Context: an optimization exercise on an open-source flow, tuned for small area and a short achievable clock period. The choices shown serve that exercise and are no tape-out recipe.
RTL that was checked went through simulation tests only; none was proved equivalent to the original.
Some runs may be left out. An edit can pass the tests and still lose a function that they never use.
Function not checked in run 4: the RTL went through the layout flow alone.

## flow/design.v in outline (module list and top-level ports)
// module systolic_2x2: 62 lines
// module pe: 38 lines
// module mul32_pipe: 2201 lines
module systolic_2x2 #(parameter DATA_TYPE = 3'b011) (
    input clk,
    input rst,
    input load_in,
    input [31:0] row_in_row0, row_in_row1,
    input [31:0] col_in_col0, col_in_col1,
    output [63:0] result_row00, result_row01, result_row10, result_row11,
    output carry_00, carry_01, carry_10, carry_11,
    output reg done,
    output reg valid_op
);
  // ...
==> flow/run.sh <==
#!/bin/bash
# synth_recipe.tcl (not shown) runs the flow's synth.tcl, then flattens the netlist and writes it again
# the make line also repeats each setting of config.mk as NAME=value (left out here)
make -C /OpenROAD-flow-scripts/flow DESIGN_CONFIG=/design/flow/config.mk WORK_HOME=/design/flow/orfs CLKGATE_MAP_FILE= SYNTH_SCRIPT=/design/flow/synth_recipe.tcl finish
==> flow/config.mk <==
export PLATFORM = sky130hd
export DESIGN_NAME = systolic_2x2
export DESIGN_NICKNAME = systolic_2x2
export VERILOG_FILES = /design/flow/design.v
export SDC_FILE = /design/flow/constraint.sdc
export NUM_CORES = 8
export LEC_CHECK = 0
export CAP_MARGIN = 20
export CELL_PAD_IN_SITES_DETAIL_PLACEMENT = 1
export CORE_MARGIN = 2
export CORE_UTILIZATION = 35
export PLACE_DENSITY = 0.5
export SETUP_SLACK_MARGIN = 2.0
export SLEW_MARGIN = 20
==> flow/constraint.sdc <==
create_clock -name core_clock -period 5.0 [get_ports {clk}]
set_input_delay 1.0000 -clock core_clock [delete_from_list [all_inputs] [get_ports {clk}]]
set_output_delay 1.0000 -clock core_clock [all_outputs]
set_load 0.01 [all_outputs]
Fig. 1: run 1, the metal 3 layer
Bar = 200 microns.
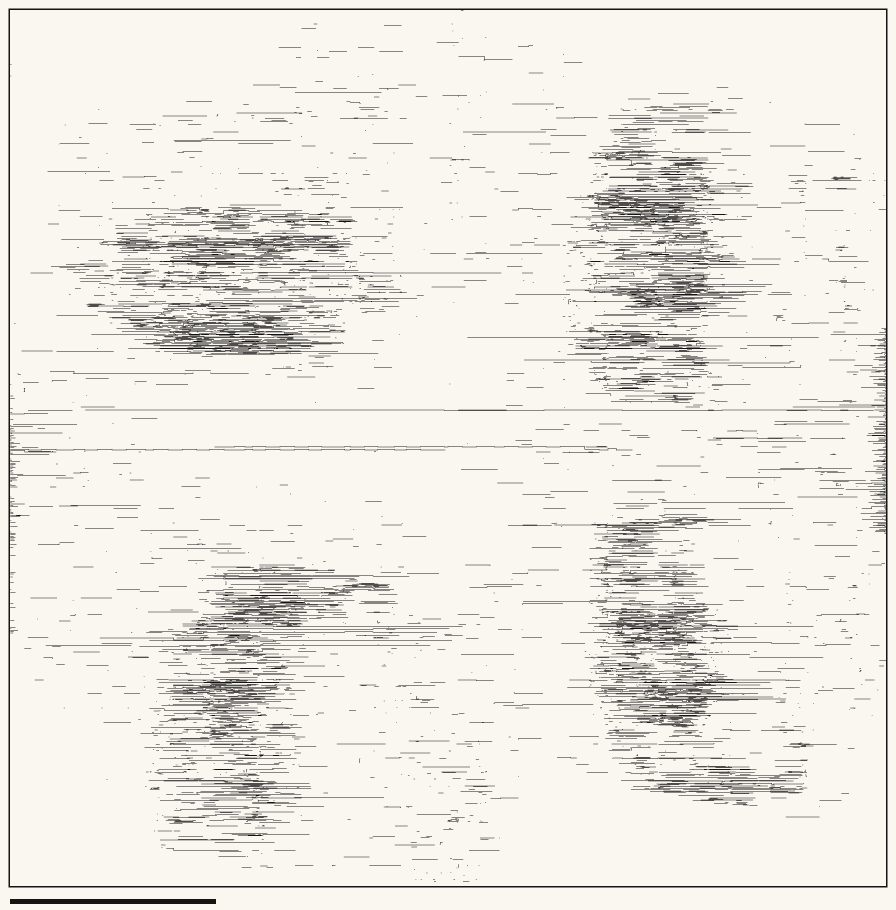
longest straight run: 348 microns
share of all routed wire: 9.3%
nets with wire on the layer: 1,611
wire length on this layer: 78.2 mm
main direction: horizontal
sum of routed wire length over all layers: 840 mm
total via count in the routed design: 164,000
met3 GRT Util: 0.0492

Fig. 2: run 1, routed metal, one colour a layer
Bar = 200 microns. Two of the layers only.
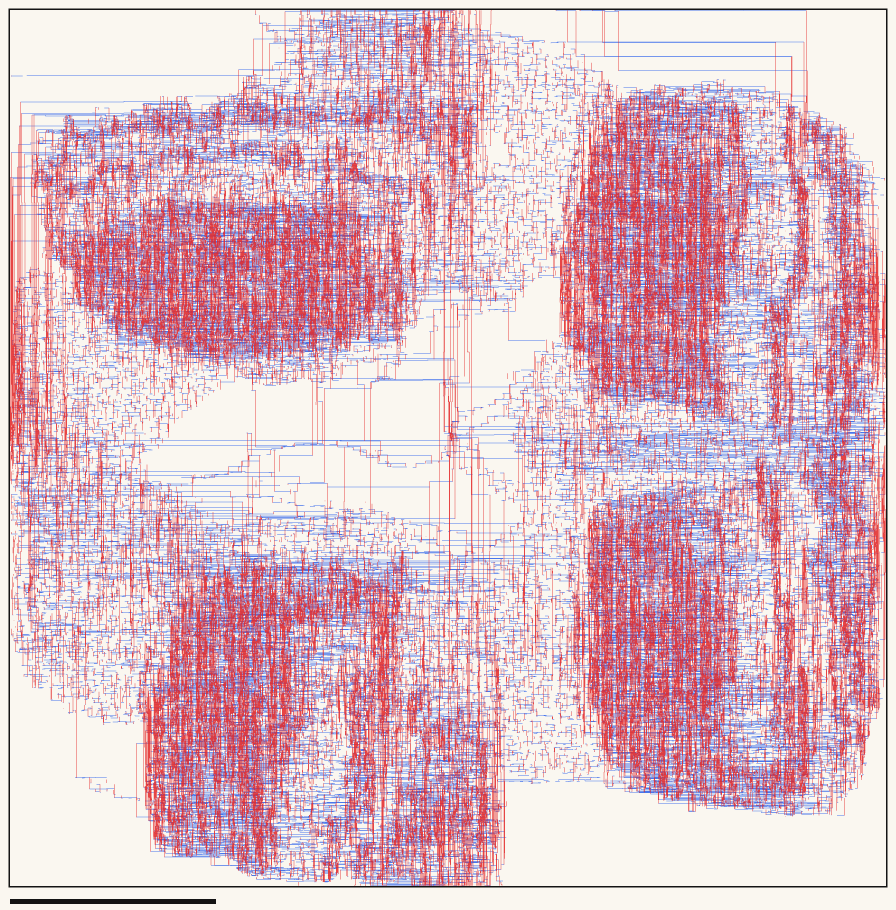
legend:
  met1:
    colour: blue
    wire_length: 338 mm
  met2:
    colour: red
    wire_length: 371 mm
average wire length per cell after detail routing: 26.4 microns
All-Layer GR Usage: 0.215

Fig. 3: run 1, cell placement
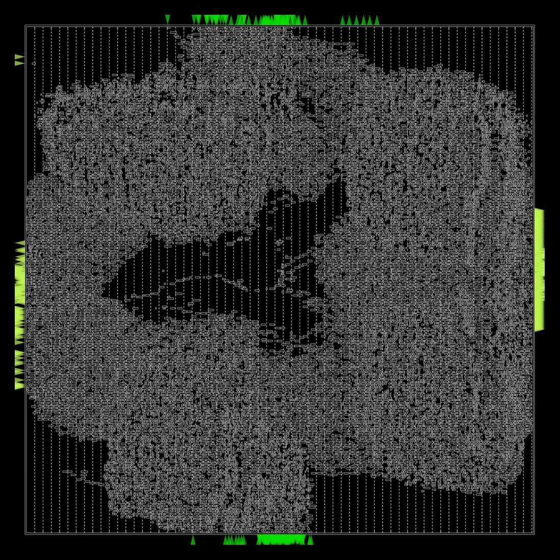
final core area utilization: 0.422
core box area: 0.712 sq mm
num tapcells: 9,516

==> impl_metrics.xml, run 1 <==
<?xml version="1.0" encoding="UTF-8"?>
<metrics>
  <group name="sta">
    <metric name="rsz0062_at_grt" unit="">true</metric>
    <metric name="fin_crit" unit="ns">3.21</metric>
    <metric name="timing.hold.ws" unit="ns">0.236</metric>
    <metric name="period_share" unit="">0.643</metric>
    <metric name="hold_violations_final" unit="">0</metric>
    <metric name="max_slew_margin" unit="">0.354</metric>
    <metric name="tightestPinTransition" unit="ns">0.970</metric>
    <metric name="finalClockSkew" unit="ns">0.0876</metric>
    <metric name="pins_over_their_slew_limit" unit="">0</metric>
    <metric name="setup_tns" unit="ns">0</metric>
    <metric name="clock.fmax" unit="GHz">0.311</metric>
    <metric name="finalSetupViolCount" unit="">0</metric>
    <metric name="setup_slack" unit="ns">1.79</metric>
  </group>
  <group name="layout">
    <metric name="areaGrowthSynthToFinish" unit="%">20.2</metric>
    <metric name="finish.net_count" unit="">24400</metric>
    <metric name="fill_cells" unit="">74400</metric>
    <metric name="fin_cells" unit="">31800</metric>
    <metric name="layout.cells.most_common_list" unit="">dfxtp_1 (5,898), xnor2_1 (2,003), a22oi_1 (1,984)</metric>
    <metric name="leading_cell_type_in_the_layout_fill_and_taps_excluded" unit="">dfxtp_1</metric>
    <metric name="final_layout_size_suffix_gt1_frac" unit="">0.146</metric>
  </group>
  <group name="yosys">
    <metric name="synth-edff-count" unit="">128</metric>
    <metric name="synth_warnings" unit="">6</metric>
    <metric name="syn-mean-instance-area" unit="sq um">11.8</metric>
    <metric name="ys_async_sr_fraction" unit="">0</metric>
    <metric name="synth.yosys.seq_area_share" unit="">0.521</metric>
    <metric name="synthesis.instances" unit="">21100</metric>
    <metric name="synthDistinctLibCells" unit="">110</metric>
    <metric name="dominantRegCellSynth" unit="">dfxtp_1</metric>
    <metric name="ys_seq_elements" unit="">6442</metric>
    <metric name="combined_area_of_all_synthesized_cells" unit="sq mm">0.250</metric>
  </group>
  <group name="critical_path">
    <metric name="worst_path_dominant_cell_family" unit="">compound AO/OA/AOI/OAI gates</metric>
    <metric name="timing.reg2reg.worst_path_depth" unit="">16</metric>
    <metric name="slowest_stage_cell_cp" unit="">fa_2</metric>
    <metric name="maximum_net_fanout_on_the_critical_path" unit="">4</metric>
    <metric name="critical_path_arrival" unit="ns">4.18</metric>
    <metric name="endpoint_kind" unit="">flip-flop</metric>
    <metric name="cp.required" unit="ns">5.97</metric>
    <metric name="reg2reg_slack" unit="ns">1.79</metric>
    <metric name="start_kind" unit="">flip-flop</metric>
    <metric name="critical_path_depth" unit="">16</metric>
    <metric name="critPathMaxStageDelay" unit="ns">0.40</metric>
    <metric name="path_cells" unit="">ha_4 -&gt; fa_2 -&gt; a211oi_4 -&gt; o21ai_2 -&gt; a211oi_2 -&gt; buf_4 -&gt; o21ai_4 -&gt; buf_6 -&gt; a21oi_4 -&gt; o31ai_4 -&gt; a21oi_2 -&gt; buf_6 -&gt; nor2_4 -&gt; a31oi_1 -&gt; xor2_1 -&gt; o21ai_0</metric>
    <metric name="crit_buf_inv" unit="">3</metric>
    <metric name="path_class" unit="">flip-flop to flip-flop</metric>
    <metric name="timing.critical_path.mode_cell" unit="">buf_6</metric>
  </group>
  <group name="clock_network">
    <metric name="clock_buffer_depth" unit="">4</metric>
    <metric name="worstSkewPairLatency" unit="ns">1.14</metric>
    <metric name="h-tree-depth" unit="">6</metric>
    <metric name="cts_tree" unit="">yes</metric>
    <metric name="postCtsHoldBufs" unit="">0</metric>
    <metric name="cts.sink_count" unit="">6442</metric>
    <metric name="cts_inserted_buffers" unit="">673</metric>
    <metric name="clockRootBuffer" unit="">clkbuf_16</metric>
    <metric name="clkTransAtPathRegs" unit="ns">0.06</metric>
  </group>
  <group name="global_routing">
    <metric name="grt_antenna_before_repair" unit="">53</metric>
    <metric name="grt_pass1_vias" unit="">172000</metric>
    <metric name="global_route_wire_length_before_repair" unit="mm">1160</metric>
    <metric name="overflow" unit="">0</metric>
    <metric name="grt_start_max_net_pins" unit="">104</metric>
  </group>
  <group name="routing">
    <metric name="drtPass1Iterations" unit="">6</metric>
    <metric name="via_per_inst" unit="">5.15</metric>
    <metric name="highest_layer" unit="">met5</metric>
    <metric name="wl_met2" unit="mm">371</metric>
    <metric name="drt_drc_violations_left" unit="">0</metric>
    <metric name="m1WireLength" unit="mm">338</metric>
    <metric name="dr.first_iter.drc_count" unit="">15000</metric>
    <metric name="ant_nets" unit="">0</metric>
    <metric name="routed-wl-met3" unit="mm">78.2</metric>
  </group>
  <group name="floorplanning">
    <metric name="floorplan.io_pins" unit="">393</metric>
    <metric name="die-width" unit="microns">849</metric>
    <metric name="starting_density_of_the_core" unit="">0.351</metric>
    <metric name="floorplan.rows" unit="">310</metric>
    <metric name="floorplan.die_area" unit="sq mm">0.721</metric>
    <metric name="die_h" unit="microns">849</metric>
  </group>
  <group name="place">
    <metric name="placed_cells_incl_taps" unit="">29900</metric>
    <metric name="placement.io_buffers" unit="">392</metric>
    <metric name="preCtsSetupSlack" unit="ns">0.928</metric>
    <metric name="dp.final_hpwl" unit="mm">504</metric>
    <metric name="gp_routability_congestion" unit="">0.866</metric>
  </group>
  <group name="run_status">
    <metric name="outcome" unit="">timing/DRC/antenna clean</metric>
  </group>
  <group name="flow_run">
    <metric name="number_of_max_cap_violations" unit="">0</metric>
  </group>
  <group name="worst_hold_path">
    <metric name="min-delay-path-class" unit="">input port to flip-flop</metric>
    <metric name="whs_path_depth" unit="">2</metric>
  </group>
</metrics>
-- run 1: per-layer routing --
metal / GRT usage / vias to the layer above
li1: - / 70400
met1: 0.277 / 82600
met2: 0.341 / 8022
met3: 0.0492 / 2615
met4: 0.105 / 28
met5: 0 / -
-- run 1: layout make-up --
type / count / area (sq um) / area share
clock buffer: 910 / 19200 / 0.0639
timing repair buffer: 1277 / 14000 / 0.0468
sequential: 6442 / 131000 / 0.438
clock inverter: 321 / 4470 / 0.0149
tap: 9516 / 11900 / 0.0397
antenna: 16 / 40.0 / 0.000133
inverter: 1798 / 6810 / 0.0227
multi-input combinational: 11500 / 112000 / 0.374
-- run 1: synthesized netlist by cell type, types with 137 or more instances --
master,instances,area (sq um)
a21o_1,267,2000
a21oi_1,797,3990
a22oi_1,1986,14900
clkbuf_1,1261,4730
dfxtp_1,6314,126000
fa_1,1884,37700
ha_1,694,8680
inv_1,1758,6600
nand2_1,1152,4320
nand4_1,137,857
nor2_1,290,1090
o21ai_0,410,2050
xnor2_1,2018,17700
xor2_1,570,4990
-- run 1: stage by stage --
step	util	area, sq um
global placement	0.369	263000
finish	0.422	300000
detailed placement	0.369	263000
floorplan	-	250000
global route	0.422	300000
CTS	0.411	292000
-- run 1: repair_timing --
| item | 4_1_cts | 5_1_grt |
|---|---|---|
| resized for setup | 1414 | 642 |
| gates cloned | 0 | 3 |
| pin swaps | 173 | 309 |
| endpoints found under the setup margin | 1123 | 351 |
| buffers inserted | 218 | 400 |
-- run 1: kinds of logic after synthesis --
family	share of synthesized area
xor+xnor	0.0907
flops	0.521
fa+ha+maj	0.186
compound gates	0.110
mux	0.00126
buf+inv	0.0486
simple gates	0.0424
Fig. 4: run 1, supply network
Bar = 200 microns. Pins as bars on the die edge. Tap cells in grey.
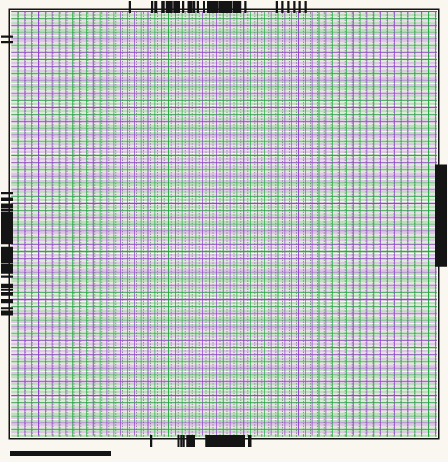

--- run 2: outline of the changes from run 1 ---
flow/design.v: 2303 -> 2844 lines; modules unchanged: 1
  pe: edited, 38 -> 40 lines
  mul32_pipe: edited, 2201 -> 1623 lines
  pfx_add64pg: new, 454 lines
  pfx_add65: new, 457 lines
  pfx_add34x: new, 206 lines
==> module pe as of run 2 <==
module pe #(parameter HOLD_A = 1, parameter HOLD_B = 1) (
    input             clk,
    input             rst,
    input             load_in,
    input      [31:0] row_in,
    input      [31:0] col_in,
    output reg [31:0] col_out,
    output reg [31:0] row_out,
    output reg [64:0] pe_result,
    output reg        done_pe
);
    reg  [31:0] a_in_reg, b_in_reg;
    reg  [19:0] vld;             
    wire [63:0] product, product_n;
    wire [65:0] sum;
    mul32_pipe mul (.clk(clk), .a(a_in_reg), .b(b_in_reg), .p(product), .pn(product_n));
    pfx_add65 acc_add (.x(pe_result), .y({1'b0, product}), .y2({1'b1, product_n}), .s(sum));
    wire acc_en = vld[19] & ~load_in;
    always @(posedge clk) begin
        if (!HOLD_A || load_in) a_in_reg <= row_in;
        if (!HOLD_B || load_in) b_in_reg <= col_in;
    end
    always @(posedge clk) begin
        if (rst) begin
            vld       <= 20'b0;
            pe_result <= 65'b0;
            row_out   <= 32'b0;
            col_out   <= 32'b0;
            done_pe   <= 1'b0;
        end else begin
            vld     <= {vld[18:0], load_in};
            done_pe <= acc_en;
            if (acc_en) begin
                pe_result <= sum[64:0];
                row_out   <= a_in_reg;
                col_out   <= b_in_reg;
            end
        end
    end
endmodule
==> module pfx_add34x as of run 2 <==
module pfx_add34x (input [33:0] x, input [33:0] y, output [34:0] s);
  wire [33:0] p0 = x ^ y;
  wire [33:0] g0 = x & y;
  wire [33:0] t0 = p0;
  wire gg1 = g0[1] | (p0[1] & g0[0]);
  wire pp1 = p0[1] & p0[0];
  wire gg2 = g0[3] | (p0[3] & g0[2]);
  wire pp2 = p0[3] & p0[2];
  wire gg3 = g0[5] | (p0[5] & g0[4]);
  wire pp3 = p0[5] & p0[4];
  wire gg4 = g0[7] | (p0[7] & g0[6]);
  wire pp4 = p0[7] & p0[6];
  wire gg5 = g0[9] | (p0[9] & g0[8]);
  wire pp5 = p0[9] & p0[8];
  wire gg6 = g0[11] | (p0[11] & g0[10]);
  wire pp6 = p0[11] & p0[10];
  wire gg7 = g0[13] | (p0[13] & g0[12]);
  wire pp7 = p0[13] & p0[12];
  wire gg8 = g0[15] | (p0[15] & g0[14]);
  wire pp8 = p0[15] & p0[14];
  wire gg9 = g0[17] | (p0[17] & g0[16]);
  wire pp9 = p0[17] & p0[16];
  wire gg10 = g0[19] | (p0[19] & g0[18]);
  wire pp10 = p0[19] & p0[18];
  wire gg11 = g0[21] | (p0[21] & g0[20]);
  wire pp11 = p0[21] & p0[20];
  wire gg12 = g0[23] | (p0[23] & g0[22]);
  wire pp12 = p0[23] & p0[22];
  wire gg13 = g0[25] | (p0[25] & g0[24]);
  wire pp13 = p0[25] & p0[24];
  wire gg14 = g0[27] | (p0[27] & g0[26]);
  wire pp14 = p0[27] & p0[26];
  wire gg15 = g0[29] | (p0[29] & g0[28]);
  wire pp15 = p0[29] & p0[28];
  wire gg16 = g0[31] | (p0[31] & g0[30]);
  wire pp16 = p0[31] & p0[30];
  wire gg17 = g0[33] | (p0[33] & g0[32]);
  wire pp17 = p0[33] & p0[32];
  wire gg18 = g0[2] | (p0[2] & gg1);
  wire pp18 = p0[2] & pp1;
  wire gg19 = gg2 | (pp2 & gg1);
  wire pp19 = pp2 & pp1;
  wire gg20 = g0[6] | (p0[6] & gg3);
  wire pp20 = p0[6] & pp3;
  wire gg21 = gg4 | (pp4 & gg3);
  wire pp21 = pp4 & pp3;
  wire gg22 = g0[10] | (p0[10] & gg5);
  wire pp22 = p0[10] & pp5;
  wire gg23 = gg6 | (pp6 & gg5);
  wire pp23 = pp6 & pp5;
  wire gg24 = g0[14] | (p0[14] & gg7);
  wire pp24 = p0[14] & pp7;
  wire gg25 = gg8 | (pp8 & gg7);
  wire pp25 = pp8 & pp7;
  wire gg26 = g0[18] | (p0[18] & gg9);
  wire pp26 = p0[18] & pp9;
  wire gg27 = gg10 | (pp10 & gg9);
  wire pp27 = pp10 & pp9;
  wire gg28 = g0[22] | (p0[22] & gg11);
  wire pp28 = p0[22] & pp11;
  wire gg29 = gg12 | (pp12 & gg11);
  wire pp29 = pp12 & pp11;
  wire gg30 = g0[26] | (p0[26] & gg13);
  wire pp30 = p0[26] & pp13;
  wire gg31 = gg14 | (pp14 & gg13);
  wire pp31 = pp14 & pp13;
  wire gg32 = g0[30] | (p0[30] & gg15);
  wire pp32 = p0[30] & pp15;
  wire gg33 = gg16 | (pp16 & gg15);
  wire pp33 = pp16 & pp15;
  wire gg34 = g0[4] | (p0[4] & gg19);
  wire pp34 = p0[4] & pp19;
  wire gg35 = gg3 | (pp3 & gg19);
  wire pp35 = pp3 & pp19;
  wire gg36 = gg20 | (pp20 & gg19);
  wire pp36 = pp20 & pp19;
  wire gg37 = gg21 | (pp21 & gg19);
  wire pp37 = pp21 & pp19;
  wire gg38 = g0[12] | (p0[12] & gg23);
  wire pp38 = p0[12] & pp23;
  wire gg39 = gg7 | (pp7 & gg23);
  wire pp39 = pp7 & pp23;
  wire gg40 = gg24 | (pp24 & gg23);
  wire pp40 = pp24 & pp23;
  wire gg41 = gg25 | (pp25 & gg23);
  wire pp41 = pp25 & pp23;
  wire gg42 = g0[20] | (p0[20] & gg27);
  wire pp42 = p0[20] & pp27;
  wire gg43 = gg11 | (pp11 & gg27);
  wire pp43 = pp11 & pp27;
  wire gg44 = gg28 | (pp28 & gg27);
  wire pp44 = pp28 & pp27;
  wire gg45 = gg29 | (pp29 & gg27);
  wire pp45 = pp29 & pp27;
  wire gg46 = g0[28] | (p0[28] & gg31);
  wire pp46 = p0[28] & pp31;
  wire gg47 = gg15 | (pp15 & gg31);
  wire pp47 = pp15 & pp31;
  wire gg48 = gg32 | (pp32 & gg31);
  wire pp48 = pp32 & pp31;
  wire gg49 = gg33 | (pp33 & gg31);
  wire pp49 = pp33 & pp31;
  wire gg50 = g0[8] | (p0[8] & gg37);
  wire pp50 = p0[8] & pp37;
  wire gg51 = gg5 | (pp5 & gg37);
  wire pp51 = pp5 & pp37;
  wire gg52 = gg22 | (pp22 & gg37);
  wire pp52 = pp22 & pp37;
  wire gg53 = gg23 | (pp23 & gg37);
  wire pp53 = pp23 & pp37;
  wire gg54 = gg38 | (pp38 & gg37);
  wire pp54 = pp38 & pp37;
  wire gg55 = gg39 | (pp39 & gg37);
  wire pp55 = pp39 & pp37;
  wire gg56 = gg40 | (pp40 & gg37);
  wire pp56 = pp40 & pp37;
  wire gg57 = gg41 | (pp41 & gg37);
  wire pp57 = pp41 & pp37;
  wire gg58 = g0[24] | (p0[24] & gg45);
  wire pp58 = p0[24] & pp45;
  wire gg59 = gg13 | (pp13 & gg45);
  wire pp59 = pp13 & pp45;
  wire gg60 = gg30 | (pp30 & gg45);
  wire pp60 = pp30 & pp45;
  wire gg61 = gg31 | (pp31 & gg45);
  wire pp61 = pp31 & pp45;
  wire gg62 = gg46 | (pp46 & gg45);
  wire pp62 = pp46 & pp45;
  wire gg63 = gg47 | (pp47 & gg45);
  wire pp63 = pp47 & pp45;
  wire gg64 = gg48 | (pp48 & gg45);
  wire pp64 = pp48 & pp45;
  wire gg65 = gg49 | (pp49 & gg45);
  wire pp65 = pp49 & pp45;
  wire gg66 = g0[16] | (p0[16] & gg57);
  wire pp66 = p0[16] & pp57;
  wire gg67 = gg9 | (pp9 & gg57);
  wire pp67 = pp9 & pp57;
  wire gg68 = gg26 | (pp26 & gg57);
  wire pp68 = pp26 & pp57;
  wire gg69 = gg27 | (pp27 & gg57);
  wire pp69 = pp27 & pp57;
  wire gg70 = gg42 | (pp42 & gg57);
  wire pp70 = pp42 & pp57;
  wire gg71 = gg43 | (pp43 & gg57);
  wire pp71 = pp43 & pp57;
  wire gg72 = gg44 | (pp44 & gg57);
  wire pp72 = pp44 & pp57;
  wire gg73 = gg45 | (pp45 & gg57);
  wire pp73 = pp45 & pp57;
  wire gg74 = gg58 | (pp58 & gg57);
  wire pp74 = pp58 & pp57;
  wire gg75 = gg59 | (pp59 & gg57);
  wire pp75 = pp59 & pp57;
  wire gg76 = gg60 | (pp60 & gg57);
  wire pp76 = pp60 & pp57;
  wire gg77 = gg61 | (pp61 & gg57);
  wire pp77 = pp61 & pp57;
  wire gg78 = gg62 | (pp62 & gg57);
  wire pp78 = pp62 & pp57;
  wire gg79 = gg63 | (pp63 & gg57);
  wire pp79 = pp63 & pp57;
  wire gg80 = gg64 | (pp64 & gg57);
  wire pp80 = pp64 & pp57;
  wire gg81 = gg65 | (pp65 & gg57);
  wire pp81 = pp65 & pp57;
  wire gg82 = g0[32] | (p0[32] & gg81);
  wire pp82 = p0[32] & pp81;
  wire gg83 = gg17 | (pp17 & gg81);
  wire pp83 = pp17 & pp81;
  assign s[0] = t0[0];
  assign s[1] = t0[1] ^ g0[0];
  assign s[2] = t0[2] ^ gg1;
  assign s[3] = t0[3] ^ gg18;
  assign s[4] = t0[4] ^ gg19;
  assign s[5] = t0[5] ^ gg34;
  assign s[6] = t0[6] ^ gg35;
  assign s[7] = t0[7] ^ gg36;
  assign s[8] = t0[8] ^ gg37;
  assign s[9] = t0[9] ^ gg50;
  assign s[10] = t0[10] ^ gg51;
  assign s[11] = t0[11] ^ gg52;
  assign s[12] = t0[12] ^ gg53;
  assign s[13] = t0[13] ^ gg54;
  assign s[14] = t0[14] ^ gg55;
  assign s[15] = t0[15] ^ gg56;
  assign s[16] = t0[16] ^ gg57;
  assign s[17] = t0[17] ^ gg66;
  assign s[18] = t0[18] ^ gg67;
  assign s[19] = t0[19] ^ gg68;
  assign s[20] = t0[20] ^ gg69;
  assign s[21] = t0[21] ^ gg70;
  assign s[22] = t0[22] ^ gg71;
  assign s[23] = t0[23] ^ gg72;
  assign s[24] = t0[24] ^ gg73;
  assign s[25] = t0[25] ^ gg74;
  assign s[26] = t0[26] ^ gg75;
  assign s[27] = t0[27] ^ gg76;
  assign s[28] = t0[28] ^ gg77;
  assign s[29] = t0[29] ^ gg78;
  assign s[30] = t0[30] ^ gg79;
  assign s[31] = t0[31] ^ gg80;
  assign s[32] = t0[32] ^ gg81;
  assign s[33] = t0[33] ^ gg82;
  assign s[34] = gg83;
endmodule
==> flow/flow/run.sh (new file) <==
#!/bin/bash
# Own layout flow: the standard flow, except that synthesis maps the prefix
# adder modules (pfx_add*) with a delay-oriented ABC script. Everything else,
# including the registers, is exactly the standard synthesis.
set -euo pipefail
W=$(pwd)
F=$W/flow
# same make call as standard.sh, with our synthesis script in place of synth_recipe.tcl
sed "s#SYNTH_SCRIPT=[^ ]*synth_recipe.tcl#SYNTH_SCRIPT=$W/my_synth.tcl#" standard.sh > my_standard.sh
grep -q "SYNTH_SCRIPT=$W/my_synth.tcl" my_standard.sh
sed "s#@FLOW_SYNTH@#$W/synth_recipe.tcl#" $F/my_synth.tcl.in > $W/my_synth.tcl
export MY_ABC_SCRIPT=$F/adder.abc
export MY_ABC_MODS="pfx_add*"
bash my_standard.sh synth > $W/synth.log 2>&1
bash standard.sh finish > $W/layout.log 2>&1
test -f out/final.def
==> flow/flow/adder.abc (new file) <==
strash
dch
map -D 1600
buffer -c
topo
upsize -c
dnsize -c
==> flow/flow/my_synth.tcl.in (new file) <==
# synth_recipe.tcl, with ABC run first on the adder modules with another script
proc abc {args} {
  set i [lsearch -exact $args -script]
  set fast $args
  lset fast [expr {$i + 1}] $::env(MY_ABC_SCRIPT)
  puts "own flow: abc with $::env(MY_ABC_SCRIPT) on $::env(MY_ABC_MODS)"
  yosys abc {*}$fast {*}$::env(MY_ABC_MODS)
  yosys abc {*}$args
}
source @FLOW_SYNTH@
==> flow/standard.sh (new file) <==
#!/bin/bash
# synth_recipe.tcl (not shown) runs the flow's synth.tcl, then flattens the netlist and writes it again
# the make line also repeats each setting of config.mk as NAME=value (left out here)
make -C /OpenROAD-flow-scripts/flow DESIGN_CONFIG=/design/flow/config.mk WORK_HOME=/design/flow/orfs CLKGATE_MAP_FILE= SYNTH_SCRIPT=/design/flow/synth_recipe.tcl "${@:-finish}"
--- a/flow/config.mk
+++ b/flow/config.mk
@@ -11,4 +11,5 @@
 export CORE_UTILIZATION = 35
 export PLACE_DENSITY = 0.5
-export SETUP_SLACK_MARGIN = 2.0
+export SETUP_SLACK_MARGIN = 2.2
 export SLEW_MARGIN = 20
+export SYNTH_HIERARCHICAL = 1
removed: flow/run.sh
Fig. 5: run 2, supply network
Bar = 200 microns. Pins as bars on the die edge. Tap cells in grey.
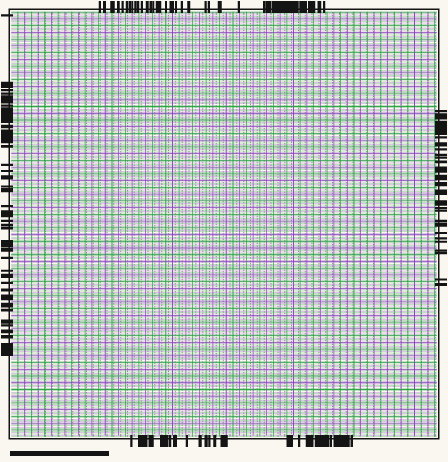
legend:
  VSS:
    colour: green
  VDD:
    colour: purple
rows: 315
met4 straps: 63
signal pins: 393
horizontal die dimension: 864 microns
core box area: 0.736 sq mm

Fig. 6: run 2, routed metal, one colour a layer
Bar = 200 microns. Two of the layers only.
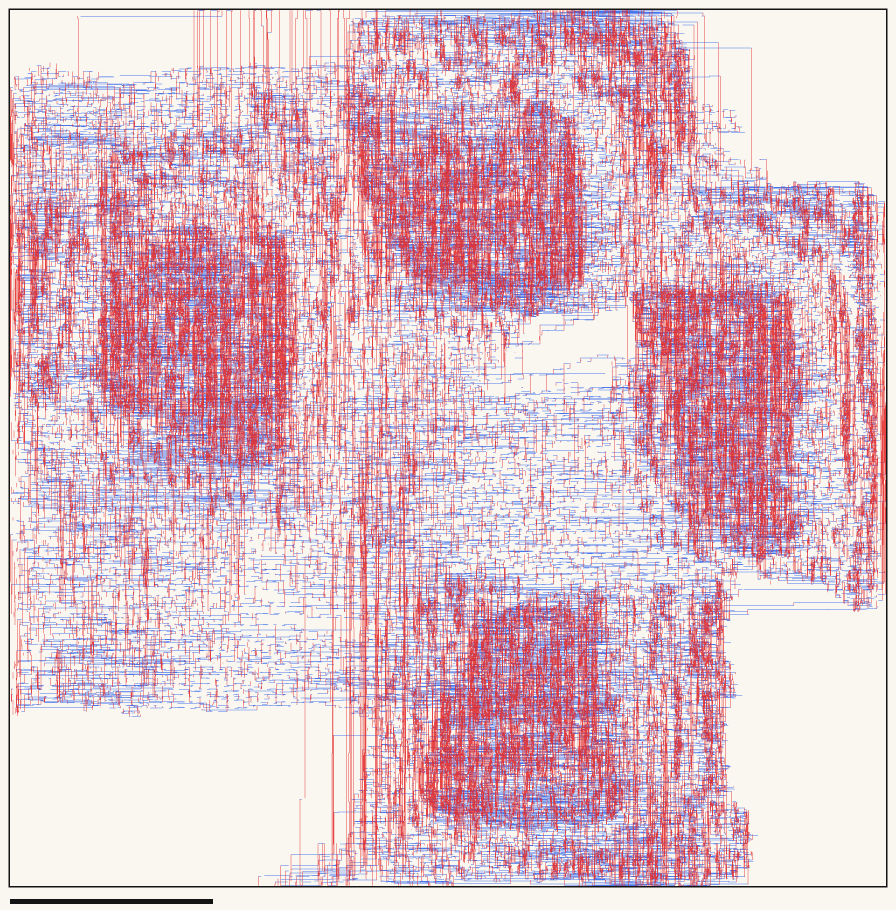
legend:
  met1:
    colour: blue
    wire_length: 331 mm
  met2:
    colour: red
    wire_length: 365 mm

Fig. 7: run 2, cell density map
22 x 22 tiles, from black (low) to pale yellow (high), 0 to 100% covered.
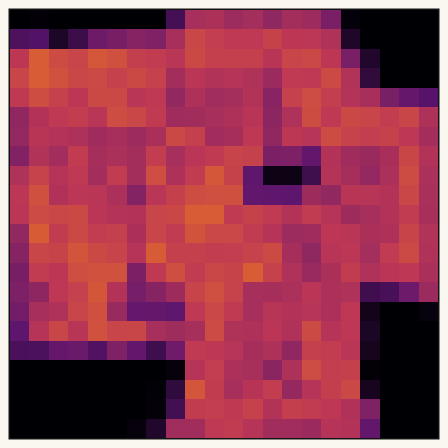
mean over tiles: 38%
emptiest ninth of the die: bottom left
fullest tile: 61%
nearly empty tiles: 16%
starting density of the core: 0.352
final core area utilization: 0.406

==> run 2 against run 1 <==
  * Still clean on timing, DRC and antenna
  * Final cell count grew 3.2%
  * Global-route usage shrank 0.82 points
  * Synthesized cell count grew 5.8%
  * Worst setup slack improved by 0.39 ns
  * Flip-flop and latch count up 446
  * Die area increased by 3.6%
  * Clock skew is 0.0077 ns lower
  * Sequential share of layout area grew 3.3 points
  * Design area is 0.46% lower
  * Hold slack better by 0.045 ns
  * Critical path depth decreased by 11
  * Largest cell class unchanged
==> impl_metrics.xml, run 2 <==
<?xml version="1.0" encoding="UTF-8"?>
<metrics>
  <group name="sta">
    <metric name="pins_over_their_slew_limit" unit="">0</metric>
    <metric name="max_slew_margin" unit="">0.210</metric>
    <metric name="tightestPinTransition" unit="ns">1.18</metric>
    <metric name="setup_tns" unit="ns">0</metric>
    <metric name="period_share" unit="">0.564</metric>
    <metric name="setup_slack" unit="ns">2.18</metric>
    <metric name="finalSetupViolCount" unit="">0</metric>
    <metric name="rsz0062_at_grt" unit="">true</metric>
    <metric name="clock.fmax" unit="GHz">0.354</metric>
    <metric name="finalClockSkew" unit="ns">0.0799</metric>
    <metric name="fin_crit" unit="ns">2.82</metric>
  </group>
  <group name="routing">
    <metric name="via_per_inst" unit="">5.15</metric>
    <metric name="via_count" unit="">169000</metric>
    <metric name="dr.first_iter.drc_count" unit="">14400</metric>
    <metric name="average_wire_length_per_cell_after_detail_routing" unit="microns">24.5</metric>
    <metric name="ant_nets" unit="">0</metric>
    <metric name="wl" unit="mm">803</metric>
    <metric name="drt_drc_violations_left" unit="">0</metric>
  </group>
  <group name="critical_path">
    <metric name="maximum_net_fanout_on_the_critical_path" unit="">11</metric>
    <metric name="slowest_stage_cell_cp" unit="">dfxtp_1</metric>
    <metric name="start_kind" unit="">flip-flop</metric>
    <metric name="path_cells" unit="">a22o_1 -&gt; a221oi_1 -&gt; xnor2_1 -&gt; fa_1 -&gt; fa_1</metric>
    <metric name="cp.required" unit="ns">5.96</metric>
    <metric name="timing.critical_path.mode_cell" unit="">fa_1</metric>
    <metric name="timing.reg2reg.worst_path_depth" unit="">5</metric>
    <metric name="reg2reg_slack" unit="ns">2.18</metric>
    <metric name="endpoint_kind" unit="">flip-flop</metric>
    <metric name="critical_path_arrival" unit="ns">3.78</metric>
    <metric name="critPathMaxStageDelay" unit="ns">1.02</metric>
    <metric name="path_class" unit="">flip-flop to flip-flop</metric>
  </group>
  <group name="flow_run">
    <metric name="number_of_max_cap_violations" unit="">0</metric>
  </group>
  <group name="place">
    <metric name="gp_routability_congestion" unit="">0.878</metric>
    <metric name="dp.final_hpwl" unit="mm">520</metric>
    <metric name="preCtsSetupSlack" unit="ns">1.76</metric>
    <metric name="placement.io_buffers" unit="">392</metric>
    <metric name="placed_cells_incl_taps" unit="">31300</metric>
  </group>
  <group name="worst_hold_path">
    <metric name="min-delay-path-class" unit="">flip-flop to flip-flop</metric>
    <metric name="whs_path_depth" unit="">0</metric>
  </group>
  <group name="layout">
    <metric name="layout.cells.most_common_list" unit="">dfxtp_1 (6,116), inv_1 (2,298), xnor2_1 (1,527)</metric>
    <metric name="fill_cells" unit="">78100</metric>
    <metric name="leading_cell_type_in_the_layout_fill_and_taps_excluded" unit="">dfxtp_1</metric>
    <metric name="fin_cells" unit="">32800</metric>
    <metric name="layout.area.seq" unit="sq mm">0.141</metric>
    <metric name="multi_input_area" unit="sq mm">0.104</metric>
    <metric name="final_layout_size_suffix_gt1_frac" unit="">0.144</metric>
    <metric name="areaGrowthSynthToFinish" unit="%">15.5</metric>
  </group>
  <group name="yosys">
    <metric name="combined_area_of_all_synthesized_cells" unit="sq mm">0.259</metric>
    <metric name="synthesis.instances" unit="">22400</metric>
  </group>
  <group name="clock_network">
    <metric name="postCtsHoldBufs" unit="">0</metric>
    <metric name="worstSkewPairLatency" unit="ns">1.12</metric>
    <metric name="clock_buffer_depth" unit="">4</metric>
    <metric name="clkTransAtPathRegs" unit="ns">0.06</metric>
    <metric name="cts.sink_count" unit="">6888</metric>
    <metric name="cts_tree" unit="">yes</metric>
    <metric name="cts_inserted_buffers" unit="">710</metric>
    <metric name="clockRootBuffer" unit="">clkbuf_16</metric>
  </group>
  <group name="floorplanning">
    <metric name="floorplan.die_area" unit="sq mm">0.746</metric>
  </group>
  <group name="run_status">
    <metric name="outcome" unit="">timing/DRC/antenna clean</metric>
  </group>
  <group name="global_routing">
    <metric name="global_route_wire_length_before_repair" unit="mm">1180</metric>
    <metric name="overflow" unit="">0</metric>
    <metric name="grt_antenna_before_repair" unit="">40</metric>
  </group>
</metrics>
run 2: metrics by stage:
| stage | utilization | hold slack, ns | instance area (sq um) |
|---|---|---|---|
| after global routing | 0.406 | 0.284 | 299000 |
| after floorplan | - | 0.310 | 259000 |
| after detailed placement | 0.367 | 0.313 | 270000 |
| after global placement | 0.367 | 0.310 | 270000 |
| final | 0.406 | 0.281 | 299000 |
| after CTS | 0.402 | 0.274 | 296000 |
run 2: critical path: cells and delay by family, from the launching register on:
| family | cells | cell delay, ns |
|---|---|---|
| flops | 1 | 1.02 |
| xor+xnor | 1 | 0.33 |
| compound gates | 2 | 0.31 |
| fa+ha+maj | 2 | 1.00 |
run 2: routing by layer:
| layer | global-route usage | part of all wire |
|---|---|---|
| met5 | 0 | 0.000052 |
| met4 | 0.0957 | 0.053 |
| met3 | 0.0468 | 0.080 |
| met2 | 0.337 | 0.45 |
| met1 | 0.261 | 0.41 |
run 2: final cells by class:
type | count | share of cell area
antenna | 41 | 0.000343
sequential | 6888 | 0.471
timing repair buffer | 823 | 0.0244
clock buffer | 1013 | 0.0693
multi-input combinational | 11500 | 0.349
clock inverter | 293 | 0.0144
inverter | 2423 | 0.0306
tap | 9827 | 0.0411
run 2: timing repair:
item	CTS	global route
setup buffers	56	103
resized for setup	1845	394
cloned	1	10
pin swaps	16	80
hold endpoints to repair	0	0
setup endpoints to repair	890	586
Fig. 8: run 2, cell placement
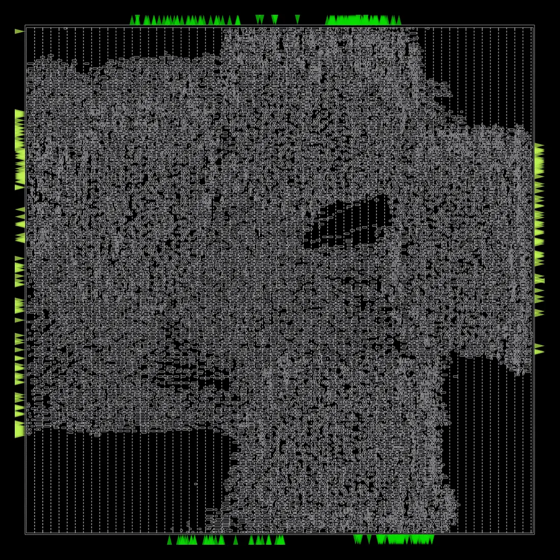

## Run 3: what changed since run 2
--- a/flow/config.mk
+++ b/flow/config.mk
@@ -9,6 +9,8 @@
 export CELL_PAD_IN_SITES_DETAIL_PLACEMENT = 1
 export CORE_MARGIN = 2
 export CORE_UTILIZATION = 35
+export CTS_CLUSTER_DIAMETER = 70
+export CTS_CLUSTER_SIZE = 24
 export PLACE_DENSITY = 0.5
 export SETUP_SLACK_MARGIN = 2.2
 export SLEW_MARGIN = 20
Fig. 9: run 3, cell placement
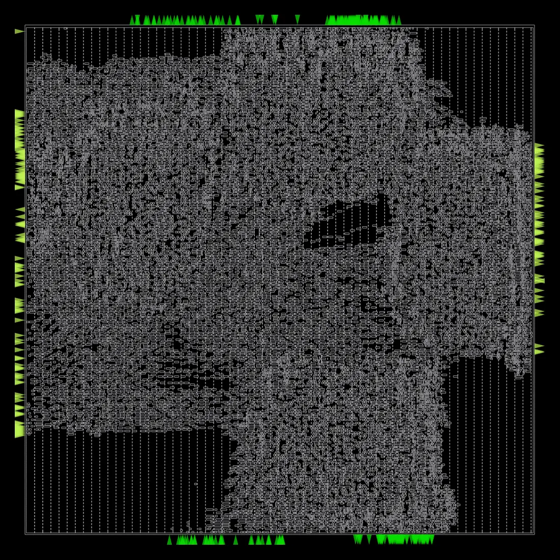
number of filler instances in the final layout: 78,600
Seq cells: 6,888

Fig. 10: run 3, the metal 3 layer
Bar = 200 microns.
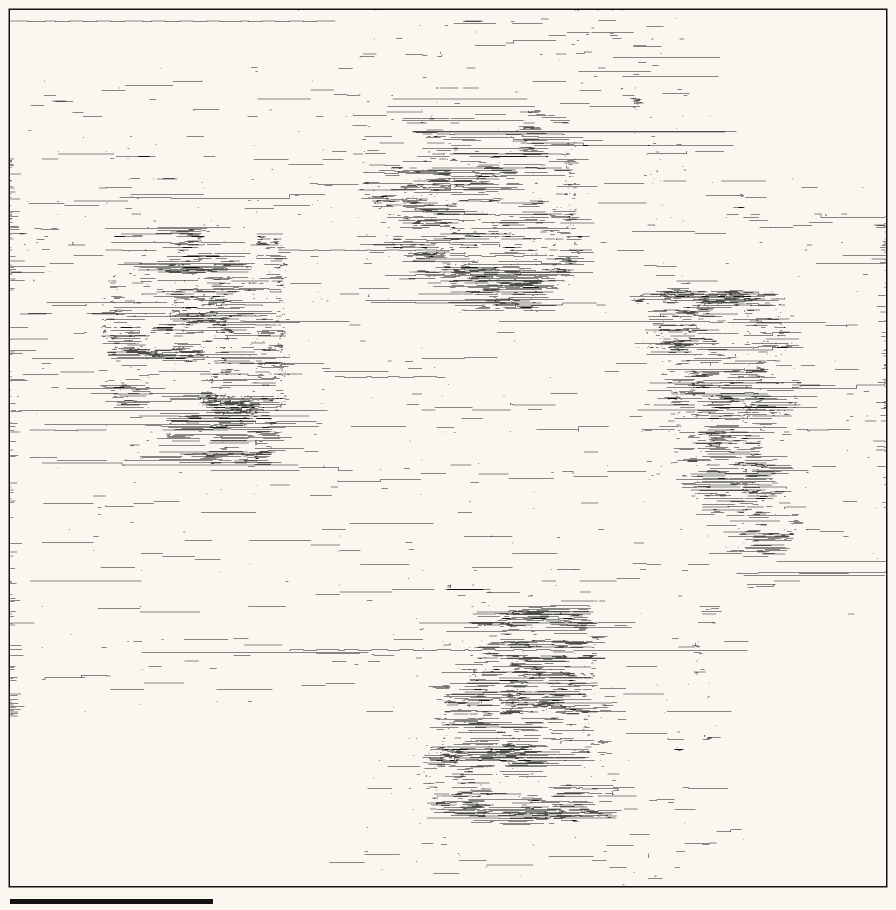
main direction: horizontal
longest straight run: 319 microns
wire length on this layer: 62.4 mm
nets with wire on the layer: 1,270

Fig. 11: run 3, routed metal, one colour a layer
Bar = 200 microns. Two of the layers only.
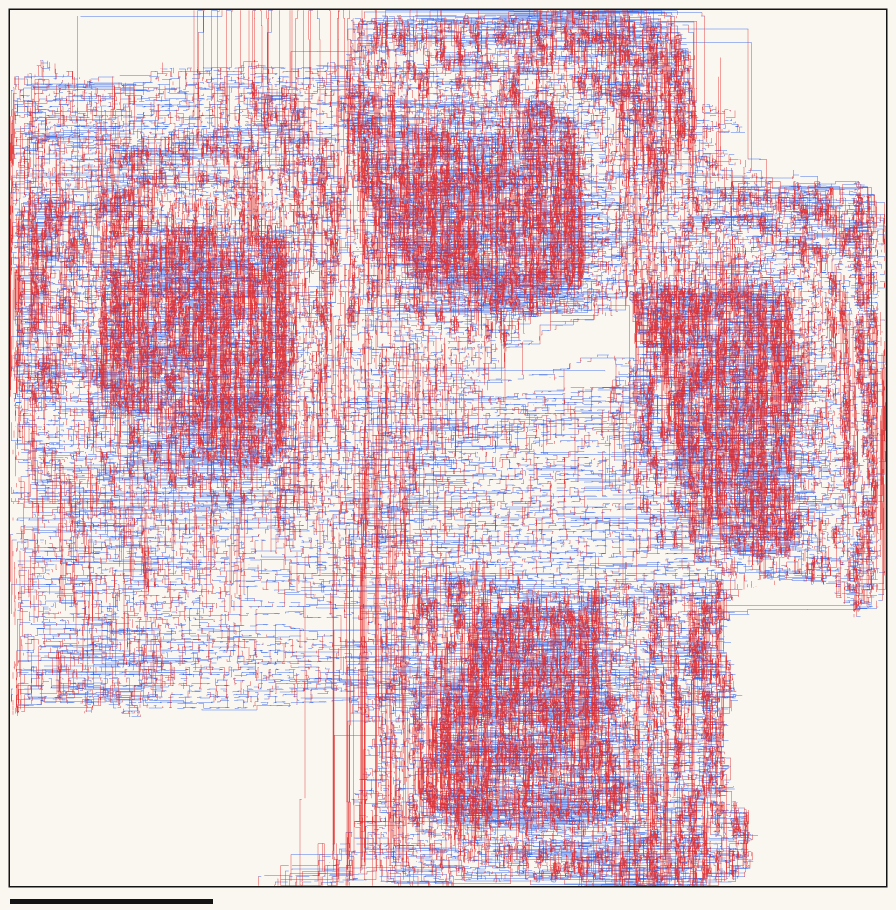
legend:
  met1:
    colour: blue
    wire_length: 327 mm
  met2:
    colour: red
    wire_length: 361 mm

==> run 3 against run 2 <==
  * Still clean on timing, DRC and antenna
  * Design area down 3.4%
  * Via count shrank 1.4%
  * Fmax is 0.49% lower
  * Hold slack better by 0.0017 ns
  * Core utilization decreased by 1.4 points
  * Critical path depth did not move
  * Final cell count shrank 1.7%
  * Critical endpoint is now pe01.mul.r2_fs251
  * Highest routed layer unchanged
==> impl_metrics.xml, run 3 <==
<?xml version="1.0" encoding="UTF-8"?>
<metrics>
  <group name="yosys">
    <metric name="syn-mean-instance-area" unit="sq um">11.6</metric>
    <metric name="synth_warnings" unit="">12</metric>
    <metric name="combined_area_of_all_synthesized_cells" unit="sq mm">0.259</metric>
    <metric name="synthesis.instances" unit="">22400</metric>
  </group>
  <group name="floorplanning">
    <metric name="starting_density_of_the_core" unit="">0.352</metric>
    <metric name="core" unit="sq mm">0.736</metric>
    <metric name="floorplan.rows" unit="">315</metric>
    <metric name="die_h" unit="microns">864</metric>
    <metric name="die-width" unit="microns">864</metric>
    <metric name="floorplan.io_pins" unit="">393</metric>
    <metric name="floorplan.die_area" unit="sq mm">0.746</metric>
  </group>
  <group name="layout">
    <metric name="leading_cell_type_in_the_layout_fill_and_taps_excluded" unit="">dfxtp_1</metric>
    <metric name="fin_cells" unit="">32200</metric>
    <metric name="final_layout_size_suffix_gt1_frac" unit="">0.124</metric>
    <metric name="final_core_utilization" unit="">0.392</metric>
    <metric name="areaGrowthSynthToFinish" unit="%">11.5</metric>
    <metric name="fin_area" unit="sq mm">0.289</metric>
    <metric name="finish.net_count" unit="">23900</metric>
    <metric name="layout.cells.most_common_list" unit="">dfxtp_1 (6,127), inv_1 (2,299), xnor2_1 (1,527)</metric>
  </group>
  <group name="critical_path">
    <metric name="endpoint_kind" unit="">flip-flop</metric>
    <metric name="timing.reg2reg.worst_path_depth" unit="">5</metric>
    <metric name="reg2reg_slack" unit="ns">2.16</metric>
    <metric name="start_kind" unit="">flip-flop</metric>
    <metric name="cp.required" unit="ns">6.01</metric>
    <metric name="critical_path_arrival" unit="ns">3.85</metric>
    <metric name="maximum_net_fanout_on_the_critical_path" unit="">11</metric>
    <metric name="path_class" unit="">flip-flop to flip-flop</metric>
  </group>
  <group name="global_routing">
    <metric name="gr-usage-all-layers" unit="">0.204</metric>
    <metric name="global_route_wire_length_before_repair" unit="mm">1160</metric>
    <metric name="grt_antenna_before_repair" unit="">41</metric>
    <metric name="grt_start_max_net_pins" unit="">143</metric>
    <metric name="overflow" unit="">0</metric>
    <metric name="grt_pass1_vias" unit="">175000</metric>
  </group>
  <group name="sta">
    <metric name="max_slew_margin" unit="">0.231</metric>
    <metric name="finalSetupViolCount" unit="">0</metric>
    <metric name="hold_violations_final" unit="">0</metric>
    <metric name="pins_over_their_slew_limit" unit="">0</metric>
    <metric name="tightestPinTransition" unit="ns">1.15</metric>
    <metric name="clock.fmax" unit="GHz">0.353</metric>
    <metric name="fin_crit" unit="ns">2.84</metric>
    <metric name="finalClockSkew" unit="ns">0.0743</metric>
    <metric name="setup_tns" unit="ns">0</metric>
    <metric name="rsz0062_at_grt" unit="">true</metric>
    <metric name="period_share" unit="">0.567</metric>
  </group>
  <group name="clock_network">
    <metric name="cts_inserted_buffers" unit="">441</metric>
    <metric name="clock_buffer_depth" unit="">4</metric>
    <metric name="h-tree-depth" unit="">5</metric>
    <metric name="cts_tree" unit="">yes</metric>
    <metric name="clkTransAtPathRegs" unit="ns">0.09</metric>
    <metric name="worstSkewPairLatency" unit="ns">1.10</metric>
    <metric name="postCtsHoldBufs" unit="">0</metric>
    <metric name="clockRootBuffer" unit="">clkbuf_16</metric>
    <metric name="cts.sink_count" unit="">6888</metric>
  </group>
  <group name="worst_hold_path">
    <metric name="min-delay-path-class" unit="">flip-flop to flip-flop</metric>
    <metric name="whs_path_depth" unit="">0</metric>
  </group>
  <group name="run_status">
    <metric name="outcome" unit="">timing/DRC/antenna clean</metric>
  </group>
  <group name="routing">
    <metric name="average_wire_length_per_cell_after_detail_routing" unit="microns">24.6</metric>
    <metric name="drtPass1Iterations" unit="">7</metric>
    <metric name="wl" unit="mm">792</metric>
    <metric name="via_per_inst" unit="">5.16</metric>
    <metric name="via_count" unit="">166000</metric>
    <metric name="drt_drc_violations_left" unit="">0</metric>
    <metric name="dr.first_iter.drc_count" unit="">13800</metric>
    <metric name="ant_nets" unit="">0</metric>
  </group>
  <group name="place">
    <metric name="placedInstanceArea" unit="sq mm">0.270</metric>
    <metric name="dp.final_hpwl" unit="mm">520</metric>
    <metric name="placed_cells_incl_taps" unit="">31300</metric>
    <metric name="placement.io_buffers" unit="">392</metric>
    <metric name="gp_routability_congestion" unit="">0.878</metric>
  </group>
  <group name="flow_run">
    <metric name="number_of_max_cap_violations" unit="">0</metric>
  </group>
</metrics>
run 3: changes by cell type in the layout (fill, tap and decap cells not counted), sizes merged, moves of 7 or more:
| cell | before | now |
|---|---|---|
| diode | 41 | 48 |
| buf | 657 | 645 |
| clkinv | 182 | 110 |
| clkinvlp | 34 | 14 |
| bufinv | 61 | 11 |
| inv | 2439 | 2534 |
| clkbuf | 1018 | 495 |
| clkdlybuf4s15 | 33 | 47 |
run 3: timing repair:
item	4_1_cts	5_1_grt
pin swaps	15	47
cloned	1	6
buffers inserted	87	75
setup endpoints to repair	829	558
resized for setup	1775	330
run 3: worst max-delay path, stage by stage, from the launching register on:
cell and delay, ns:
dfxtp_1 1.08, a22o_1 0.24, a221oi_1 0.07, xnor2_1 0.25
fa_1 0.47, fa_1 0.65
run 3: metal layers:
metal	vias up	global-route usage	routed length, microns
met5	-	0	106
met4	8	0.0918	40800
met3	2182	0.0463	62400
met2	6954	0.334	361000
met1	82800	0.258	327000
li1	74300	-	-
run 3: layout make-up:
type                    instances  area [sq um]
diodes                         48           120
clock buffers                 492         11500
clock inverters               246          3740
fillers                     78600        448000
inverters                    2423          9130
multi-input cells           11500        104000
flip-flops and latches       6888        141000
well taps                    9827         12300
repair buffers                823          7250
run 3: metrics by stage:
stage	hold slack (ns)	setup WS, ns
2_1_floorplan	0.310	2.62
3_3_place_gp	0.310	1.72
3_5_place_dp	0.313	1.76
4_1_cts	0.261	1.98
5_1_grt	0.259	2.10
6_report	0.283	2.16
Fig. 12: run 3, cell density map
22 x 22 tiles, from black (low) to pale yellow (high), 0 to 100% covered.
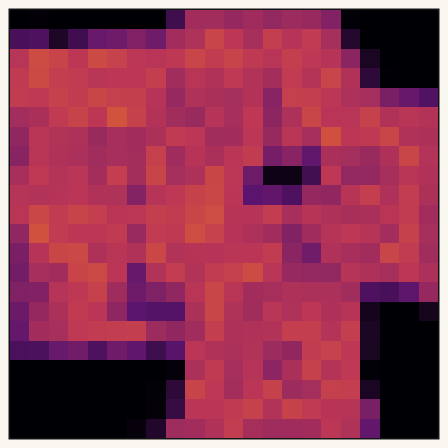

## Run 4: what changed since run 3
--- a/flow/design.v
+++ b/flow/design.v
@@ -15,19 +15,30 @@
     wire [31:0] pe10_row_out, pe10_col_out;
     wire [31:0] pe11_row_out, pe11_col_out;
     wire [64:0] pe00_result, pe01_result, pe10_result, pe11_result;
-    wire pe00_done, pe01_done, pe10_done, pe11_done;
-    pe #(.HOLD_A(1), .HOLD_B(1)) pe00 (.clk(clk), .rst(rst), .load_in(load_in),
+    reg  [19:0] vld;
+    reg         pe_done;
+    wire pe00_done = pe_done, pe01_done = pe_done, pe10_done = pe_done, pe11_done = pe_done;
+    always @(posedge clk) begin
+        if (rst) begin
+            vld     <= 20'b0;
+            pe_done <= 1'b0;
+        end else begin
+            vld     <= {vld[18:0], load_in};
+            pe_done <= vld[19] & ~load_in;
+        end
+    end
+    pe #(.HOLD_A(1), .HOLD_B(1)) pe00 (.clk(clk), .rst(rst), .load_in(load_in), .mul_done(vld[19]),
         .row_in(row_in_row0), .col_in(col_in_col0),
-        .row_out(pe00_row_out), .col_out(pe00_col_out), .pe_result(pe00_result), .done_pe(pe00_done));
-    pe #(.HOLD_A(0), .HOLD_B(1)) pe01 (.clk(clk), .rst(rst), .load_in(load_in),
+        .row_out(pe00_row_out), .col_out(pe00_col_out), .pe_result(pe00_result));
+    pe #(.HOLD_A(0), .HOLD_B(1)) pe01 (.clk(clk), .rst(rst), .load_in(load_in), .mul_done(vld[19]),
         .row_in(pe00_row_out), .col_in(col_in_col1),
-        .row_out(pe01_row_out), .col_out(pe01_col_out), .pe_result(pe01_result), .done_pe(pe01_done));
-    pe #(.HOLD_A(1), .HOLD_B(0)) pe10 (.clk(clk), .rst(rst), .load_in(load_in),
+        .row_out(pe01_row_out), .col_out(pe01_col_out), .pe_result(pe01_result));
+    pe #(.HOLD_A(1), .HOLD_B(0)) pe10 (.clk(clk), .rst(rst), .load_in(load_in), .mul_done(vld[19]),
         .row_in(row_in_row1), .col_in(pe00_col_out),
-        .row_out(pe10_row_out), .col_out(pe10_col_out), .pe_result(pe10_result), .done_pe(pe10_done));
-    pe #(.HOLD_A(0), .HOLD_B(0)) pe11 (.clk(clk), .rst(rst), .load_in(load_in),
+        .row_out(pe10_row_out), .col_out(pe10_col_out), .pe_result(pe10_result));
+    pe #(.HOLD_A(0), .HOLD_B(0)) pe11 (.clk(clk), .rst(rst), .load_in(load_in), .mul_done(vld[19]),
         .row_in(pe10_row_out), .col_in(pe01_col_out),
-        .row_out(pe11_row_out), .col_out(pe11_col_out), .pe_result(pe11_result), .done_pe(pe11_done));
+        .row_out(pe11_row_out), .col_out(pe11_col_out), .pe_result(pe11_result));
     assign {carry_00, result_row00} = pe00_result;
     assign {carry_01, result_row01} = pe01_result;
     assign {carry_10, result_row10} = pe10_result;
@@ -65,39 +76,32 @@
     input             clk,
     input             rst,
     input             load_in,
+    input             mul_done,
     input      [31:0] row_in,
     input      [31:0] col_in,
     output reg [31:0] col_out,
     output reg [31:0] row_out,
-    output reg [64:0] pe_result,
-    output reg        done_pe
+    output reg [64:0] pe_result
 );
     reg  [31:0] a_in_reg, b_in_reg;
-    reg  [19:0] vld;             
     wire [63:0] product, product_n;
     wire [65:0] sum;
     mul32_pipe mul (.clk(clk), .a(a_in_reg), .b(b_in_reg), .p(product), .pn(product_n));
     pfx_add65 acc_add (.x(pe_result), .y({1'b0, product}), .y2({1'b1, product_n}), .s(sum));
-    wire acc_en = vld[19] & ~load_in;
+    wire acc_en = mul_done & ~load_in;
     always @(posedge clk) begin
         if (!HOLD_A || load_in) a_in_reg <= row_in;
         if (!HOLD_B || load_in) b_in_reg <= col_in;
     end
     always @(posedge clk) begin
         if (rst) begin
-            vld       <= 20'b0;
             pe_result <= 65'b0;
             row_out   <= 32'b0;
             col_out   <= 32'b0;
-            done_pe   <= 1'b0;
-        end else begin
-            vld     <= {vld[18:0], load_in};
-            done_pe <= acc_en;
-            if (acc_en) begin
-                pe_result <= sum[64:0];
-                row_out   <= a_in_reg;
-                col_out   <= b_in_reg;
-            end
+        end else if (acc_en) begin
+            pe_result <= sum[64:0];
+            row_out   <= a_in_reg;
+            col_out   <= b_in_reg;
         end
     end
 endmodule
--- a/flow/config.mk
+++ b/flow/config.mk
@@ -8,10 +8,10 @@
 export CAP_MARGIN = 20
 export CELL_PAD_IN_SITES_DETAIL_PLACEMENT = 1
 export CORE_MARGIN = 2
-export CORE_UTILIZATION = 35
+export CORE_UTILIZATION = 50
 export CTS_CLUSTER_DIAMETER = 70
 export CTS_CLUSTER_SIZE = 24
-export PLACE_DENSITY = 0.5
+export PLACE_DENSITY = 0.62
 export SETUP_SLACK_MARGIN = 2.2
 export SLEW_MARGIN = 20
 export SYNTH_HIERARCHICAL = 1
Fig. 13: run 4, cell density map
36 x 36 tiles, from black (low) to pale yellow (high), 0 to 100% covered.
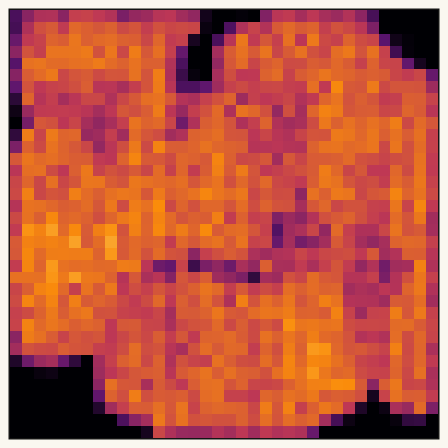
fullest tile: 80%
tiles over 75% full: 1.2%
mean over tiles: 52%

Fig. 14: run 4, cell placement
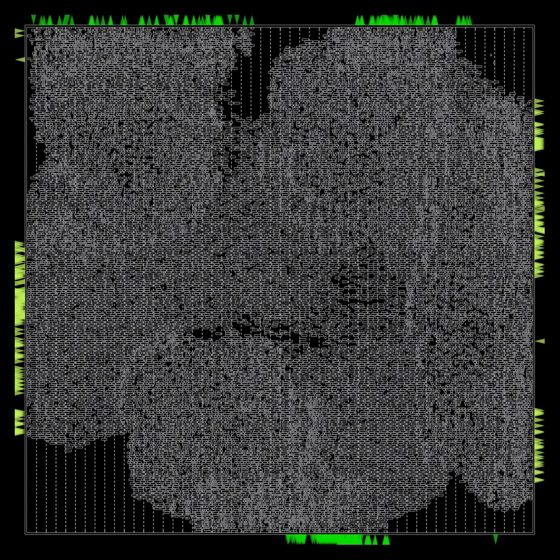
final core area utilization: 0.548
Seq cells: 6,826
fraction of area in registers: 0.495
core box area: 0.513 sq mm
number of filler instances in the final layout: 51,800

==> run 4 against run 3 <==
  * Wire length shrank 5.5%
  * Non-clock buffer count decreased by 117
  * Still clean on timing, DRC and antenna
  * Core utilization is 16 points higher
  * Highest routed layer unchanged
  * Final cell count down 11%
==> impl_metrics.xml, run 4 <==
<?xml version="1.0" encoding="UTF-8"?>
<metrics>
  <group name="run_status">
    <metric name="outcome" unit="">timing/DRC/antenna clean</metric>
  </group>
  <group name="worst_hold_path">
    <metric name="whs_path_depth" unit="">0</metric>
    <metric name="min-delay-path-class" unit="">flip-flop to flip-flop</metric>
  </group>
  <group name="routing">
    <metric name="drtPass1Iterations" unit="">10</metric>
    <metric name="via_per_inst" unit="">5.84</metric>
    <metric name="wl" unit="mm">748</metric>
    <metric name="dr.first_iter.drc_count" unit="">16800</metric>
    <metric name="via_count" unit="">168000</metric>
    <metric name="drt_drc_violations_left" unit="">0</metric>
    <metric name="average_wire_length_per_cell_after_detail_routing" unit="microns">26.0</metric>
    <metric name="ant_nets" unit="">0</metric>
  </group>
  <group name="flow_run">
    <metric name="number_of_max_cap_violations" unit="">0</metric>
  </group>
  <group name="global_routing">
    <metric name="grt_pass1_vias" unit="">178000</metric>
    <metric name="gr-usage-all-layers" unit="">0.278</metric>
    <metric name="global_route_wire_length_before_repair" unit="mm">1110</metric>
    <metric name="overflow" unit="">0</metric>
    <metric name="grt_antenna_before_repair" unit="">40</metric>
    <metric name="grt_start_max_net_pins" unit="">199</metric>
  </group>
  <group name="critical_path">
    <metric name="path_cells" unit="">a22o_1 -&gt; a221oi_2 -&gt; xor2_1 -&gt; fa_1 -&gt; inv_1 -&gt; fa_1</metric>
    <metric name="path_class" unit="">flip-flop to flip-flop</metric>
    <metric name="timing.critical_path.mode_cell" unit="">fa_1</metric>
    <metric name="critPathMaxStageDelay" unit="ns">1.03</metric>
    <metric name="maximum_net_fanout_on_the_critical_path" unit="">33</metric>
    <metric name="endpoint_kind" unit="">flip-flop</metric>
    <metric name="cp.required" unit="ns">5.87</metric>
    <metric name="critical_path_arrival" unit="ns">3.76</metric>
    <metric name="timing.reg2reg.worst_path_depth" unit="">6</metric>
    <metric name="start_kind" unit="">flip-flop</metric>
    <metric name="reg2reg_slack" unit="ns">2.12</metric>
    <metric name="slowest_stage_cell_cp" unit="">dfxtp_2</metric>
  </group>
  <group name="place">
    <metric name="placed_cells_incl_taps" unit="">28000</metric>
    <metric name="placement.io_buffers" unit="">392</metric>
    <metric name="dp.final_hpwl" unit="mm">484</metric>
    <metric name="gp_routability_congestion" unit="">0.938</metric>
  </group>
  <group name="layout">
    <metric name="multi_input_area" unit="sq mm">0.104</metric>
    <metric name="layout.area.seq" unit="sq mm">0.139</metric>
    <metric name="areaGrowthSynthToFinish" unit="%">9.25</metric>
    <metric name="final_layout_size_suffix_gt1_frac" unit="">0.107</metric>
    <metric name="leading_cell_type_in_the_layout_fill_and_taps_excluded" unit="">dfxtp_1</metric>
    <metric name="layout.cells.most_common_list" unit="">dfxtp_1 (6,142), inv_1 (2,309), xnor2_1 (1,527)</metric>
    <metric name="finish.net_count" unit="">23600</metric>
    <metric name="fin_cells" unit="">28800</metric>
  </group>
  <group name="sta">
    <metric name="hold_violations_final" unit="">0</metric>
    <metric name="pins_over_their_slew_limit" unit="">0</metric>
    <metric name="finalClockSkew" unit="ns">0.103</metric>
    <metric name="period_share" unit="">0.577</metric>
    <metric name="fin_crit" unit="ns">2.88</metric>
    <metric name="clock.fmax" unit="GHz">0.347</metric>
    <metric name="max_slew_margin" unit="">0.156</metric>
    <metric name="setup_tns" unit="ns">0</metric>
    <metric name="tightestPinTransition" unit="ns">1.26</metric>
    <metric name="rsz0062_at_grt" unit="">true</metric>
    <metric name="finalSetupViolCount" unit="">0</metric>
  </group>
  <group name="clock_network">
    <metric name="worstSkewPairLatency" unit="ns">1.08</metric>
    <metric name="cts_tree" unit="">yes</metric>
    <metric name="postCtsHoldBufs" unit="">0</metric>
    <metric name="clkTransAtPathRegs" unit="ns">0.09</metric>
    <metric name="h-tree-depth" unit="">5</metric>
    <metric name="clockRootBuffer" unit="">clkbuf_16</metric>
    <metric name="clock_buffer_depth" unit="">4</metric>
    <metric name="cts.sink_count" unit="">6826</metric>
    <metric name="cts_inserted_buffers" unit="">413</metric>
  </group>
  <group name="yosys">
    <metric name="synthesis.instances" unit="">22200</metric>
    <metric name="synth_warnings" unit="">12</metric>
    <metric name="syn-mean-instance-area" unit="sq um">11.6</metric>
    <metric name="combined_area_of_all_synthesized_cells" unit="sq mm">0.257</metric>
  </group>
  <group name="floorplanning">
    <metric name="floorplan.io_pins" unit="">393</metric>
    <metric name="floorplan.die_area" unit="sq mm">0.520</metric>
    <metric name="starting_density_of_the_core" unit="">0.502</metric>
    <metric name="floorplan.rows" unit="">263</metric>
  </group>
</metrics>
Fig. 15: run 4, supply network
Bar = 200 microns. Pins as bars on the die edge. Tap cells in grey.
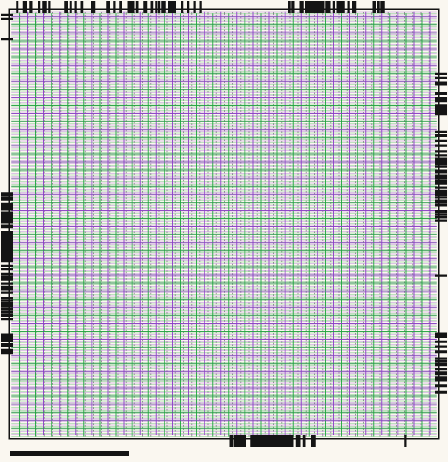
horizontal die dimension: 721 microns
vertical extent of the die: 721 microns

## run 4: per-layer routing
metal / up-vias / wire length [microns] / global-route usage
met3: 2842 / 66900 / 0.0637
met4: 18 / 47200 / 0.145
met1: 83500 / 292000 / 0.345
met5: - / 141 / 0
met2: 8326 / 342000 / 0.453
li1: 73500 / - / -
## run 4: stage by stage
stage	setup slack, ns	instance area [sq um]	hold slack [ns]	utilization
after floorplan	2.62	258000	0.310	-
after global placement	1.48	264000	0.310	0.515
after detailed placement	1.41	264000	0.313	0.515
after CTS	1.90	279000	0.274	0.544
after global routing	2.00	281000	0.271	0.548
final	2.12	281000	0.285	0.548
## run 4: worst max-delay path, delay by kind of cell, from the launching register on
family                   cells  cell delay, ns
adder cells (fa/ha/maj)      2            1.07
flip-flops                   1            1.03
AO/OA/AOI/OAI                2            0.31
XOR/XNOR                     1            0.22
buffers and inverters        1            0.06
## run 4: final cells by class
class	count	share of cell area
well taps	6757	0.0301
clock buffers	464	0.0379
multi-input cells	11400	0.369
diodes	15	0.000134
repair buffers	706	0.0230
inverters	2423	0.0325
clock inverters	215	0.0126
flip-flops and latches	6826	0.495
## run 4: timing repair
item | CTS | global route
setup buffers | 32 | 72
pin swaps | 15 | 61
resized for setup | 1091 | 374
cloned | 1 | 7
endpoints found under the setup margin | 703 | 573
Fig. 16: run 4, the metal 3 layer
Bar = 200 microns.
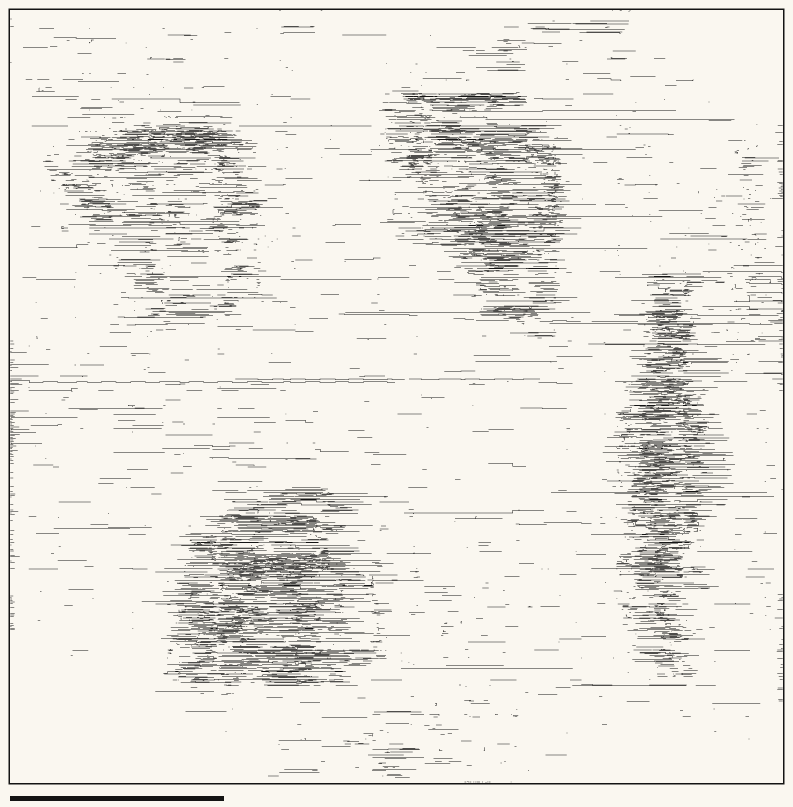

## Run 5: what changed since run 4
--- a/flow/design.v
+++ b/flow/design.v
@@ -139,7 +139,6 @@
   always @(posedge clk) begin da14 <= da13; db14 <= db13; end
   wire [31:0] bb = db14;
   reg [31:0] ta;
-  reg [33:0] t3;
   reg [10:0] s1, s2, s3, s4, neg;
   wire [3:0] g0 = {bb[2], bb[1], bb[0], 1'b0};
   wire e_s10 = (g0 == 4'd1) | (g0 == 4'd2) | (g0 == 4'd13) | (g0 == 4'd14);
@@ -207,9 +206,11 @@
   wire e_s310 = (g10 == 4'd5) | (g10 == 4'd6) | (g10 == 4'd9) | (g10 == 4'd10);
   wire e_s410 = (g10 == 4'd7) | (g10 == 4'd8);
   wire e_neg10 = 1'b0 & ~(bb[31] & bb[30] & bb[29]);
-  wire [34:0] t3s;
-  pfx_add34x t3add (.x({2'b00, da14}), .y({1'b0, da14, 1'b0}), .s(t3s));
-  always @(posedge clk) begin ta <= da14; t3 <= t3s[33:0];
+  wire [32:0] t3s;
+  pfx_add32x t3add (.x({1'b0, da14[31:1]}), .y(da14), .s(t3s));
+  reg [33:1] t3r;
+  wire [33:0] t3 = {t3r, ta[0]};
+  always @(posedge clk) begin ta <= da14; t3r <= t3s;
     s1[0] <= e_s10; s2[0] <= e_s20; s3[0] <= e_s30; s4[0] <= e_s40; neg[0] <= e_neg0;
     s1[1] <= e_s11; s2[1] <= e_s21; s3[1] <= e_s31; s4[1] <= e_s41; neg[1] <= e_neg1;
     s1[2] <= e_s12; s2[2] <= e_s22; s3[2] <= e_s32; s4[2] <= e_s42; neg[2] <= e_neg2;
@@ -2640,10 +2641,10 @@
   assign s[64] = t0[64] ^ gg192;
   assign s[65] = gg193;
 endmodule
-module pfx_add34x (input [33:0] x, input [33:0] y, output [34:0] s);
-  wire [33:0] p0 = x ^ y;
-  wire [33:0] g0 = x & y;
-  wire [33:0] t0 = p0;
+module pfx_add32x (input [31:0] x, input [31:0] y, output [32:0] s);
+  wire [31:0] p0 = x ^ y;
+  wire [31:0] g0 = x & y;
+  wire [31:0] t0 = p0;
   wire gg1 = g0[1] | (p0[1] & g0[0]);
   wire pp1 = p0[1] & p0[0];
   wire gg2 = g0[3] | (p0[3] & g0[2]);
@@ -2676,173 +2677,165 @@
   wire pp15 = p0[29] & p0[28];
   wire gg16 = g0[31] | (p0[31] & g0[30]);
   wire pp16 = p0[31] & p0[30];
-  wire gg17 = g0[33] | (p0[33] & g0[32]);
-  wire pp17 = p0[33] & p0[32];
-  wire gg18 = g0[2] | (p0[2] & gg1);
-  wire pp18 = p0[2] & pp1;
-  wire gg19 = gg2 | (pp2 & gg1);
-  wire pp19 = pp2 & pp1;
-  wire gg20 = g0[6] | (p0[6] & gg3);
-  wire pp20 = p0[6] & pp3;
-  wire gg21 = gg4 | (pp4 & gg3);
-  wire pp21 = pp4 & pp3;
-  wire gg22 = g0[10] | (p0[10] & gg5);
-  wire pp22 = p0[10] & pp5;
-  wire gg23 = gg6 | (pp6 & gg5);
-  wire pp23 = pp6 & pp5;
-  wire gg24 = g0[14] | (p0[14] & gg7);
-  wire pp24 = p0[14] & pp7;
-  wire gg25 = gg8 | (pp8 & gg7);
-  wire pp25 = pp8 & pp7;
-  wire gg26 = g0[18] | (p0[18] & gg9);
-  wire pp26 = p0[18] & pp9;
-  wire gg27 = gg10 | (pp10 & gg9);
-  wire pp27 = pp10 & pp9;
-  wire gg28 = g0[22] | (p0[22] & gg11);
-  wire pp28 = p0[22] & pp11;
-  wire gg29 = gg12 | (pp12 & gg11);
-  wire pp29 = pp12 & pp11;
-  wire gg30 = g0[26] | (p0[26] & gg13);
-  wire pp30 = p0[26] & pp13;
-  wire gg31 = gg14 | (pp14 & gg13);
-  wire pp31 = pp14 & pp13;
-  wire gg32 = g0[30] | (p0[30] & gg15);
-  wire pp32 = p0[30] & pp15;
-  wire gg33 = gg16 | (pp16 & gg15);
-  wire pp33 = pp16 & pp15;
-  wire gg34 = g0[4] | (p0[4] & gg19);
-  wire pp34 = p0[4] & pp19;
-  wire gg35 = gg3 | (pp3 & gg19);
-  wire pp35 = pp3 & pp19;
-  wire gg36 = gg20 | (pp20 & gg19);
-  wire pp36 = pp20 & pp19;
-  wire gg37 = gg21 | (pp21 & gg19);
-  wire pp37 = pp21 & pp19;
-  wire gg38 = g0[12] | (p0[12] & gg23);
-  wire pp38 = p0[12] & pp23;
-  wire gg39 = gg7 | (pp7 & gg23);
-  wire pp39 = pp7 & pp23;
-  wire gg40 = gg24 | (pp24 & gg23);
-  wire pp40 = pp24 & pp23;
-  wire gg41 = gg25 | (pp25 & gg23);
-  wire pp41 = pp25 & pp23;
-  wire gg42 = g0[20] | (p0[20] & gg27);
-  wire pp42 = p0[20] & pp27;
-  wire gg43 = gg11 | (pp11 & gg27);
-  wire pp43 = pp11 & pp27;
-  wire gg44 = gg28 | (pp28 & gg27);
-  wire pp44 = pp28 & pp27;
-  wire gg45 = gg29 | (pp29 & gg27);
-  wire pp45 = pp29 & pp27;
-  wire gg46 = g0[28] | (p0[28] & gg31);
-  wire pp46 = p0[28] & pp31;
-  wire gg47 = gg15 | (pp15 & gg31);
-  wire pp47 = pp15 & pp31;
-  wire gg48 = gg32 | (pp32 & gg31);
-  wire pp48 = pp32 & pp31;
-  wire gg49 = gg33 | (pp33 & gg31);
-  wire pp49 = pp33 & pp31;
-  wire gg50 = g0[8] | (p0[8] & gg37);
-  wire pp50 = p0[8] & pp37;
-  wire gg51 = gg5 | (pp5 & gg37);
-  wire pp51 = pp5 & pp37;
-  wire gg52 = gg22 | (pp22 & gg37);
-  wire pp52 = pp22 & pp37;
-  wire gg53 = gg23 | (pp23 & gg37);
-  wire pp53 = pp23 & pp37;
-  wire gg54 = gg38 | (pp38 & gg37);
-  wire pp54 = pp38 & pp37;
-  wire gg55 = gg39 | (pp39 & gg37);
-  wire pp55 = pp39 & pp37;
-  wire gg56 = gg40 | (pp40 & gg37);
-  wire pp56 = pp40 & pp37;
-  wire gg57 = gg41 | (pp41 & gg37);
-  wire pp57 = pp41 & pp37;
-  wire gg58 = g0[24] | (p0[24] & gg45);
-  wire pp58 = p0[24] & pp45;
-  wire gg59 = gg13 | (pp13 & gg45);
-  wire pp59 = pp13 & pp45;
-  wire gg60 = gg30 | (pp30 & gg45);
-  wire pp60 = pp30 & pp45;
-  wire gg61 = gg31 | (pp31 & gg45);
-  wire pp61 = pp31 & pp45;
-  wire gg62 = gg46 | (pp46 & gg45);
-  wire pp62 = pp46 & pp45;
-  wire gg63 = gg47 | (pp47 & gg45);
-  wire pp63 = pp47 & pp45;
-  wire gg64 = gg48 | (pp48 & gg45);
-  wire pp64 = pp48 & pp45;
-  wire gg65 = gg49 | (pp49 & gg45);
-  wire pp65 = pp49 & pp45;
-  wire gg66 = g0[16] | (p0[16] & gg57);
-  wire pp66 = p0[16] & pp57;
-  wire gg67 = gg9 | (pp9 & gg57);
-  wire pp67 = pp9 & pp57;
-  wire gg68 = gg26 | (pp26 & gg57);
-  wire pp68 = pp26 & pp57;
-  wire gg69 = gg27 | (pp27 & gg57);
-  wire pp69 = pp27 & pp57;
-  wire gg70 = gg42 | (pp42 & gg57);
-  wire pp70 = pp42 & pp57;
-  wire gg71 = gg43 | (pp43 & gg57);
-  wire pp71 = pp43 & pp57;
-  wire gg72 = gg44 | (pp44 & gg57);
-  wire pp72 = pp44 & pp57;
-  wire gg73 = gg45 | (pp45 & gg57);
-  wire pp73 = pp45 & pp57;
-  wire gg74 = gg58 | (pp58 & gg57);
-  wire pp74 = pp58 & pp57;
-  wire gg75 = gg59 | (pp59 & gg57);
-  wire pp75 = pp59 & pp57;
-  wire gg76 = gg60 | (pp60 & gg57);
-  wire pp76 = pp60 & pp57;
-  wire gg77 = gg61 | (pp61 & gg57);
-  wire pp77 = pp61 & pp57;
-  wire gg78 = gg62 | (pp62 & gg57);
-  wire pp78 = pp62 & pp57;
-  wire gg79 = gg63 | (pp63 & gg57);
-  wire pp79 = pp63 & pp57;
-  wire gg80 = gg64 | (pp64 & gg57);
-  wire pp80 = pp64 & pp57;
-  wire gg81 = gg65 | (pp65 & gg57);
-  wire pp81 = pp65 & pp57;
-  wire gg82 = g0[32] | (p0[32] & gg81);
-  wire pp82 = p0[32] & pp81;
-  wire gg83 = gg17 | (pp17 & gg81);
-  wire pp83 = pp17 & pp81;
+  wire gg17 = g0[2] | (p0[2] & gg1);
+  wire pp17 = p0[2] & pp1;
+  wire gg18 = gg2 | (pp2 & gg1);
+  wire pp18 = pp2 & pp1;
+  wire gg19 = g0[6] | (p0[6] & gg3);
+  wire pp19 = p0[6] & pp3;
+  wire gg20 = gg4 | (pp4 & gg3);
+  wire pp20 = pp4 & pp3;
+  wire gg21 = g0[10] | (p0[10] & gg5);
+  wire pp21 = p0[10] & pp5;
+  wire gg22 = gg6 | (pp6 & gg5);
+  wire pp22 = pp6 & pp5;
+  wire gg23 = g0[14] | (p0[14] & gg7);
+  wire pp23 = p0[14] & pp7;
+  wire gg24 = gg8 | (pp8 & gg7);
+  wire pp24 = pp8 & pp7;
+  wire gg25 = g0[18] | (p0[18] & gg9);
+  wire pp25 = p0[18] & pp9;
+  wire gg26 = gg10 | (pp10 & gg9);
+  wire pp26 = pp10 & pp9;
+  wire gg27 = g0[22] | (p0[22] & gg11);
+  wire pp27 = p0[22] & pp11;
+  wire gg28 = gg12 | (pp12 & gg11);
+  wire pp28 = pp12 & pp11;
+  wire gg29 = g0[26] | (p0[26] & gg13);
+  wire pp29 = p0[26] & pp13;
+  wire gg30 = gg14 | (pp14 & gg13);
+  wire pp30 = pp14 & pp13;
+  wire gg31 = g0[30] | (p0[30] & gg15);
+  wire pp31 = p0[30] & pp15;
+  wire gg32 = gg16 | (pp16 & gg15);
+  wire pp32 = pp16 & pp15;
+  wire gg33 = g0[4] | (p0[4] & gg18);
+  wire pp33 = p0[4] & pp18;
+  wire gg34 = gg3 | (pp3 & gg18);
+  wire pp34 = pp3 & pp18;
+  wire gg35 = gg19 | (pp19 & gg18);
+  wire pp35 = pp19 & pp18;
+  wire gg36 = gg20 | (pp20 & gg18);
+  wire pp36 = pp20 & pp18;
+  wire gg37 = g0[12] | (p0[12] & gg22);
+  wire pp37 = p0[12] & pp22;
+  wire gg38 = gg7 | (pp7 & gg22);
+  wire pp38 = pp7 & pp22;
+  wire gg39 = gg23 | (pp23 & gg22);
+  wire pp39 = pp23 & pp22;
+  wire gg40 = gg24 | (pp24 & gg22);
+  wire pp40 = pp24 & pp22;
+  wire gg41 = g0[20] | (p0[20] & gg26);
+  wire pp41 = p0[20] & pp26;
+  wire gg42 = gg11 | (pp11 & gg26);
+  wire pp42 = pp11 & pp26;
+  wire gg43 = gg27 | (pp27 & gg26);
+  wire pp43 = pp27 & pp26;
+  wire gg44 = gg28 | (pp28 & gg26);
+  wire pp44 = pp28 & pp26;
+  wire gg45 = g0[28] | (p0[28] & gg30);
+  wire pp45 = p0[28] & pp30;
+  wire gg46 = gg15 | (pp15 & gg30);
+  wire pp46 = pp15 & pp30;
+  wire gg47 = gg31 | (pp31 & gg30);
+  wire pp47 = pp31 & pp30;
+  wire gg48 = gg32 | (pp32 & gg30);
+  wire pp48 = pp32 & pp30;
+  wire gg49 = g0[8] | (p0[8] & gg36);
+  wire pp49 = p0[8] & pp36;
+  wire gg50 = gg5 | (pp5 & gg36);
+  wire pp50 = pp5 & pp36;
+  wire gg51 = gg21 | (pp21 & gg36);
+  wire pp51 = pp21 & pp36;
+  wire gg52 = gg22 | (pp22 & gg36);
+  wire pp52 = pp22 & pp36;
+  wire gg53 = gg37 | (pp37 & gg36);
+  wire pp53 = pp37 & pp36;
+  wire gg54 = gg38 | (pp38 & gg36);
+  wire pp54 = pp38 & pp36;
+  wire gg55 = gg39 | (pp39 & gg36);
+  wire pp55 = pp39 & pp36;
+  wire gg56 = gg40 | (pp40 & gg36);
+  wire pp56 = pp40 & pp36;
+  wire gg57 = g0[24] | (p0[24] & gg44);
+  wire pp57 = p0[24] & pp44;
+  wire gg58 = gg13 | (pp13 & gg44);
+  wire pp58 = pp13 & pp44;
+  wire gg59 = gg29 | (pp29 & gg44);
+  wire pp59 = pp29 & pp44;
+  wire gg60 = gg30 | (pp30 & gg44);
+  wire pp60 = pp30 & pp44;
+  wire gg61 = gg45 | (pp45 & gg44);
+  wire pp61 = pp45 & pp44;
+  wire gg62 = gg46 | (pp46 & gg44);
+  wire pp62 = pp46 & pp44;
+  wire gg63 = gg47 | (pp47 & gg44);
+  wire pp63 = pp47 & pp44;
+  wire gg64 = gg48 | (pp48 & gg44);
+  wire pp64 = pp48 & pp44;
+  wire gg65 = g0[16] | (p0[16] & gg56);
+  wire pp65 = p0[16] & pp56;
+  wire gg66 = gg9 | (pp9 & gg56);
+  wire pp66 = pp9 & pp56;
+  wire gg67 = gg25 | (pp25 & gg56);
+  wire pp67 = pp25 & pp56;
+  wire gg68 = gg26 | (pp26 & gg56);
+  wire pp68 = pp26 & pp56;
+  wire gg69 = gg41 | (pp41 & gg56);
+  wire pp69 = pp41 & pp56;
+  wire gg70 = gg42 | (pp42 & gg56);
+  wire pp70 = pp42 & pp56;
+  wire gg71 = gg43 | (pp43 & gg56);
+  wire pp71 = pp43 & pp56;
+  wire gg72 = gg44 | (pp44 & gg56);
+  wire pp72 = pp44 & pp56;
+  wire gg73 = gg57 | (pp57 & gg56);
+  wire pp73 = pp57 & pp56;
+  wire gg74 = gg58 | (pp58 & gg56);
+  wire pp74 = pp58 & pp56;
+  wire gg75 = gg59 | (pp59 & gg56);
+  wire pp75 = pp59 & pp56;
+  wire gg76 = gg60 | (pp60 & gg56);
+  wire pp76 = pp60 & pp56;
+  wire gg77 = gg61 | (pp61 & gg56);
+  wire pp77 = pp61 & pp56;
+  wire gg78 = gg62 | (pp62 & gg56);
+  wire pp78 = pp62 & pp56;
+  wire gg79 = gg63 | (pp63 & gg56);
+  wire pp79 = pp63 & pp56;
+  wire gg80 = gg64 | (pp64 & gg56);
+  wire pp80 = pp64 & pp56;
   assign s[0] = t0[0];
   assign s[1] = t0[1] ^ g0[0];
   assign s[2] = t0[2] ^ gg1;
-  assign s[3] = t0[3] ^ gg18;
-  assign s[4] = t0[4] ^ gg19;
-  assign s[5] = t0[5] ^ gg34;
-  assign s[6] = t0[6] ^ gg35;
-  assign s[7] = t0[7] ^ gg36;
-  assign s[8] = t0[8] ^ gg37;
-  assign s[9] = t0[9] ^ gg50;
-  assign s[10] = t0[10] ^ gg51;
-  assign s[11] = t0[11] ^ gg52;
-  assign s[12] = t0[12] ^ gg53;
-  assign s[13] = t0[13] ^ gg54;
-  assign s[14] = t0[14] ^ gg55;
-  assign s[15] = t0[15] ^ gg56;
-  assign s[16] = t0[16] ^ gg57;
-  assign s[17] = t0[17] ^ gg66;
-  assign s[18] = t0[18] ^ gg67;
-  assign s[19] = t0[19] ^ gg68;
-  assign s[20] = t0[20] ^ gg69;
-  assign s[21] = t0[21] ^ gg70;
-  assign s[22] = t0[22] ^ gg71;
-  assign s[23] = t0[23] ^ gg72;
-  assign s[24] = t0[24] ^ gg73;
-  assign s[25] = t0[25] ^ gg74;
-  assign s[26] = t0[26] ^ gg75;
-  assign s[27] = t0[27] ^ gg76;
-  assign s[28] = t0[28] ^ gg77;
-  assign s[29] = t0[29] ^ gg78;
-  assign s[30] = t0[30] ^ gg79;
-  assign s[31] = t0[31] ^ gg80;
-  assign s[32] = t0[32] ^ gg81;
-  assign s[33] = t0[33] ^ gg82;
-  assign s[34] = gg83;
+  assign s[3] = t0[3] ^ gg17;
+  assign s[4] = t0[4] ^ gg18;
+  assign s[5] = t0[5] ^ gg33;
+  assign s[6] = t0[6] ^ gg34;
+  assign s[7] = t0[7] ^ gg35;
+  assign s[8] = t0[8] ^ gg36;
+  assign s[9] = t0[9] ^ gg49;
+  assign s[10] = t0[10] ^ gg50;
+  assign s[11] = t0[11] ^ gg51;
+  assign s[12] = t0[12] ^ gg52;
+  assign s[13] = t0[13] ^ gg53;
+  assign s[14] = t0[14] ^ gg54;
+  assign s[15] = t0[15] ^ gg55;
+  assign s[16] = t0[16] ^ gg56;
+  assign s[17] = t0[17] ^ gg65;
+  assign s[18] = t0[18] ^ gg66;
+  assign s[19] = t0[19] ^ gg67;
+  assign s[20] = t0[20] ^ gg68;
+  assign s[21] = t0[21] ^ gg69;
+  assign s[22] = t0[22] ^ gg70;
+  assign s[23] = t0[23] ^ gg71;
+  assign s[24] = t0[24] ^ gg72;
+  assign s[25] = t0[25] ^ gg73;
+  assign s[26] = t0[26] ^ gg74;
+  assign s[27] = t0[27] ^ gg75;
+  assign s[28] = t0[28] ^ gg76;
+  assign s[29] = t0[29] ^ gg77;
+  assign s[30] = t0[30] ^ gg78;
+  assign s[31] = t0[31] ^ gg79;
+  assign s[32] = gg80;
 endmodule
==> flow/flow/run.sh (replaced) <==
#!/bin/bash
# Own layout flow: the standard flow, except that synthesis keeps the prefix
# adder modules (pfx_add*) apart until the end and maps them with a
# delay-oriented ABC script. Everything else, including every register, is the
# standard synthesis; the design is flattened before it is written out.
set -euo pipefail
W=$(pwd)
F=$W/flow
KEEP="pfx_add32x pfx_add64pg pfx_add65"
# same make call as standard.sh, with our synthesis script in place of synth_recipe.tcl
sed -e "s#SYNTH_SCRIPT=[^ ]*synth_recipe.tcl#SYNTH_SCRIPT=$W/my_synth.tcl#" \
    -e "s#CLKGATE_MAP_FILE= #CLKGATE_MAP_FILE= 'SYNTH_KEEP_MODULES=$KEEP' #" standard.sh > my_standard.sh
grep -q "SYNTH_SCRIPT=$W/my_synth.tcl" my_standard.sh
grep -q "SYNTH_KEEP_MODULES=" my_standard.sh
sed "s#@FLOW_SYNTH@#$W/synth_recipe.tcl#" $F/my_synth.tcl.in > $W/my_synth.tcl
export MY_ABC_SCRIPT=$F/adder.abc
export MY_ABC_MODS="pfx_add*"
bash my_standard.sh synth > $W/synth.log 2>&1
bash standard.sh finish > $W/layout.log 2>&1
test -f out/final.def
--- a/flow/config.mk
+++ b/flow/config.mk
@@ -8,10 +8,9 @@
 export CAP_MARGIN = 20
 export CELL_PAD_IN_SITES_DETAIL_PLACEMENT = 1
 export CORE_MARGIN = 2
-export CORE_UTILIZATION = 50
+export CORE_UTILIZATION = 35
 export CTS_CLUSTER_DIAMETER = 70
 export CTS_CLUSTER_SIZE = 24
-export PLACE_DENSITY = 0.62
+export PLACE_DENSITY = 0.5
 export SETUP_SLACK_MARGIN = 2.2
 export SLEW_MARGIN = 20
-export SYNTH_HIERARCHICAL = 1
Fig. 17: run 5, the metal 3 layer
Bar = 200 microns.
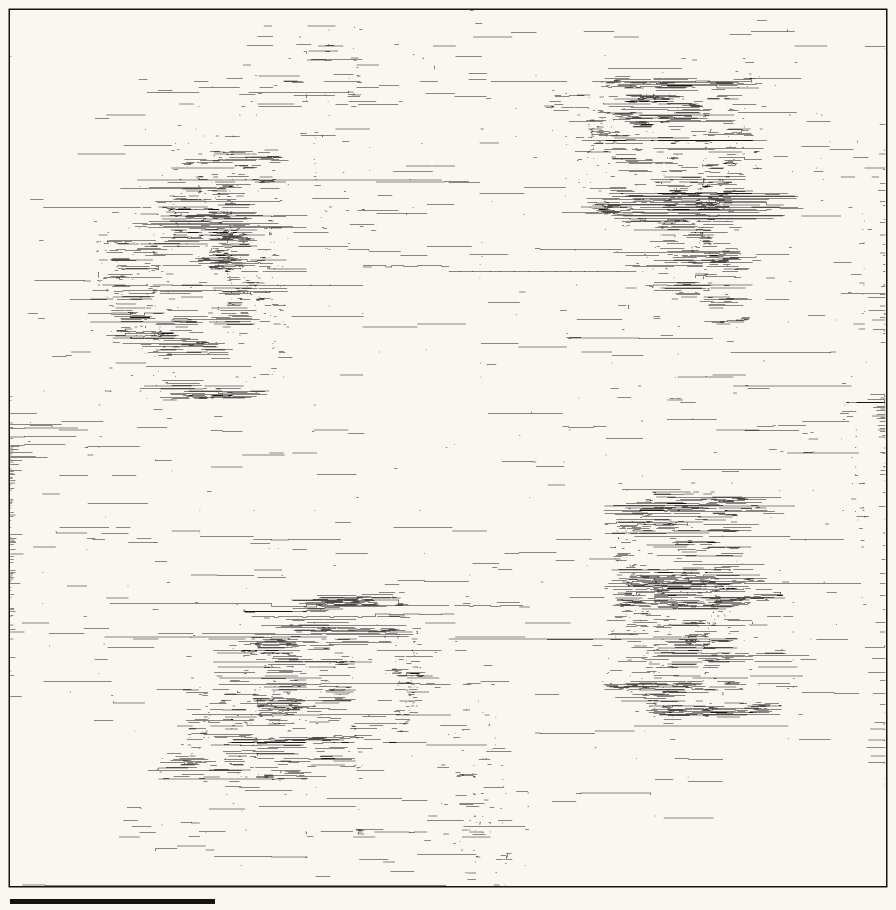
main direction: horizontal
wire length on this layer: 56.4 mm
share of all routed wire: 7.7%
longest straight run: 391 microns
met3 GRT Util: 0.0423
sum of routed wire length over all layers: 736 mm

Fig. 18: run 5, supply network
Bar = 200 microns. Pins as bars on the die edge. Tap cells in grey.
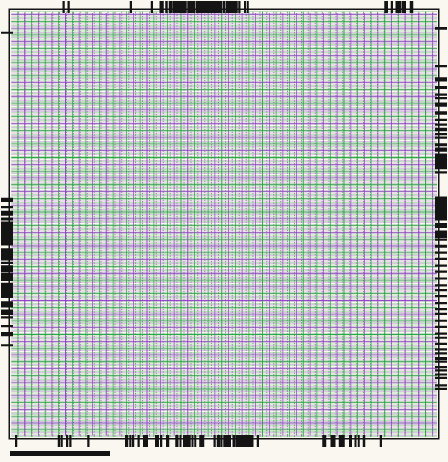
legend:
  VSS:
    colour: green
  VDD:
    colour: purple
met4 straps: 62
met5 straps: 62
horizontal die dimension: 855 microns
vertical extent of the die: 855 microns

==> run 5 against run 4 <==
  * Synthesized cell count is 0.59% lower
  * Clock skew grew 0.0047 ns
==> impl_metrics.xml, run 5 <==
<?xml version="1.0" encoding="UTF-8"?>
<metrics>
  <group name="sta">
    <metric name="clock.fmax" unit="GHz">0.345</metric>
    <metric name="pins_over_their_slew_limit" unit="">0</metric>
    <metric name="rsz0062_at_grt" unit="">true</metric>
    <metric name="setup_slack" unit="ns">2.10</metric>
    <metric name="period_share" unit="">0.580</metric>
    <metric name="setup_tns" unit="ns">0</metric>
    <metric name="max_slew_margin" unit="">0.219</metric>
    <metric name="fin_crit" unit="ns">2.90</metric>
    <metric name="finalClockSkew" unit="ns">0.108</metric>
    <metric name="tightestPinTransition" unit="ns">1.17</metric>
    <metric name="finalSetupViolCount" unit="">0</metric>
    <metric name="hold_violations_final" unit="">0</metric>
  </group>
  <group name="worst_hold_path">
    <metric name="whs_path_depth" unit="">0</metric>
    <metric name="min-delay-path-class" unit="">flip-flop to flip-flop</metric>
  </group>
  <group name="global_routing">
    <metric name="grt_start_max_net_pins" unit="">103</metric>
    <metric name="grt_pass1_vias" unit="">169000</metric>
    <metric name="global_route_wire_length_before_repair" unit="mm">1090</metric>
    <metric name="overflow" unit="">0</metric>
    <metric name="grt_antenna_before_repair" unit="">43</metric>
  </group>
  <group name="place">
    <metric name="dp.final_hpwl" unit="mm">485</metric>
    <metric name="gp_routability_congestion" unit="">0.862</metric>
    <metric name="placement.io_buffers" unit="">392</metric>
    <metric name="preCtsSetupSlack" unit="ns">1.59</metric>
  </group>
  <group name="layout">
    <metric name="layout.cells.most_common_list" unit="">dfxtp_1 (6,099), inv_1 (2,299), xnor2_1 (1,532)</metric>
    <metric name="finish.net_count" unit="">23700</metric>
    <metric name="final_layout_size_suffix_gt1_frac" unit="">0.133</metric>
    <metric name="areaGrowthSynthToFinish" unit="%">12.3</metric>
    <metric name="leading_cell_type_in_the_layout_fill_and_taps_excluded" unit="">dfxtp_1</metric>
  </group>
  <group name="critical_path">
    <metric name="timing.reg2reg.worst_path_depth" unit="">7</metric>
    <metric name="start_kind" unit="">flip-flop</metric>
    <metric name="reg2reg_slack" unit="ns">2.10</metric>
    <metric name="path_class" unit="">flip-flop to flip-flop</metric>
    <metric name="endpoint_kind" unit="">flip-flop</metric>
    <metric name="maximum_net_fanout_on_the_critical_path" unit="">11</metric>
    <metric name="cp.required" unit="ns">5.96</metric>
    <metric name="critical_path_arrival" unit="ns">3.86</metric>
  </group>
  <group name="yosys">
    <metric name="synthesis.instances" unit="">22100</metric>
    <metric name="synth_warnings" unit="">6</metric>
    <metric name="syn-mean-instance-area" unit="sq um">11.5</metric>
    <metric name="combined_area_of_all_synthesized_cells" unit="sq mm">0.253</metric>
  </group>
  <group name="floorplanning">
    <metric name="floorplan.io_pins" unit="">393</metric>
    <metric name="floorplan.die_area" unit="sq mm">0.731</metric>
    <metric name="floorplan.rows" unit="">312</metric>
    <metric name="starting_density_of_the_core" unit="">0.351</metric>
    <metric name="core" unit="sq mm">0.722</metric>
  </group>
  <group name="routing">
    <metric name="dr.first_iter.drc_count" unit="">13000</metric>
    <metric name="ant_nets" unit="">0</metric>
    <metric name="via_per_inst" unit="">5.09</metric>
    <metric name="drtPass1Iterations" unit="">6</metric>
    <metric name="drt_drc_violations_left" unit="">0</metric>
  </group>
  <group name="clock_network">
    <metric name="clockRootBuffer" unit="">clkbuf_16</metric>
    <metric name="clock_buffer_depth" unit="">4</metric>
    <metric name="cts_tree" unit="">yes</metric>
    <metric name="worstSkewPairLatency" unit="ns">1.10</metric>
    <metric name="h-tree-depth" unit="">5</metric>
    <metric name="cts.sink_count" unit="">6822</metric>
    <metric name="cts_inserted_buffers" unit="">451</metric>
    <metric name="clkTransAtPathRegs" unit="ns">0.08</metric>
  </group>
  <group name="run_status">
    <metric name="outcome" unit="">timing/DRC/antenna clean</metric>
  </group>
  <group name="flow_run">
    <metric name="number_of_max_cap_violations" unit="">0</metric>
  </group>
</metrics>
Fig. 19: run 5, routed metal, one colour a layer
Bar = 200 microns. Two of the layers only.
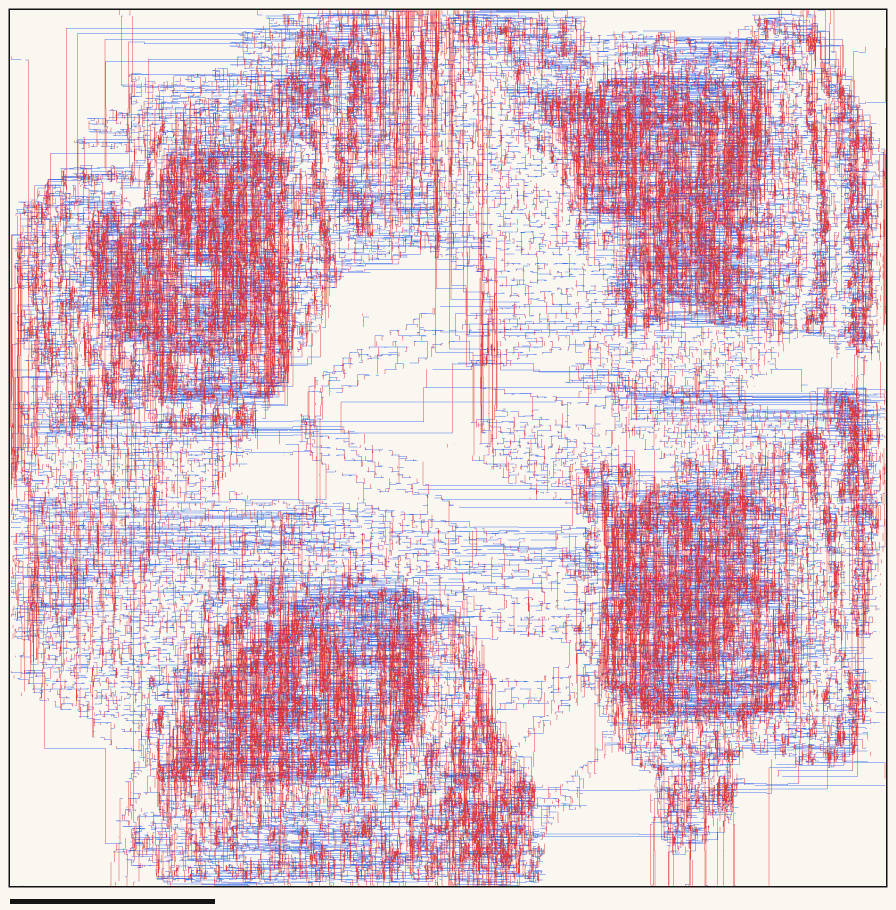
All-Layer GR Usage: 0.194
average wire length per cell after detail routing: 23.1 microns
total via count in the routed design: 162,000

## run 5: critical path, cell delays in order (launching register included)
cell	delay [ns]
dfxtp_1	1.10
a22o_1	0.30
a221oi_2	0.05
xnor2_1	0.20
fa_1	0.54
inv_1	0.07
fa_1	0.53
inv_1	0.03
## run 5: repair_timing
item / CTS / global route
cloned: 3 / 7
hold buffers: 0 / 0
resized for setup: 1588 / 361
buffers inserted: 111 / 78
pin swaps: 11 / 75
endpoints found under the setup margin: 922 / 539
hold endpoints to repair: 0 / 0
## run 5: layout make-up
type,instances,area [sq um]
inverter,2427,9150
timing repair buffer,836,7590
antenna,12,30.0
clock inverter,280,4240
tap,9577,12000
multi-input combinational,11400,100000
fill,76700,437000
sequential,6822,139000
clock buffer,507,11800
## run 5: routing by layer
| metal | vias to the layer above | wire (microns) | GRT usage |
|---|---|---|---|
| li1 | 73100 | - | - |
| met1 | 80900 | 316000 | 0.255 |
| met2 | 6080 | 330000 | 0.311 |
| met3 | 1844 | 56400 | 0.0423 |
| met4 | 18 | 33200 | 0.0771 |
| met5 | - | 130 | 0 |
## run 5: stage by stage
stage	instance area (sq um)	hold WS (ns)	instances	utilization
after floorplan	254000	0.310	22200	-
after detailed placement	265000	0.313	30800	0.367
after global routing	285000	0.283	31800	0.394
after global placement	265000	0.310	30800	0.367
after CTS	282000	0.259	31700	0.391
final	285000	0.263	31800	0.394
Fig. 20: run 5, cell density map
21 x 21 tiles, from black (low) to pale yellow (high), 0 to 100% covered.
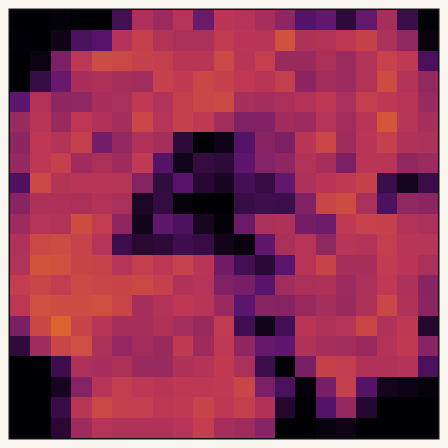

## Run 6: what changed since run 5
--- a/flow/config.mk
+++ b/flow/config.mk
@@ -12,5 +12,5 @@
 export CTS_CLUSTER_DIAMETER = 70
 export CTS_CLUSTER_SIZE = 24
 export PLACE_DENSITY = 0.5
-export SETUP_SLACK_MARGIN = 2.2
+export SETUP_SLACK_MARGIN = 2.45
 export SLEW_MARGIN = 20
Fig. 21: run 6, cell density map
21 x 21 tiles, from black (low) to pale yellow (high), 0 to 100% covered.
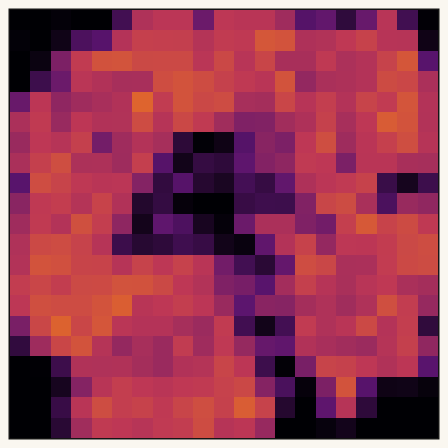
fullest tile: 63%
mean over tiles: 39%
emptiest ninth of the die: middle
nearly empty tiles: 8.2%

Fig. 22: run 6, cell placement
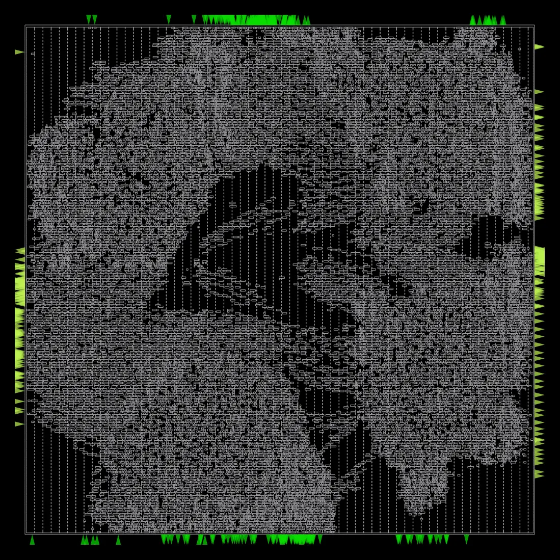
num tapcells: 9,577
fraction of area in registers: 0.472
final std cells w/o fill: 32,400
standard-cell rows: 312
core box area: 0.722 sq mm

==> run 6 against run 5 <==
  * First-iteration DRC count rose by 10%
  * Still clean on timing, DRC and antenna
  * Final cell count rose by 1.7%
  * Hold slack lost 0.0051 ns
==> impl_metrics.xml, run 6 <==
<?xml version="1.0" encoding="UTF-8"?>
<metrics>
  <group name="routing">
    <metric name="drtPass1Iterations" unit="">12</metric>
    <metric name="ant_nets" unit="">0</metric>
    <metric name="via_count" unit="">167000</metric>
    <metric name="average_wire_length_per_cell_after_detail_routing" unit="microns">24.2</metric>
    <metric name="routed-wl-met3" unit="mm">68.0</metric>
    <metric name="m1WireLength" unit="mm">325</metric>
    <metric name="dr.first_iter.drc_count" unit="">14400</metric>
    <metric name="drt_drc_violations_left" unit="">0</metric>
    <metric name="via_per_inst" unit="">5.15</metric>
    <metric name="highest_layer" unit="">met5</metric>
    <metric name="wl_met2" unit="mm">349</metric>
    <metric name="wl" unit="mm">785</metric>
  </group>
  <group name="yosys">
    <metric name="synthesis.instances" unit="">22100</metric>
    <metric name="syn-mean-instance-area" unit="sq um">11.5</metric>
    <metric name="synth_warnings" unit="">6</metric>
    <metric name="combined_area_of_all_synthesized_cells" unit="sq mm">0.253</metric>
  </group>
  <group name="sta">
    <metric name="pins_over_their_slew_limit" unit="">0</metric>
    <metric name="period_share" unit="">0.555</metric>
    <metric name="max_slew_margin" unit="">0.343</metric>
    <metric name="hold_violations_final" unit="">0</metric>
    <metric name="setup_tns" unit="ns">0</metric>
    <metric name="tightestPinTransition" unit="ns">0.986</metric>
    <metric name="finalSetupViolCount" unit="">0</metric>
    <metric name="fin_crit" unit="ns">2.77</metric>
    <metric name="rsz0062_at_grt" unit="">true</metric>
    <metric name="clock.fmax" unit="GHz">0.360</metric>
    <metric name="finalClockSkew" unit="ns">0.107</metric>
  </group>
  <group name="layout">
    <metric name="finish.net_count" unit="">24300</metric>
    <metric name="areaGrowthSynthToFinish" unit="%">17.0</metric>
    <metric name="fin_area" unit="sq mm">0.297</metric>
    <metric name="final_layout_size_suffix_gt1_frac" unit="">0.186</metric>
    <metric name="leading_cell_type_in_the_layout_fill_and_taps_excluded" unit="">dfxtp_1</metric>
    <metric name="layout.cells.most_common_list" unit="">dfxtp_1 (5,954), inv_1 (2,269), xnor2_1 (1,513)</metric>
  </group>
  <group name="clock_network">
    <metric name="worstSkewPairLatency" unit="ns">1.10</metric>
    <metric name="cts.sink_count" unit="">6822</metric>
    <metric name="clkTransAtPathRegs" unit="ns">0.09</metric>
    <metric name="h-tree-depth" unit="">5</metric>
    <metric name="cts_tree" unit="">yes</metric>
    <metric name="cts_inserted_buffers" unit="">451</metric>
    <metric name="clockRootBuffer" unit="">clkbuf_16</metric>
    <metric name="clock_buffer_depth" unit="">4</metric>
    <metric name="postCtsHoldBufs" unit="">0</metric>
  </group>
  <group name="critical_path">
    <metric name="cp.required" unit="ns">5.99</metric>
    <metric name="reg2reg_slack" unit="ns">2.23</metric>
    <metric name="slowest_stage_cell_cp" unit="">dfxtp_2</metric>
    <metric name="critical_path_arrival" unit="ns">3.76</metric>
    <metric name="critPathMaxStageDelay" unit="ns">0.34</metric>
    <metric name="path_cells" unit="">buf_6 -&gt; inv_4 -&gt; nor2_2 -&gt; maj3_2 -&gt; a211oi_4 -&gt; nor2_1 -&gt; a211oi_2 -&gt; o21ai_4 -&gt; buf_6 -&gt; a21oi_4 -&gt; buf_6 -&gt; o31ai_2 -&gt; xor2_1 -&gt; nand2_1 -&gt; a21oi_2</metric>
    <metric name="path_class" unit="">flip-flop to flip-flop</metric>
    <metric name="timing.critical_path.mode_cell" unit="">buf_6</metric>
    <metric name="start_kind" unit="">flip-flop</metric>
    <metric name="endpoint_kind" unit="">flip-flop</metric>
    <metric name="maximum_net_fanout_on_the_critical_path" unit="">4</metric>
    <metric name="timing.reg2reg.worst_path_depth" unit="">15</metric>
  </group>
  <group name="place">
    <metric name="gp_routability_congestion" unit="">0.862</metric>
    <metric name="dp.final_hpwl" unit="mm">485</metric>
    <metric name="placement.io_buffers" unit="">392</metric>
    <metric name="placed_cells_incl_taps" unit="">30800</metric>
    <metric name="placedInstanceArea" unit="sq mm">0.265</metric>
  </group>
  <group name="run_status">
    <metric name="outcome" unit="">timing/DRC/antenna clean</metric>
  </group>
  <group name="floorplanning">
    <metric name="starting_density_of_the_core" unit="">0.351</metric>
    <metric name="die-width" unit="microns">855</metric>
    <metric name="floorplan.io_pins" unit="">393</metric>
    <metric name="floorplan.die_area" unit="sq mm">0.731</metric>
    <metric name="die_h" unit="microns">855</metric>
  </group>
  <group name="global_routing">
    <metric name="grt_start_max_net_pins" unit="">103</metric>
    <metric name="grt_antenna_before_repair" unit="">44</metric>
    <metric name="overflow" unit="">0</metric>
    <metric name="grt_pass1_vias" unit="">172000</metric>
    <metric name="global_route_wire_length_before_repair" unit="mm">1110</metric>
    <metric name="gr-usage-all-layers" unit="">0.198</metric>
  </group>
  <group name="worst_hold_path">
    <metric name="min-delay-path-class" unit="">flip-flop to flip-flop</metric>
    <metric name="whs_path_depth" unit="">0</metric>
  </group>
  <group name="flow_run">
    <metric name="number_of_max_cap_violations" unit="">0</metric>
  </group>
</metrics>
Fig. 23: run 6, routed metal, one colour a layer
Bar = 200 microns. Two of the layers only.
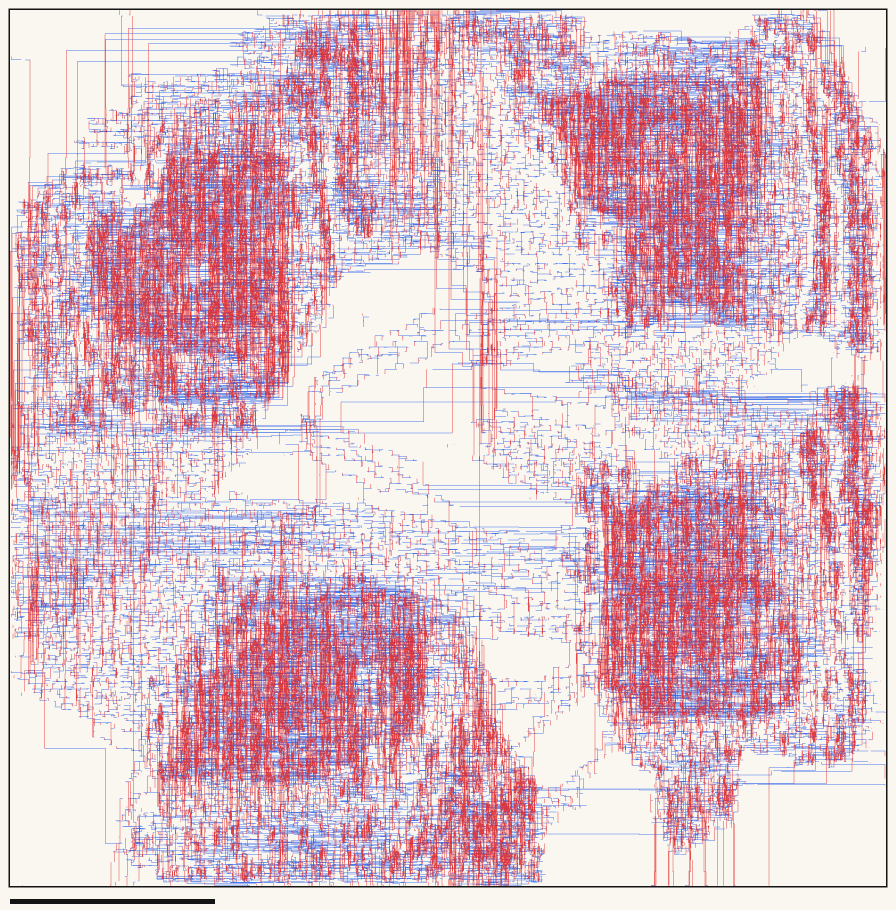
legend:
  met2:
    colour: red
    wire_length: 349 mm
  met1:
    colour: blue
    wire_length: 325 mm

==> run 6: cell count changes in the layout (fill, tap and decap cells not counted), moves of 42 or more <==
cell,delta
buf_6,+331
a21oi_1,-111
dfxtp_4,+199
buf_16,+42
nor2_1,-67
buf_2,-91
dfxtp_1,-145
buf_12,+97
clkdlybuf4s15_2,-109
a221oi_2,+87
a21oi_2,+98
buf_4,+247
a221oi_1,-100
dfxtp_2,-54
==> run 6: per-layer routing <==
layer / GRT usage / vias up
met3: 0.0435 / 2304
met1: 0.259 / 82900
met4: 0.0807 / 22
met2: 0.318 / 7307
li1: - / 74200
met5: 0 / -
==> run 6: cell type report <==
cell class,count,area (sq um)
Antenna cell,13,32.5
Clock inverter,280,4240
Multi-Input combinational cell,11400,104000
Inverter,2427,9220
Timing Repair inverter,3,36.3
Clock buffer,507,11800
Timing Repair Buffer,1378,15000
Sequential cell,6822,140000
Tap cell,9577,12000
Fill cell,75900,425000
==> run 6: what timing repair did <==
item | 4_1_cts | 5_1_grt
gates cloned | 15 | 1
pin swaps | 169 | 331
setup endpoints to repair | 1426 | 972
gates resized for setup | 2838 | 862
buffers inserted | 425 | 302
==> run 6: critical path, delay by kind of cell (launching register included) <==
family / cells / cell delay, ns
buf+inv: 4 / 0.47
fa+ha+maj: 1 / 0.33
flops: 1 / 0.34
simple gates: 3 / 0.25
xor+xnor: 1 / 0.19
compound gates: 6 / 1.12
==> run 6: stage by stage <==
step	utilization	worst slack, ns	hold WS (ns)
2_1_floorplan	-	2.60	0.310
3_3_place_gp	0.367	1.62	0.310
3_5_place_dp	0.367	1.59	0.313
4_1_cts	0.400	2.19	0.259
5_1_grt	0.411	2.11	0.283
6_report	0.411	2.23	0.258
Fig. 24: run 6, the metal 3 layer
Bar = 200 microns.
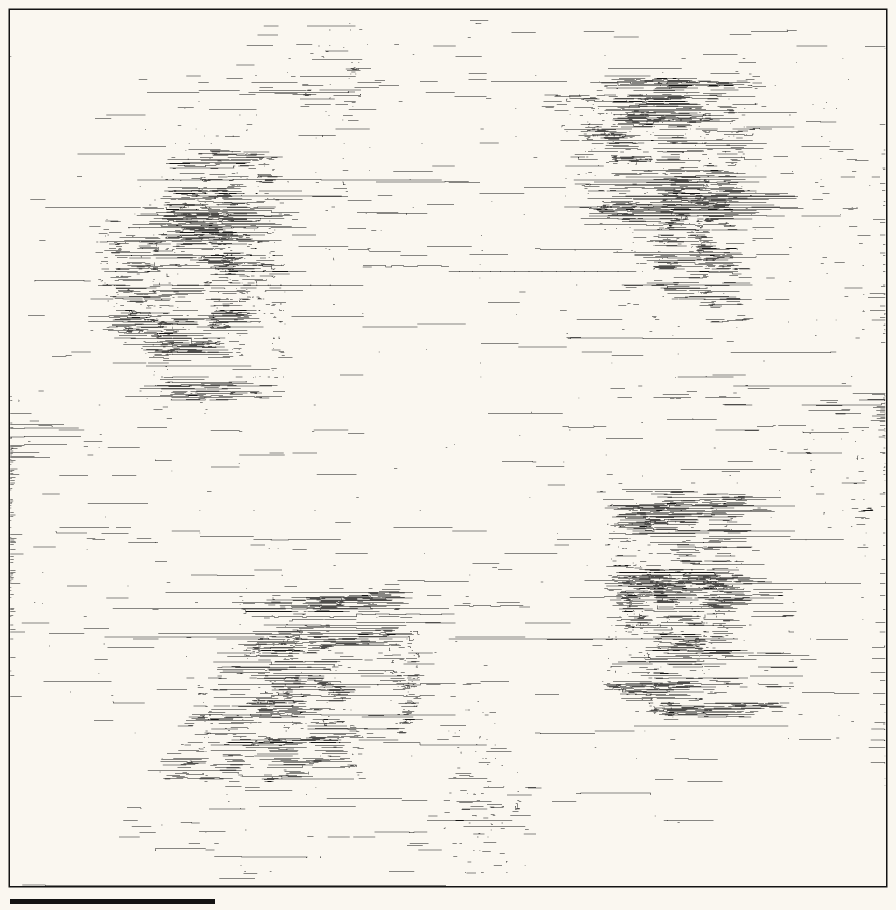

## Run 7: what changed since run 6
==> flow/config.mk (replaced) <==
export PLATFORM = sky130hd
export DESIGN_NAME = systolic_2x2
export DESIGN_NICKNAME = systolic_2x2
export VERILOG_FILES = /design/flow/design.v
export SDC_FILE = /design/flow/constraint.sdc
export NUM_CORES = 8
export LEC_CHECK = 0
export CAP_MARGIN = 50
export CELL_PAD_IN_SITES_DETAIL_PLACEMENT = 1
export CORE_MARGIN = 2
export CORE_UTILIZATION = 35
export CTS_CLUSTER_DIAMETER = 70
export CTS_CLUSTER_SIZE = 24
export PLACE_DENSITY = 0.5
export SETUP_SLACK_MARGIN = 2.2
export SLEW_MARGIN = 80
Fig. 25: run 7, the metal 3 layer
Bar = 200 microns.
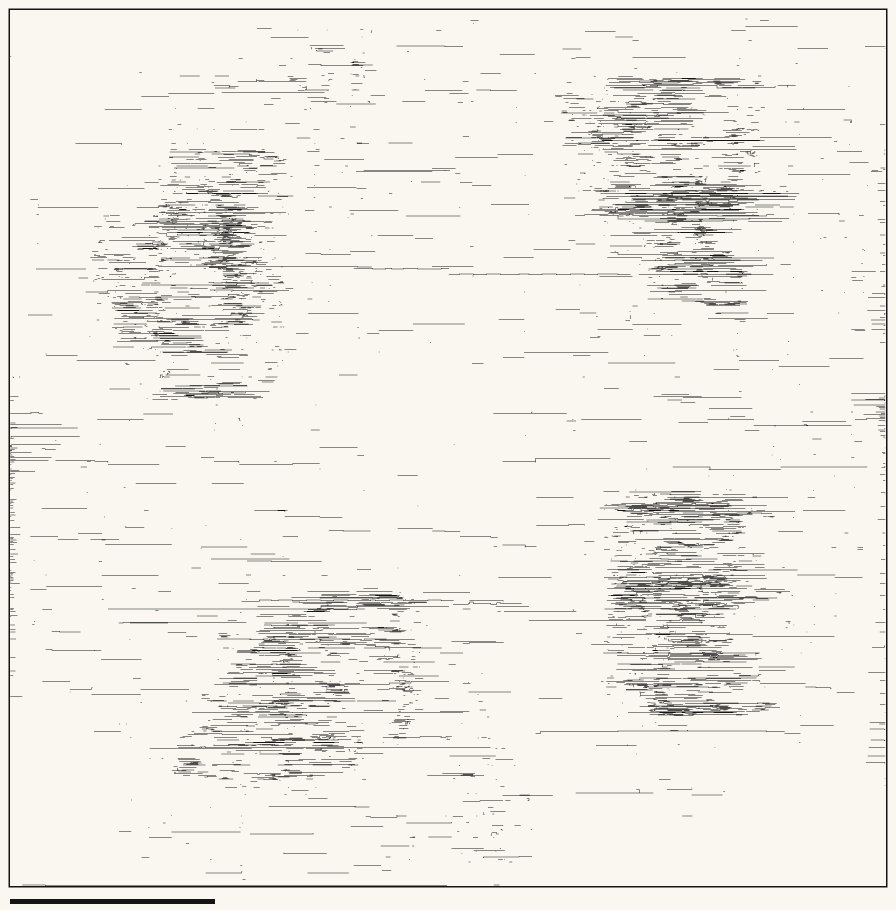
main direction: horizontal
nets with wire on the layer: 1,693
wire length on this layer: 56.4 mm
share of all routed wire: 7.5%
longest straight run: 392 microns
met3 GRT Util: 0.0424
sum of routed wire length over all layers: 751 mm
total via count in the routed design: 167,000

Fig. 26: run 7, cell density map
21 x 21 tiles, from black (low) to pale yellow (high), 0 to 100% covered.
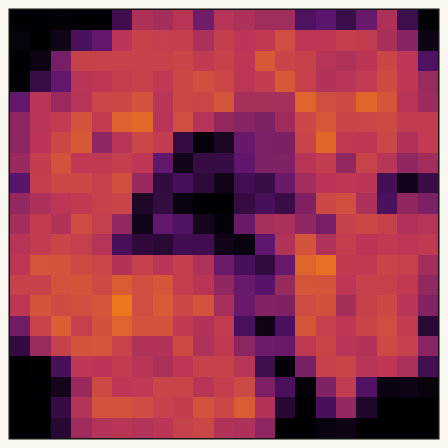
emptiest ninth of the die: middle
mean over tiles: 40%
nearly empty tiles: 7.7%
fullest tile: 69%

==> run 7 against run 6 <==
  * Wire length is 4.3% lower
  * First-iteration DRC count down 9.7%
  * Largest cell class unchanged
  * Still clean
  * Synthesized cell count unchanged
==> impl_metrics.xml, run 7 <==
<?xml version="1.0" encoding="UTF-8"?>
<metrics>
  <group name="floorplanning">
    <metric name="starting_density_of_the_core" unit="">0.351</metric>
    <metric name="floorplan.io_pins" unit="">393</metric>
    <metric name="floorplan.rows" unit="">312</metric>
    <metric name="core" unit="sq mm">0.722</metric>
    <metric name="die-width" unit="microns">855</metric>
    <metric name="floorplan.die_area" unit="sq mm">0.731</metric>
    <metric name="die_h" unit="microns">855</metric>
  </group>
  <group name="routing">
    <metric name="ant_nets" unit="">0</metric>
    <metric name="drt_drc_violations_left" unit="">0</metric>
    <metric name="via_per_inst" unit="">5.06</metric>
    <metric name="dr.first_iter.drc_count" unit="">13000</metric>
    <metric name="average_wire_length_per_cell_after_detail_routing" unit="microns">22.8</metric>
    <metric name="drtPass1Iterations" unit="">9</metric>
  </group>
  <group name="clock_network">
    <metric name="h-tree-depth" unit="">5</metric>
    <metric name="clockRootBuffer" unit="">clkbuf_16</metric>
    <metric name="clock_buffer_depth" unit="">4</metric>
    <metric name="worstSkewPairLatency" unit="ns">1.10</metric>
    <metric name="postCtsHoldBufs" unit="">0</metric>
    <metric name="cts.sink_count" unit="">6822</metric>
    <metric name="cts_tree" unit="">yes</metric>
    <metric name="cts_inserted_buffers" unit="">452</metric>
    <metric name="clkTransAtPathRegs" unit="ns">0.09</metric>
  </group>
  <group name="critical_path">
    <metric name="reg2reg_slack" unit="ns">2.18</metric>
    <metric name="start_kind" unit="">flip-flop</metric>
    <metric name="critical_path_depth" unit="">14</metric>
    <metric name="path_cells" unit="">inv_4 -&gt; nor2_4 -&gt; maj3_2 -&gt; a211oi_4 -&gt; nor2_1 -&gt; a211oi_2 -&gt; o21ai_2 -&gt; a21oi_4 -&gt; buf_12 -&gt; buf_16 -&gt; o2111ai_4 -&gt; xnor2_2 -&gt; nand2_1 -&gt; a21oi_1</metric>
    <metric name="critical_path_arrival" unit="ns">3.80</metric>
    <metric name="slowest_stage_cell_cp" unit="">dfxtp_4</metric>
    <metric name="crit_buf_inv" unit="">3</metric>
    <metric name="path_class" unit="">flip-flop to flip-flop</metric>
    <metric name="endpoint_kind" unit="">flip-flop</metric>
    <metric name="critPathMaxStageDelay" unit="ns">0.37</metric>
    <metric name="cp.required" unit="ns">5.98</metric>
    <metric name="worst_path_dominant_cell_family" unit="">compound AO/OA/AOI/OAI gates</metric>
    <metric name="maximum_net_fanout_on_the_critical_path" unit="">7</metric>
    <metric name="timing.reg2reg.worst_path_depth" unit="">14</metric>
  </group>
  <group name="yosys">
    <metric name="synth_warnings" unit="">6</metric>
    <metric name="syn-mean-instance-area" unit="sq um">11.5</metric>
    <metric name="combined_area_of_all_synthesized_cells" unit="sq mm">0.253</metric>
    <metric name="synthesis.instances" unit="">22100</metric>
  </group>
  <group name="sta">
    <metric name="hold_violations_final" unit="">0</metric>
    <metric name="pins_over_their_slew_limit" unit="">0</metric>
    <metric name="finalClockSkew" unit="ns">0.0978</metric>
    <metric name="clock.fmax" unit="GHz">0.355</metric>
    <metric name="period_share" unit="">0.563</metric>
    <metric name="timing.hold.ws" unit="ns">0.183</metric>
    <metric name="finalSetupViolCount" unit="">0</metric>
    <metric name="setup_tns" unit="ns">0</metric>
    <metric name="fin_crit" unit="ns">2.82</metric>
    <metric name="rsz0062_at_grt" unit="">true</metric>
  </group>
  <group name="global_routing">
    <metric name="grt_antenna_before_repair" unit="">35</metric>
    <metric name="grt_start_max_net_pins" unit="">40</metric>
    <metric name="gr-usage-all-layers" unit="">0.197</metric>
    <metric name="global_route_wire_length_before_repair" unit="mm">1110</metric>
    <metric name="grt_pass1_vias" unit="">173000</metric>
    <metric name="overflow" unit="">0</metric>
  </group>
  <group name="layout">
    <metric name="areaGrowthSynthToFinish" unit="%">20.1</metric>
    <metric name="leading_cell_type_in_the_layout_fill_and_taps_excluded" unit="">dfxtp_1</metric>
    <metric name="final_layout_size_suffix_gt1_frac" unit="">0.209</metric>
    <metric name="layout.cells.most_common_list" unit="">dfxtp_1 (5,905), inv_1 (2,293), nand2_1 (1,481)</metric>
    <metric name="fill_cells" unit="">75800</metric>
    <metric name="finish.net_count" unit="">24900</metric>
  </group>
  <group name="worst_hold_path">
    <metric name="min-delay-path-class" unit="">input port to flip-flop</metric>
    <metric name="whs_path_depth" unit="">2</metric>
  </group>
  <group name="place">
    <metric name="gp_routability_congestion" unit="">0.862</metric>
    <metric name="dp.final_hpwl" unit="mm">553</metric>
    <metric name="placement.io_buffers" unit="">392</metric>
  </group>
  <group name="flow_run">
    <metric name="number_of_max_cap_violations" unit="">0</metric>
  </group>
  <group name="run_status">
    <metric name="outcome" unit="">timing/DRC/antenna clean</metric>
  </group>
</metrics>
Fig. 27: run 7, routed metal, one colour a layer
Bar = 200 microns. Two of the layers only.
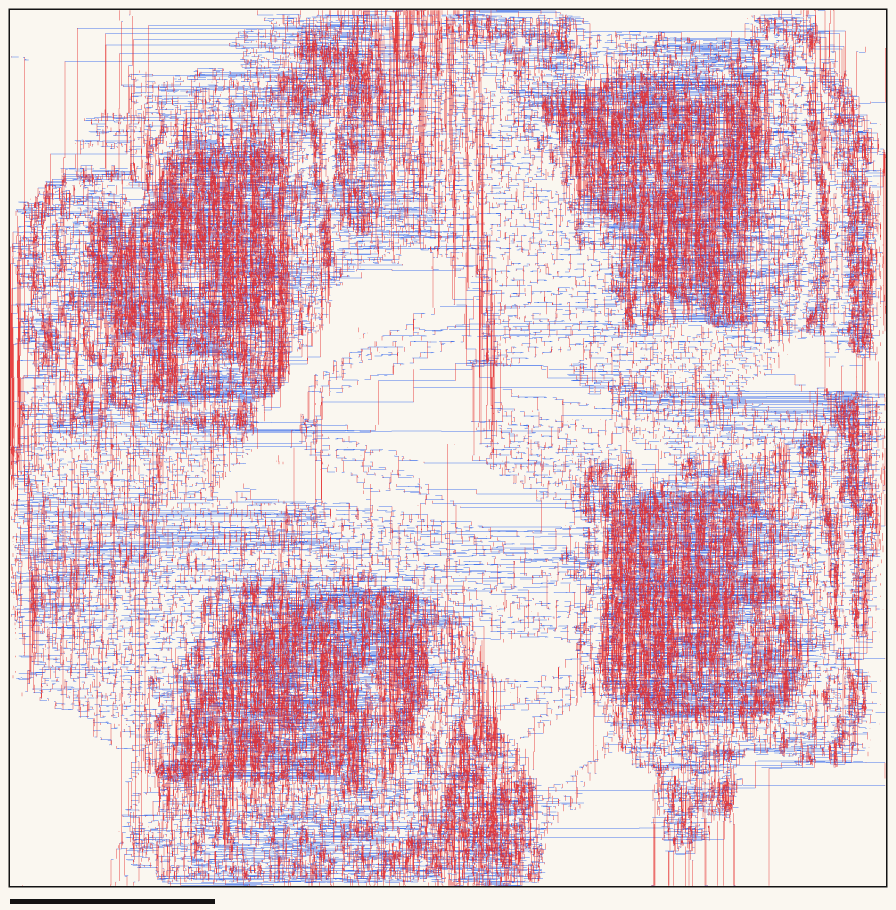
legend:
  met2:
    colour: red
    wire_length: 339 mm
  met1:
    colour: blue
    wire_length: 320 mm

==> run 7: layout make-up <==
type                    count  area (sq um)  area share
flip-flops and latches   6822        140000       0.461
multi-input cells       11400        106000       0.347
repair buffers           1974         21100      0.0694
well taps                9577         12000      0.0394
clock buffers             519         11800      0.0386
inverters                2427          9190      0.0302
clock inverters           280          4260      0.0140
diodes                     13          32.5    0.000107
==> run 7: metal layers <==
| metal | vias to the layer above | global-route usage | part of all wire |
|---|---|---|---|
| li1 | 75400 | - | - |
| met1 | 83200 | 0.259 | 0.43 |
| met2 | 6391 | 0.315 | 0.45 |
| met3 | 1959 | 0.0424 | 0.075 |
| met4 | 18 | 0.0798 | 0.047 |
| met5 | - | 0 | 0.00016 |
==> run 7: stage by stage <==
stage | instance area, sq um | utilization | setup WS (ns) | std cells
2_1_floorplan | 254000 | - | 2.60 | 22200
3_3_place_gp | 265000 | 0.367 | 1.62 | 30800
3_5_place_dp | 281000 | 0.389 | 0.248 | 31800
4_1_cts | 299000 | 0.414 | 2.00 | 32800
5_1_grt | 304000 | 0.422 | 2.00 | 33000
6_report | 304000 | 0.422 | 2.18 | 33000
==> run 7: worst register-to-register path: stages (launching register included) <==
cell       delay [ns]
dfxtp_4          0.37
inv_4            0.06
nor2_4           0.03
maj3_2           0.34
a211oi_4         0.26
nor2_1           0.08
a211oi_2         0.27
o21ai_2          0.12
a21oi_4          0.21
buf_12           0.20
buf_16           0.21
o2111ai_4        0.15
xnor2_2          0.18
nand2_1          0.07
a21oi_1          0.13
==> run 7: what timing repair did <==
item / in CTS / in global routing
gates resized for setup: 1375 / 350
pin swaps: 63 / 136
endpoints found under the setup margin: 493 / 339
setup buffers: 141 / 91
cloned: 0 / 5

[separate check: timing with driven ports]
In the flow no input, the clock included, has a driving cell. The finished layouts below were timed again as built, in two steps.
Step 1, drivers: a clkbuf_16 drives clk and a buf_2 each remaining input, both assumed.
Step 2 also shifts input and output timing later by t, the mid clock arrival at the registers, as if the neighbouring blocks saw the same clock.
Three values: no drivers, after step 1, after step 2; two values: the first two.
run	shift t [ns]	setup WS [ns]	latest minus earliest clock arrival (ns)	worst slew at a driven data input, ns	pins driven straight from the clock port
run 1	1.232	1.787 / 1.787 / 1.315	0.096 / 0.096	0.21	1
run 2	1.234	2.179 / 2.111 / 1.886	0.091 / 0.090	0.30	1
run 3	1.193	2.165 / 2.144 / 1.896	0.092 / 0.092	0.28	1
run 4	1.153	2.116 / 2.116 / 1.918	0.113 / 0.113	0.13	1
run 5	1.170	2.100 / 2.092 / 1.916	0.128 / 0.128	0.21	1
run 6	1.175	2.226 / 2.132 / 1.863	0.128 / 0.127	0.22	1
run 7	1.173	2.183 / 2.095 / 1.908	0.113 / 0.113	0.22	1
After both steps setup and hold are still met in every run listed. For run 1, which loses most, drivers alone change the setup slack by 0.000 ns; drivers and shift together by -0.472 ns.
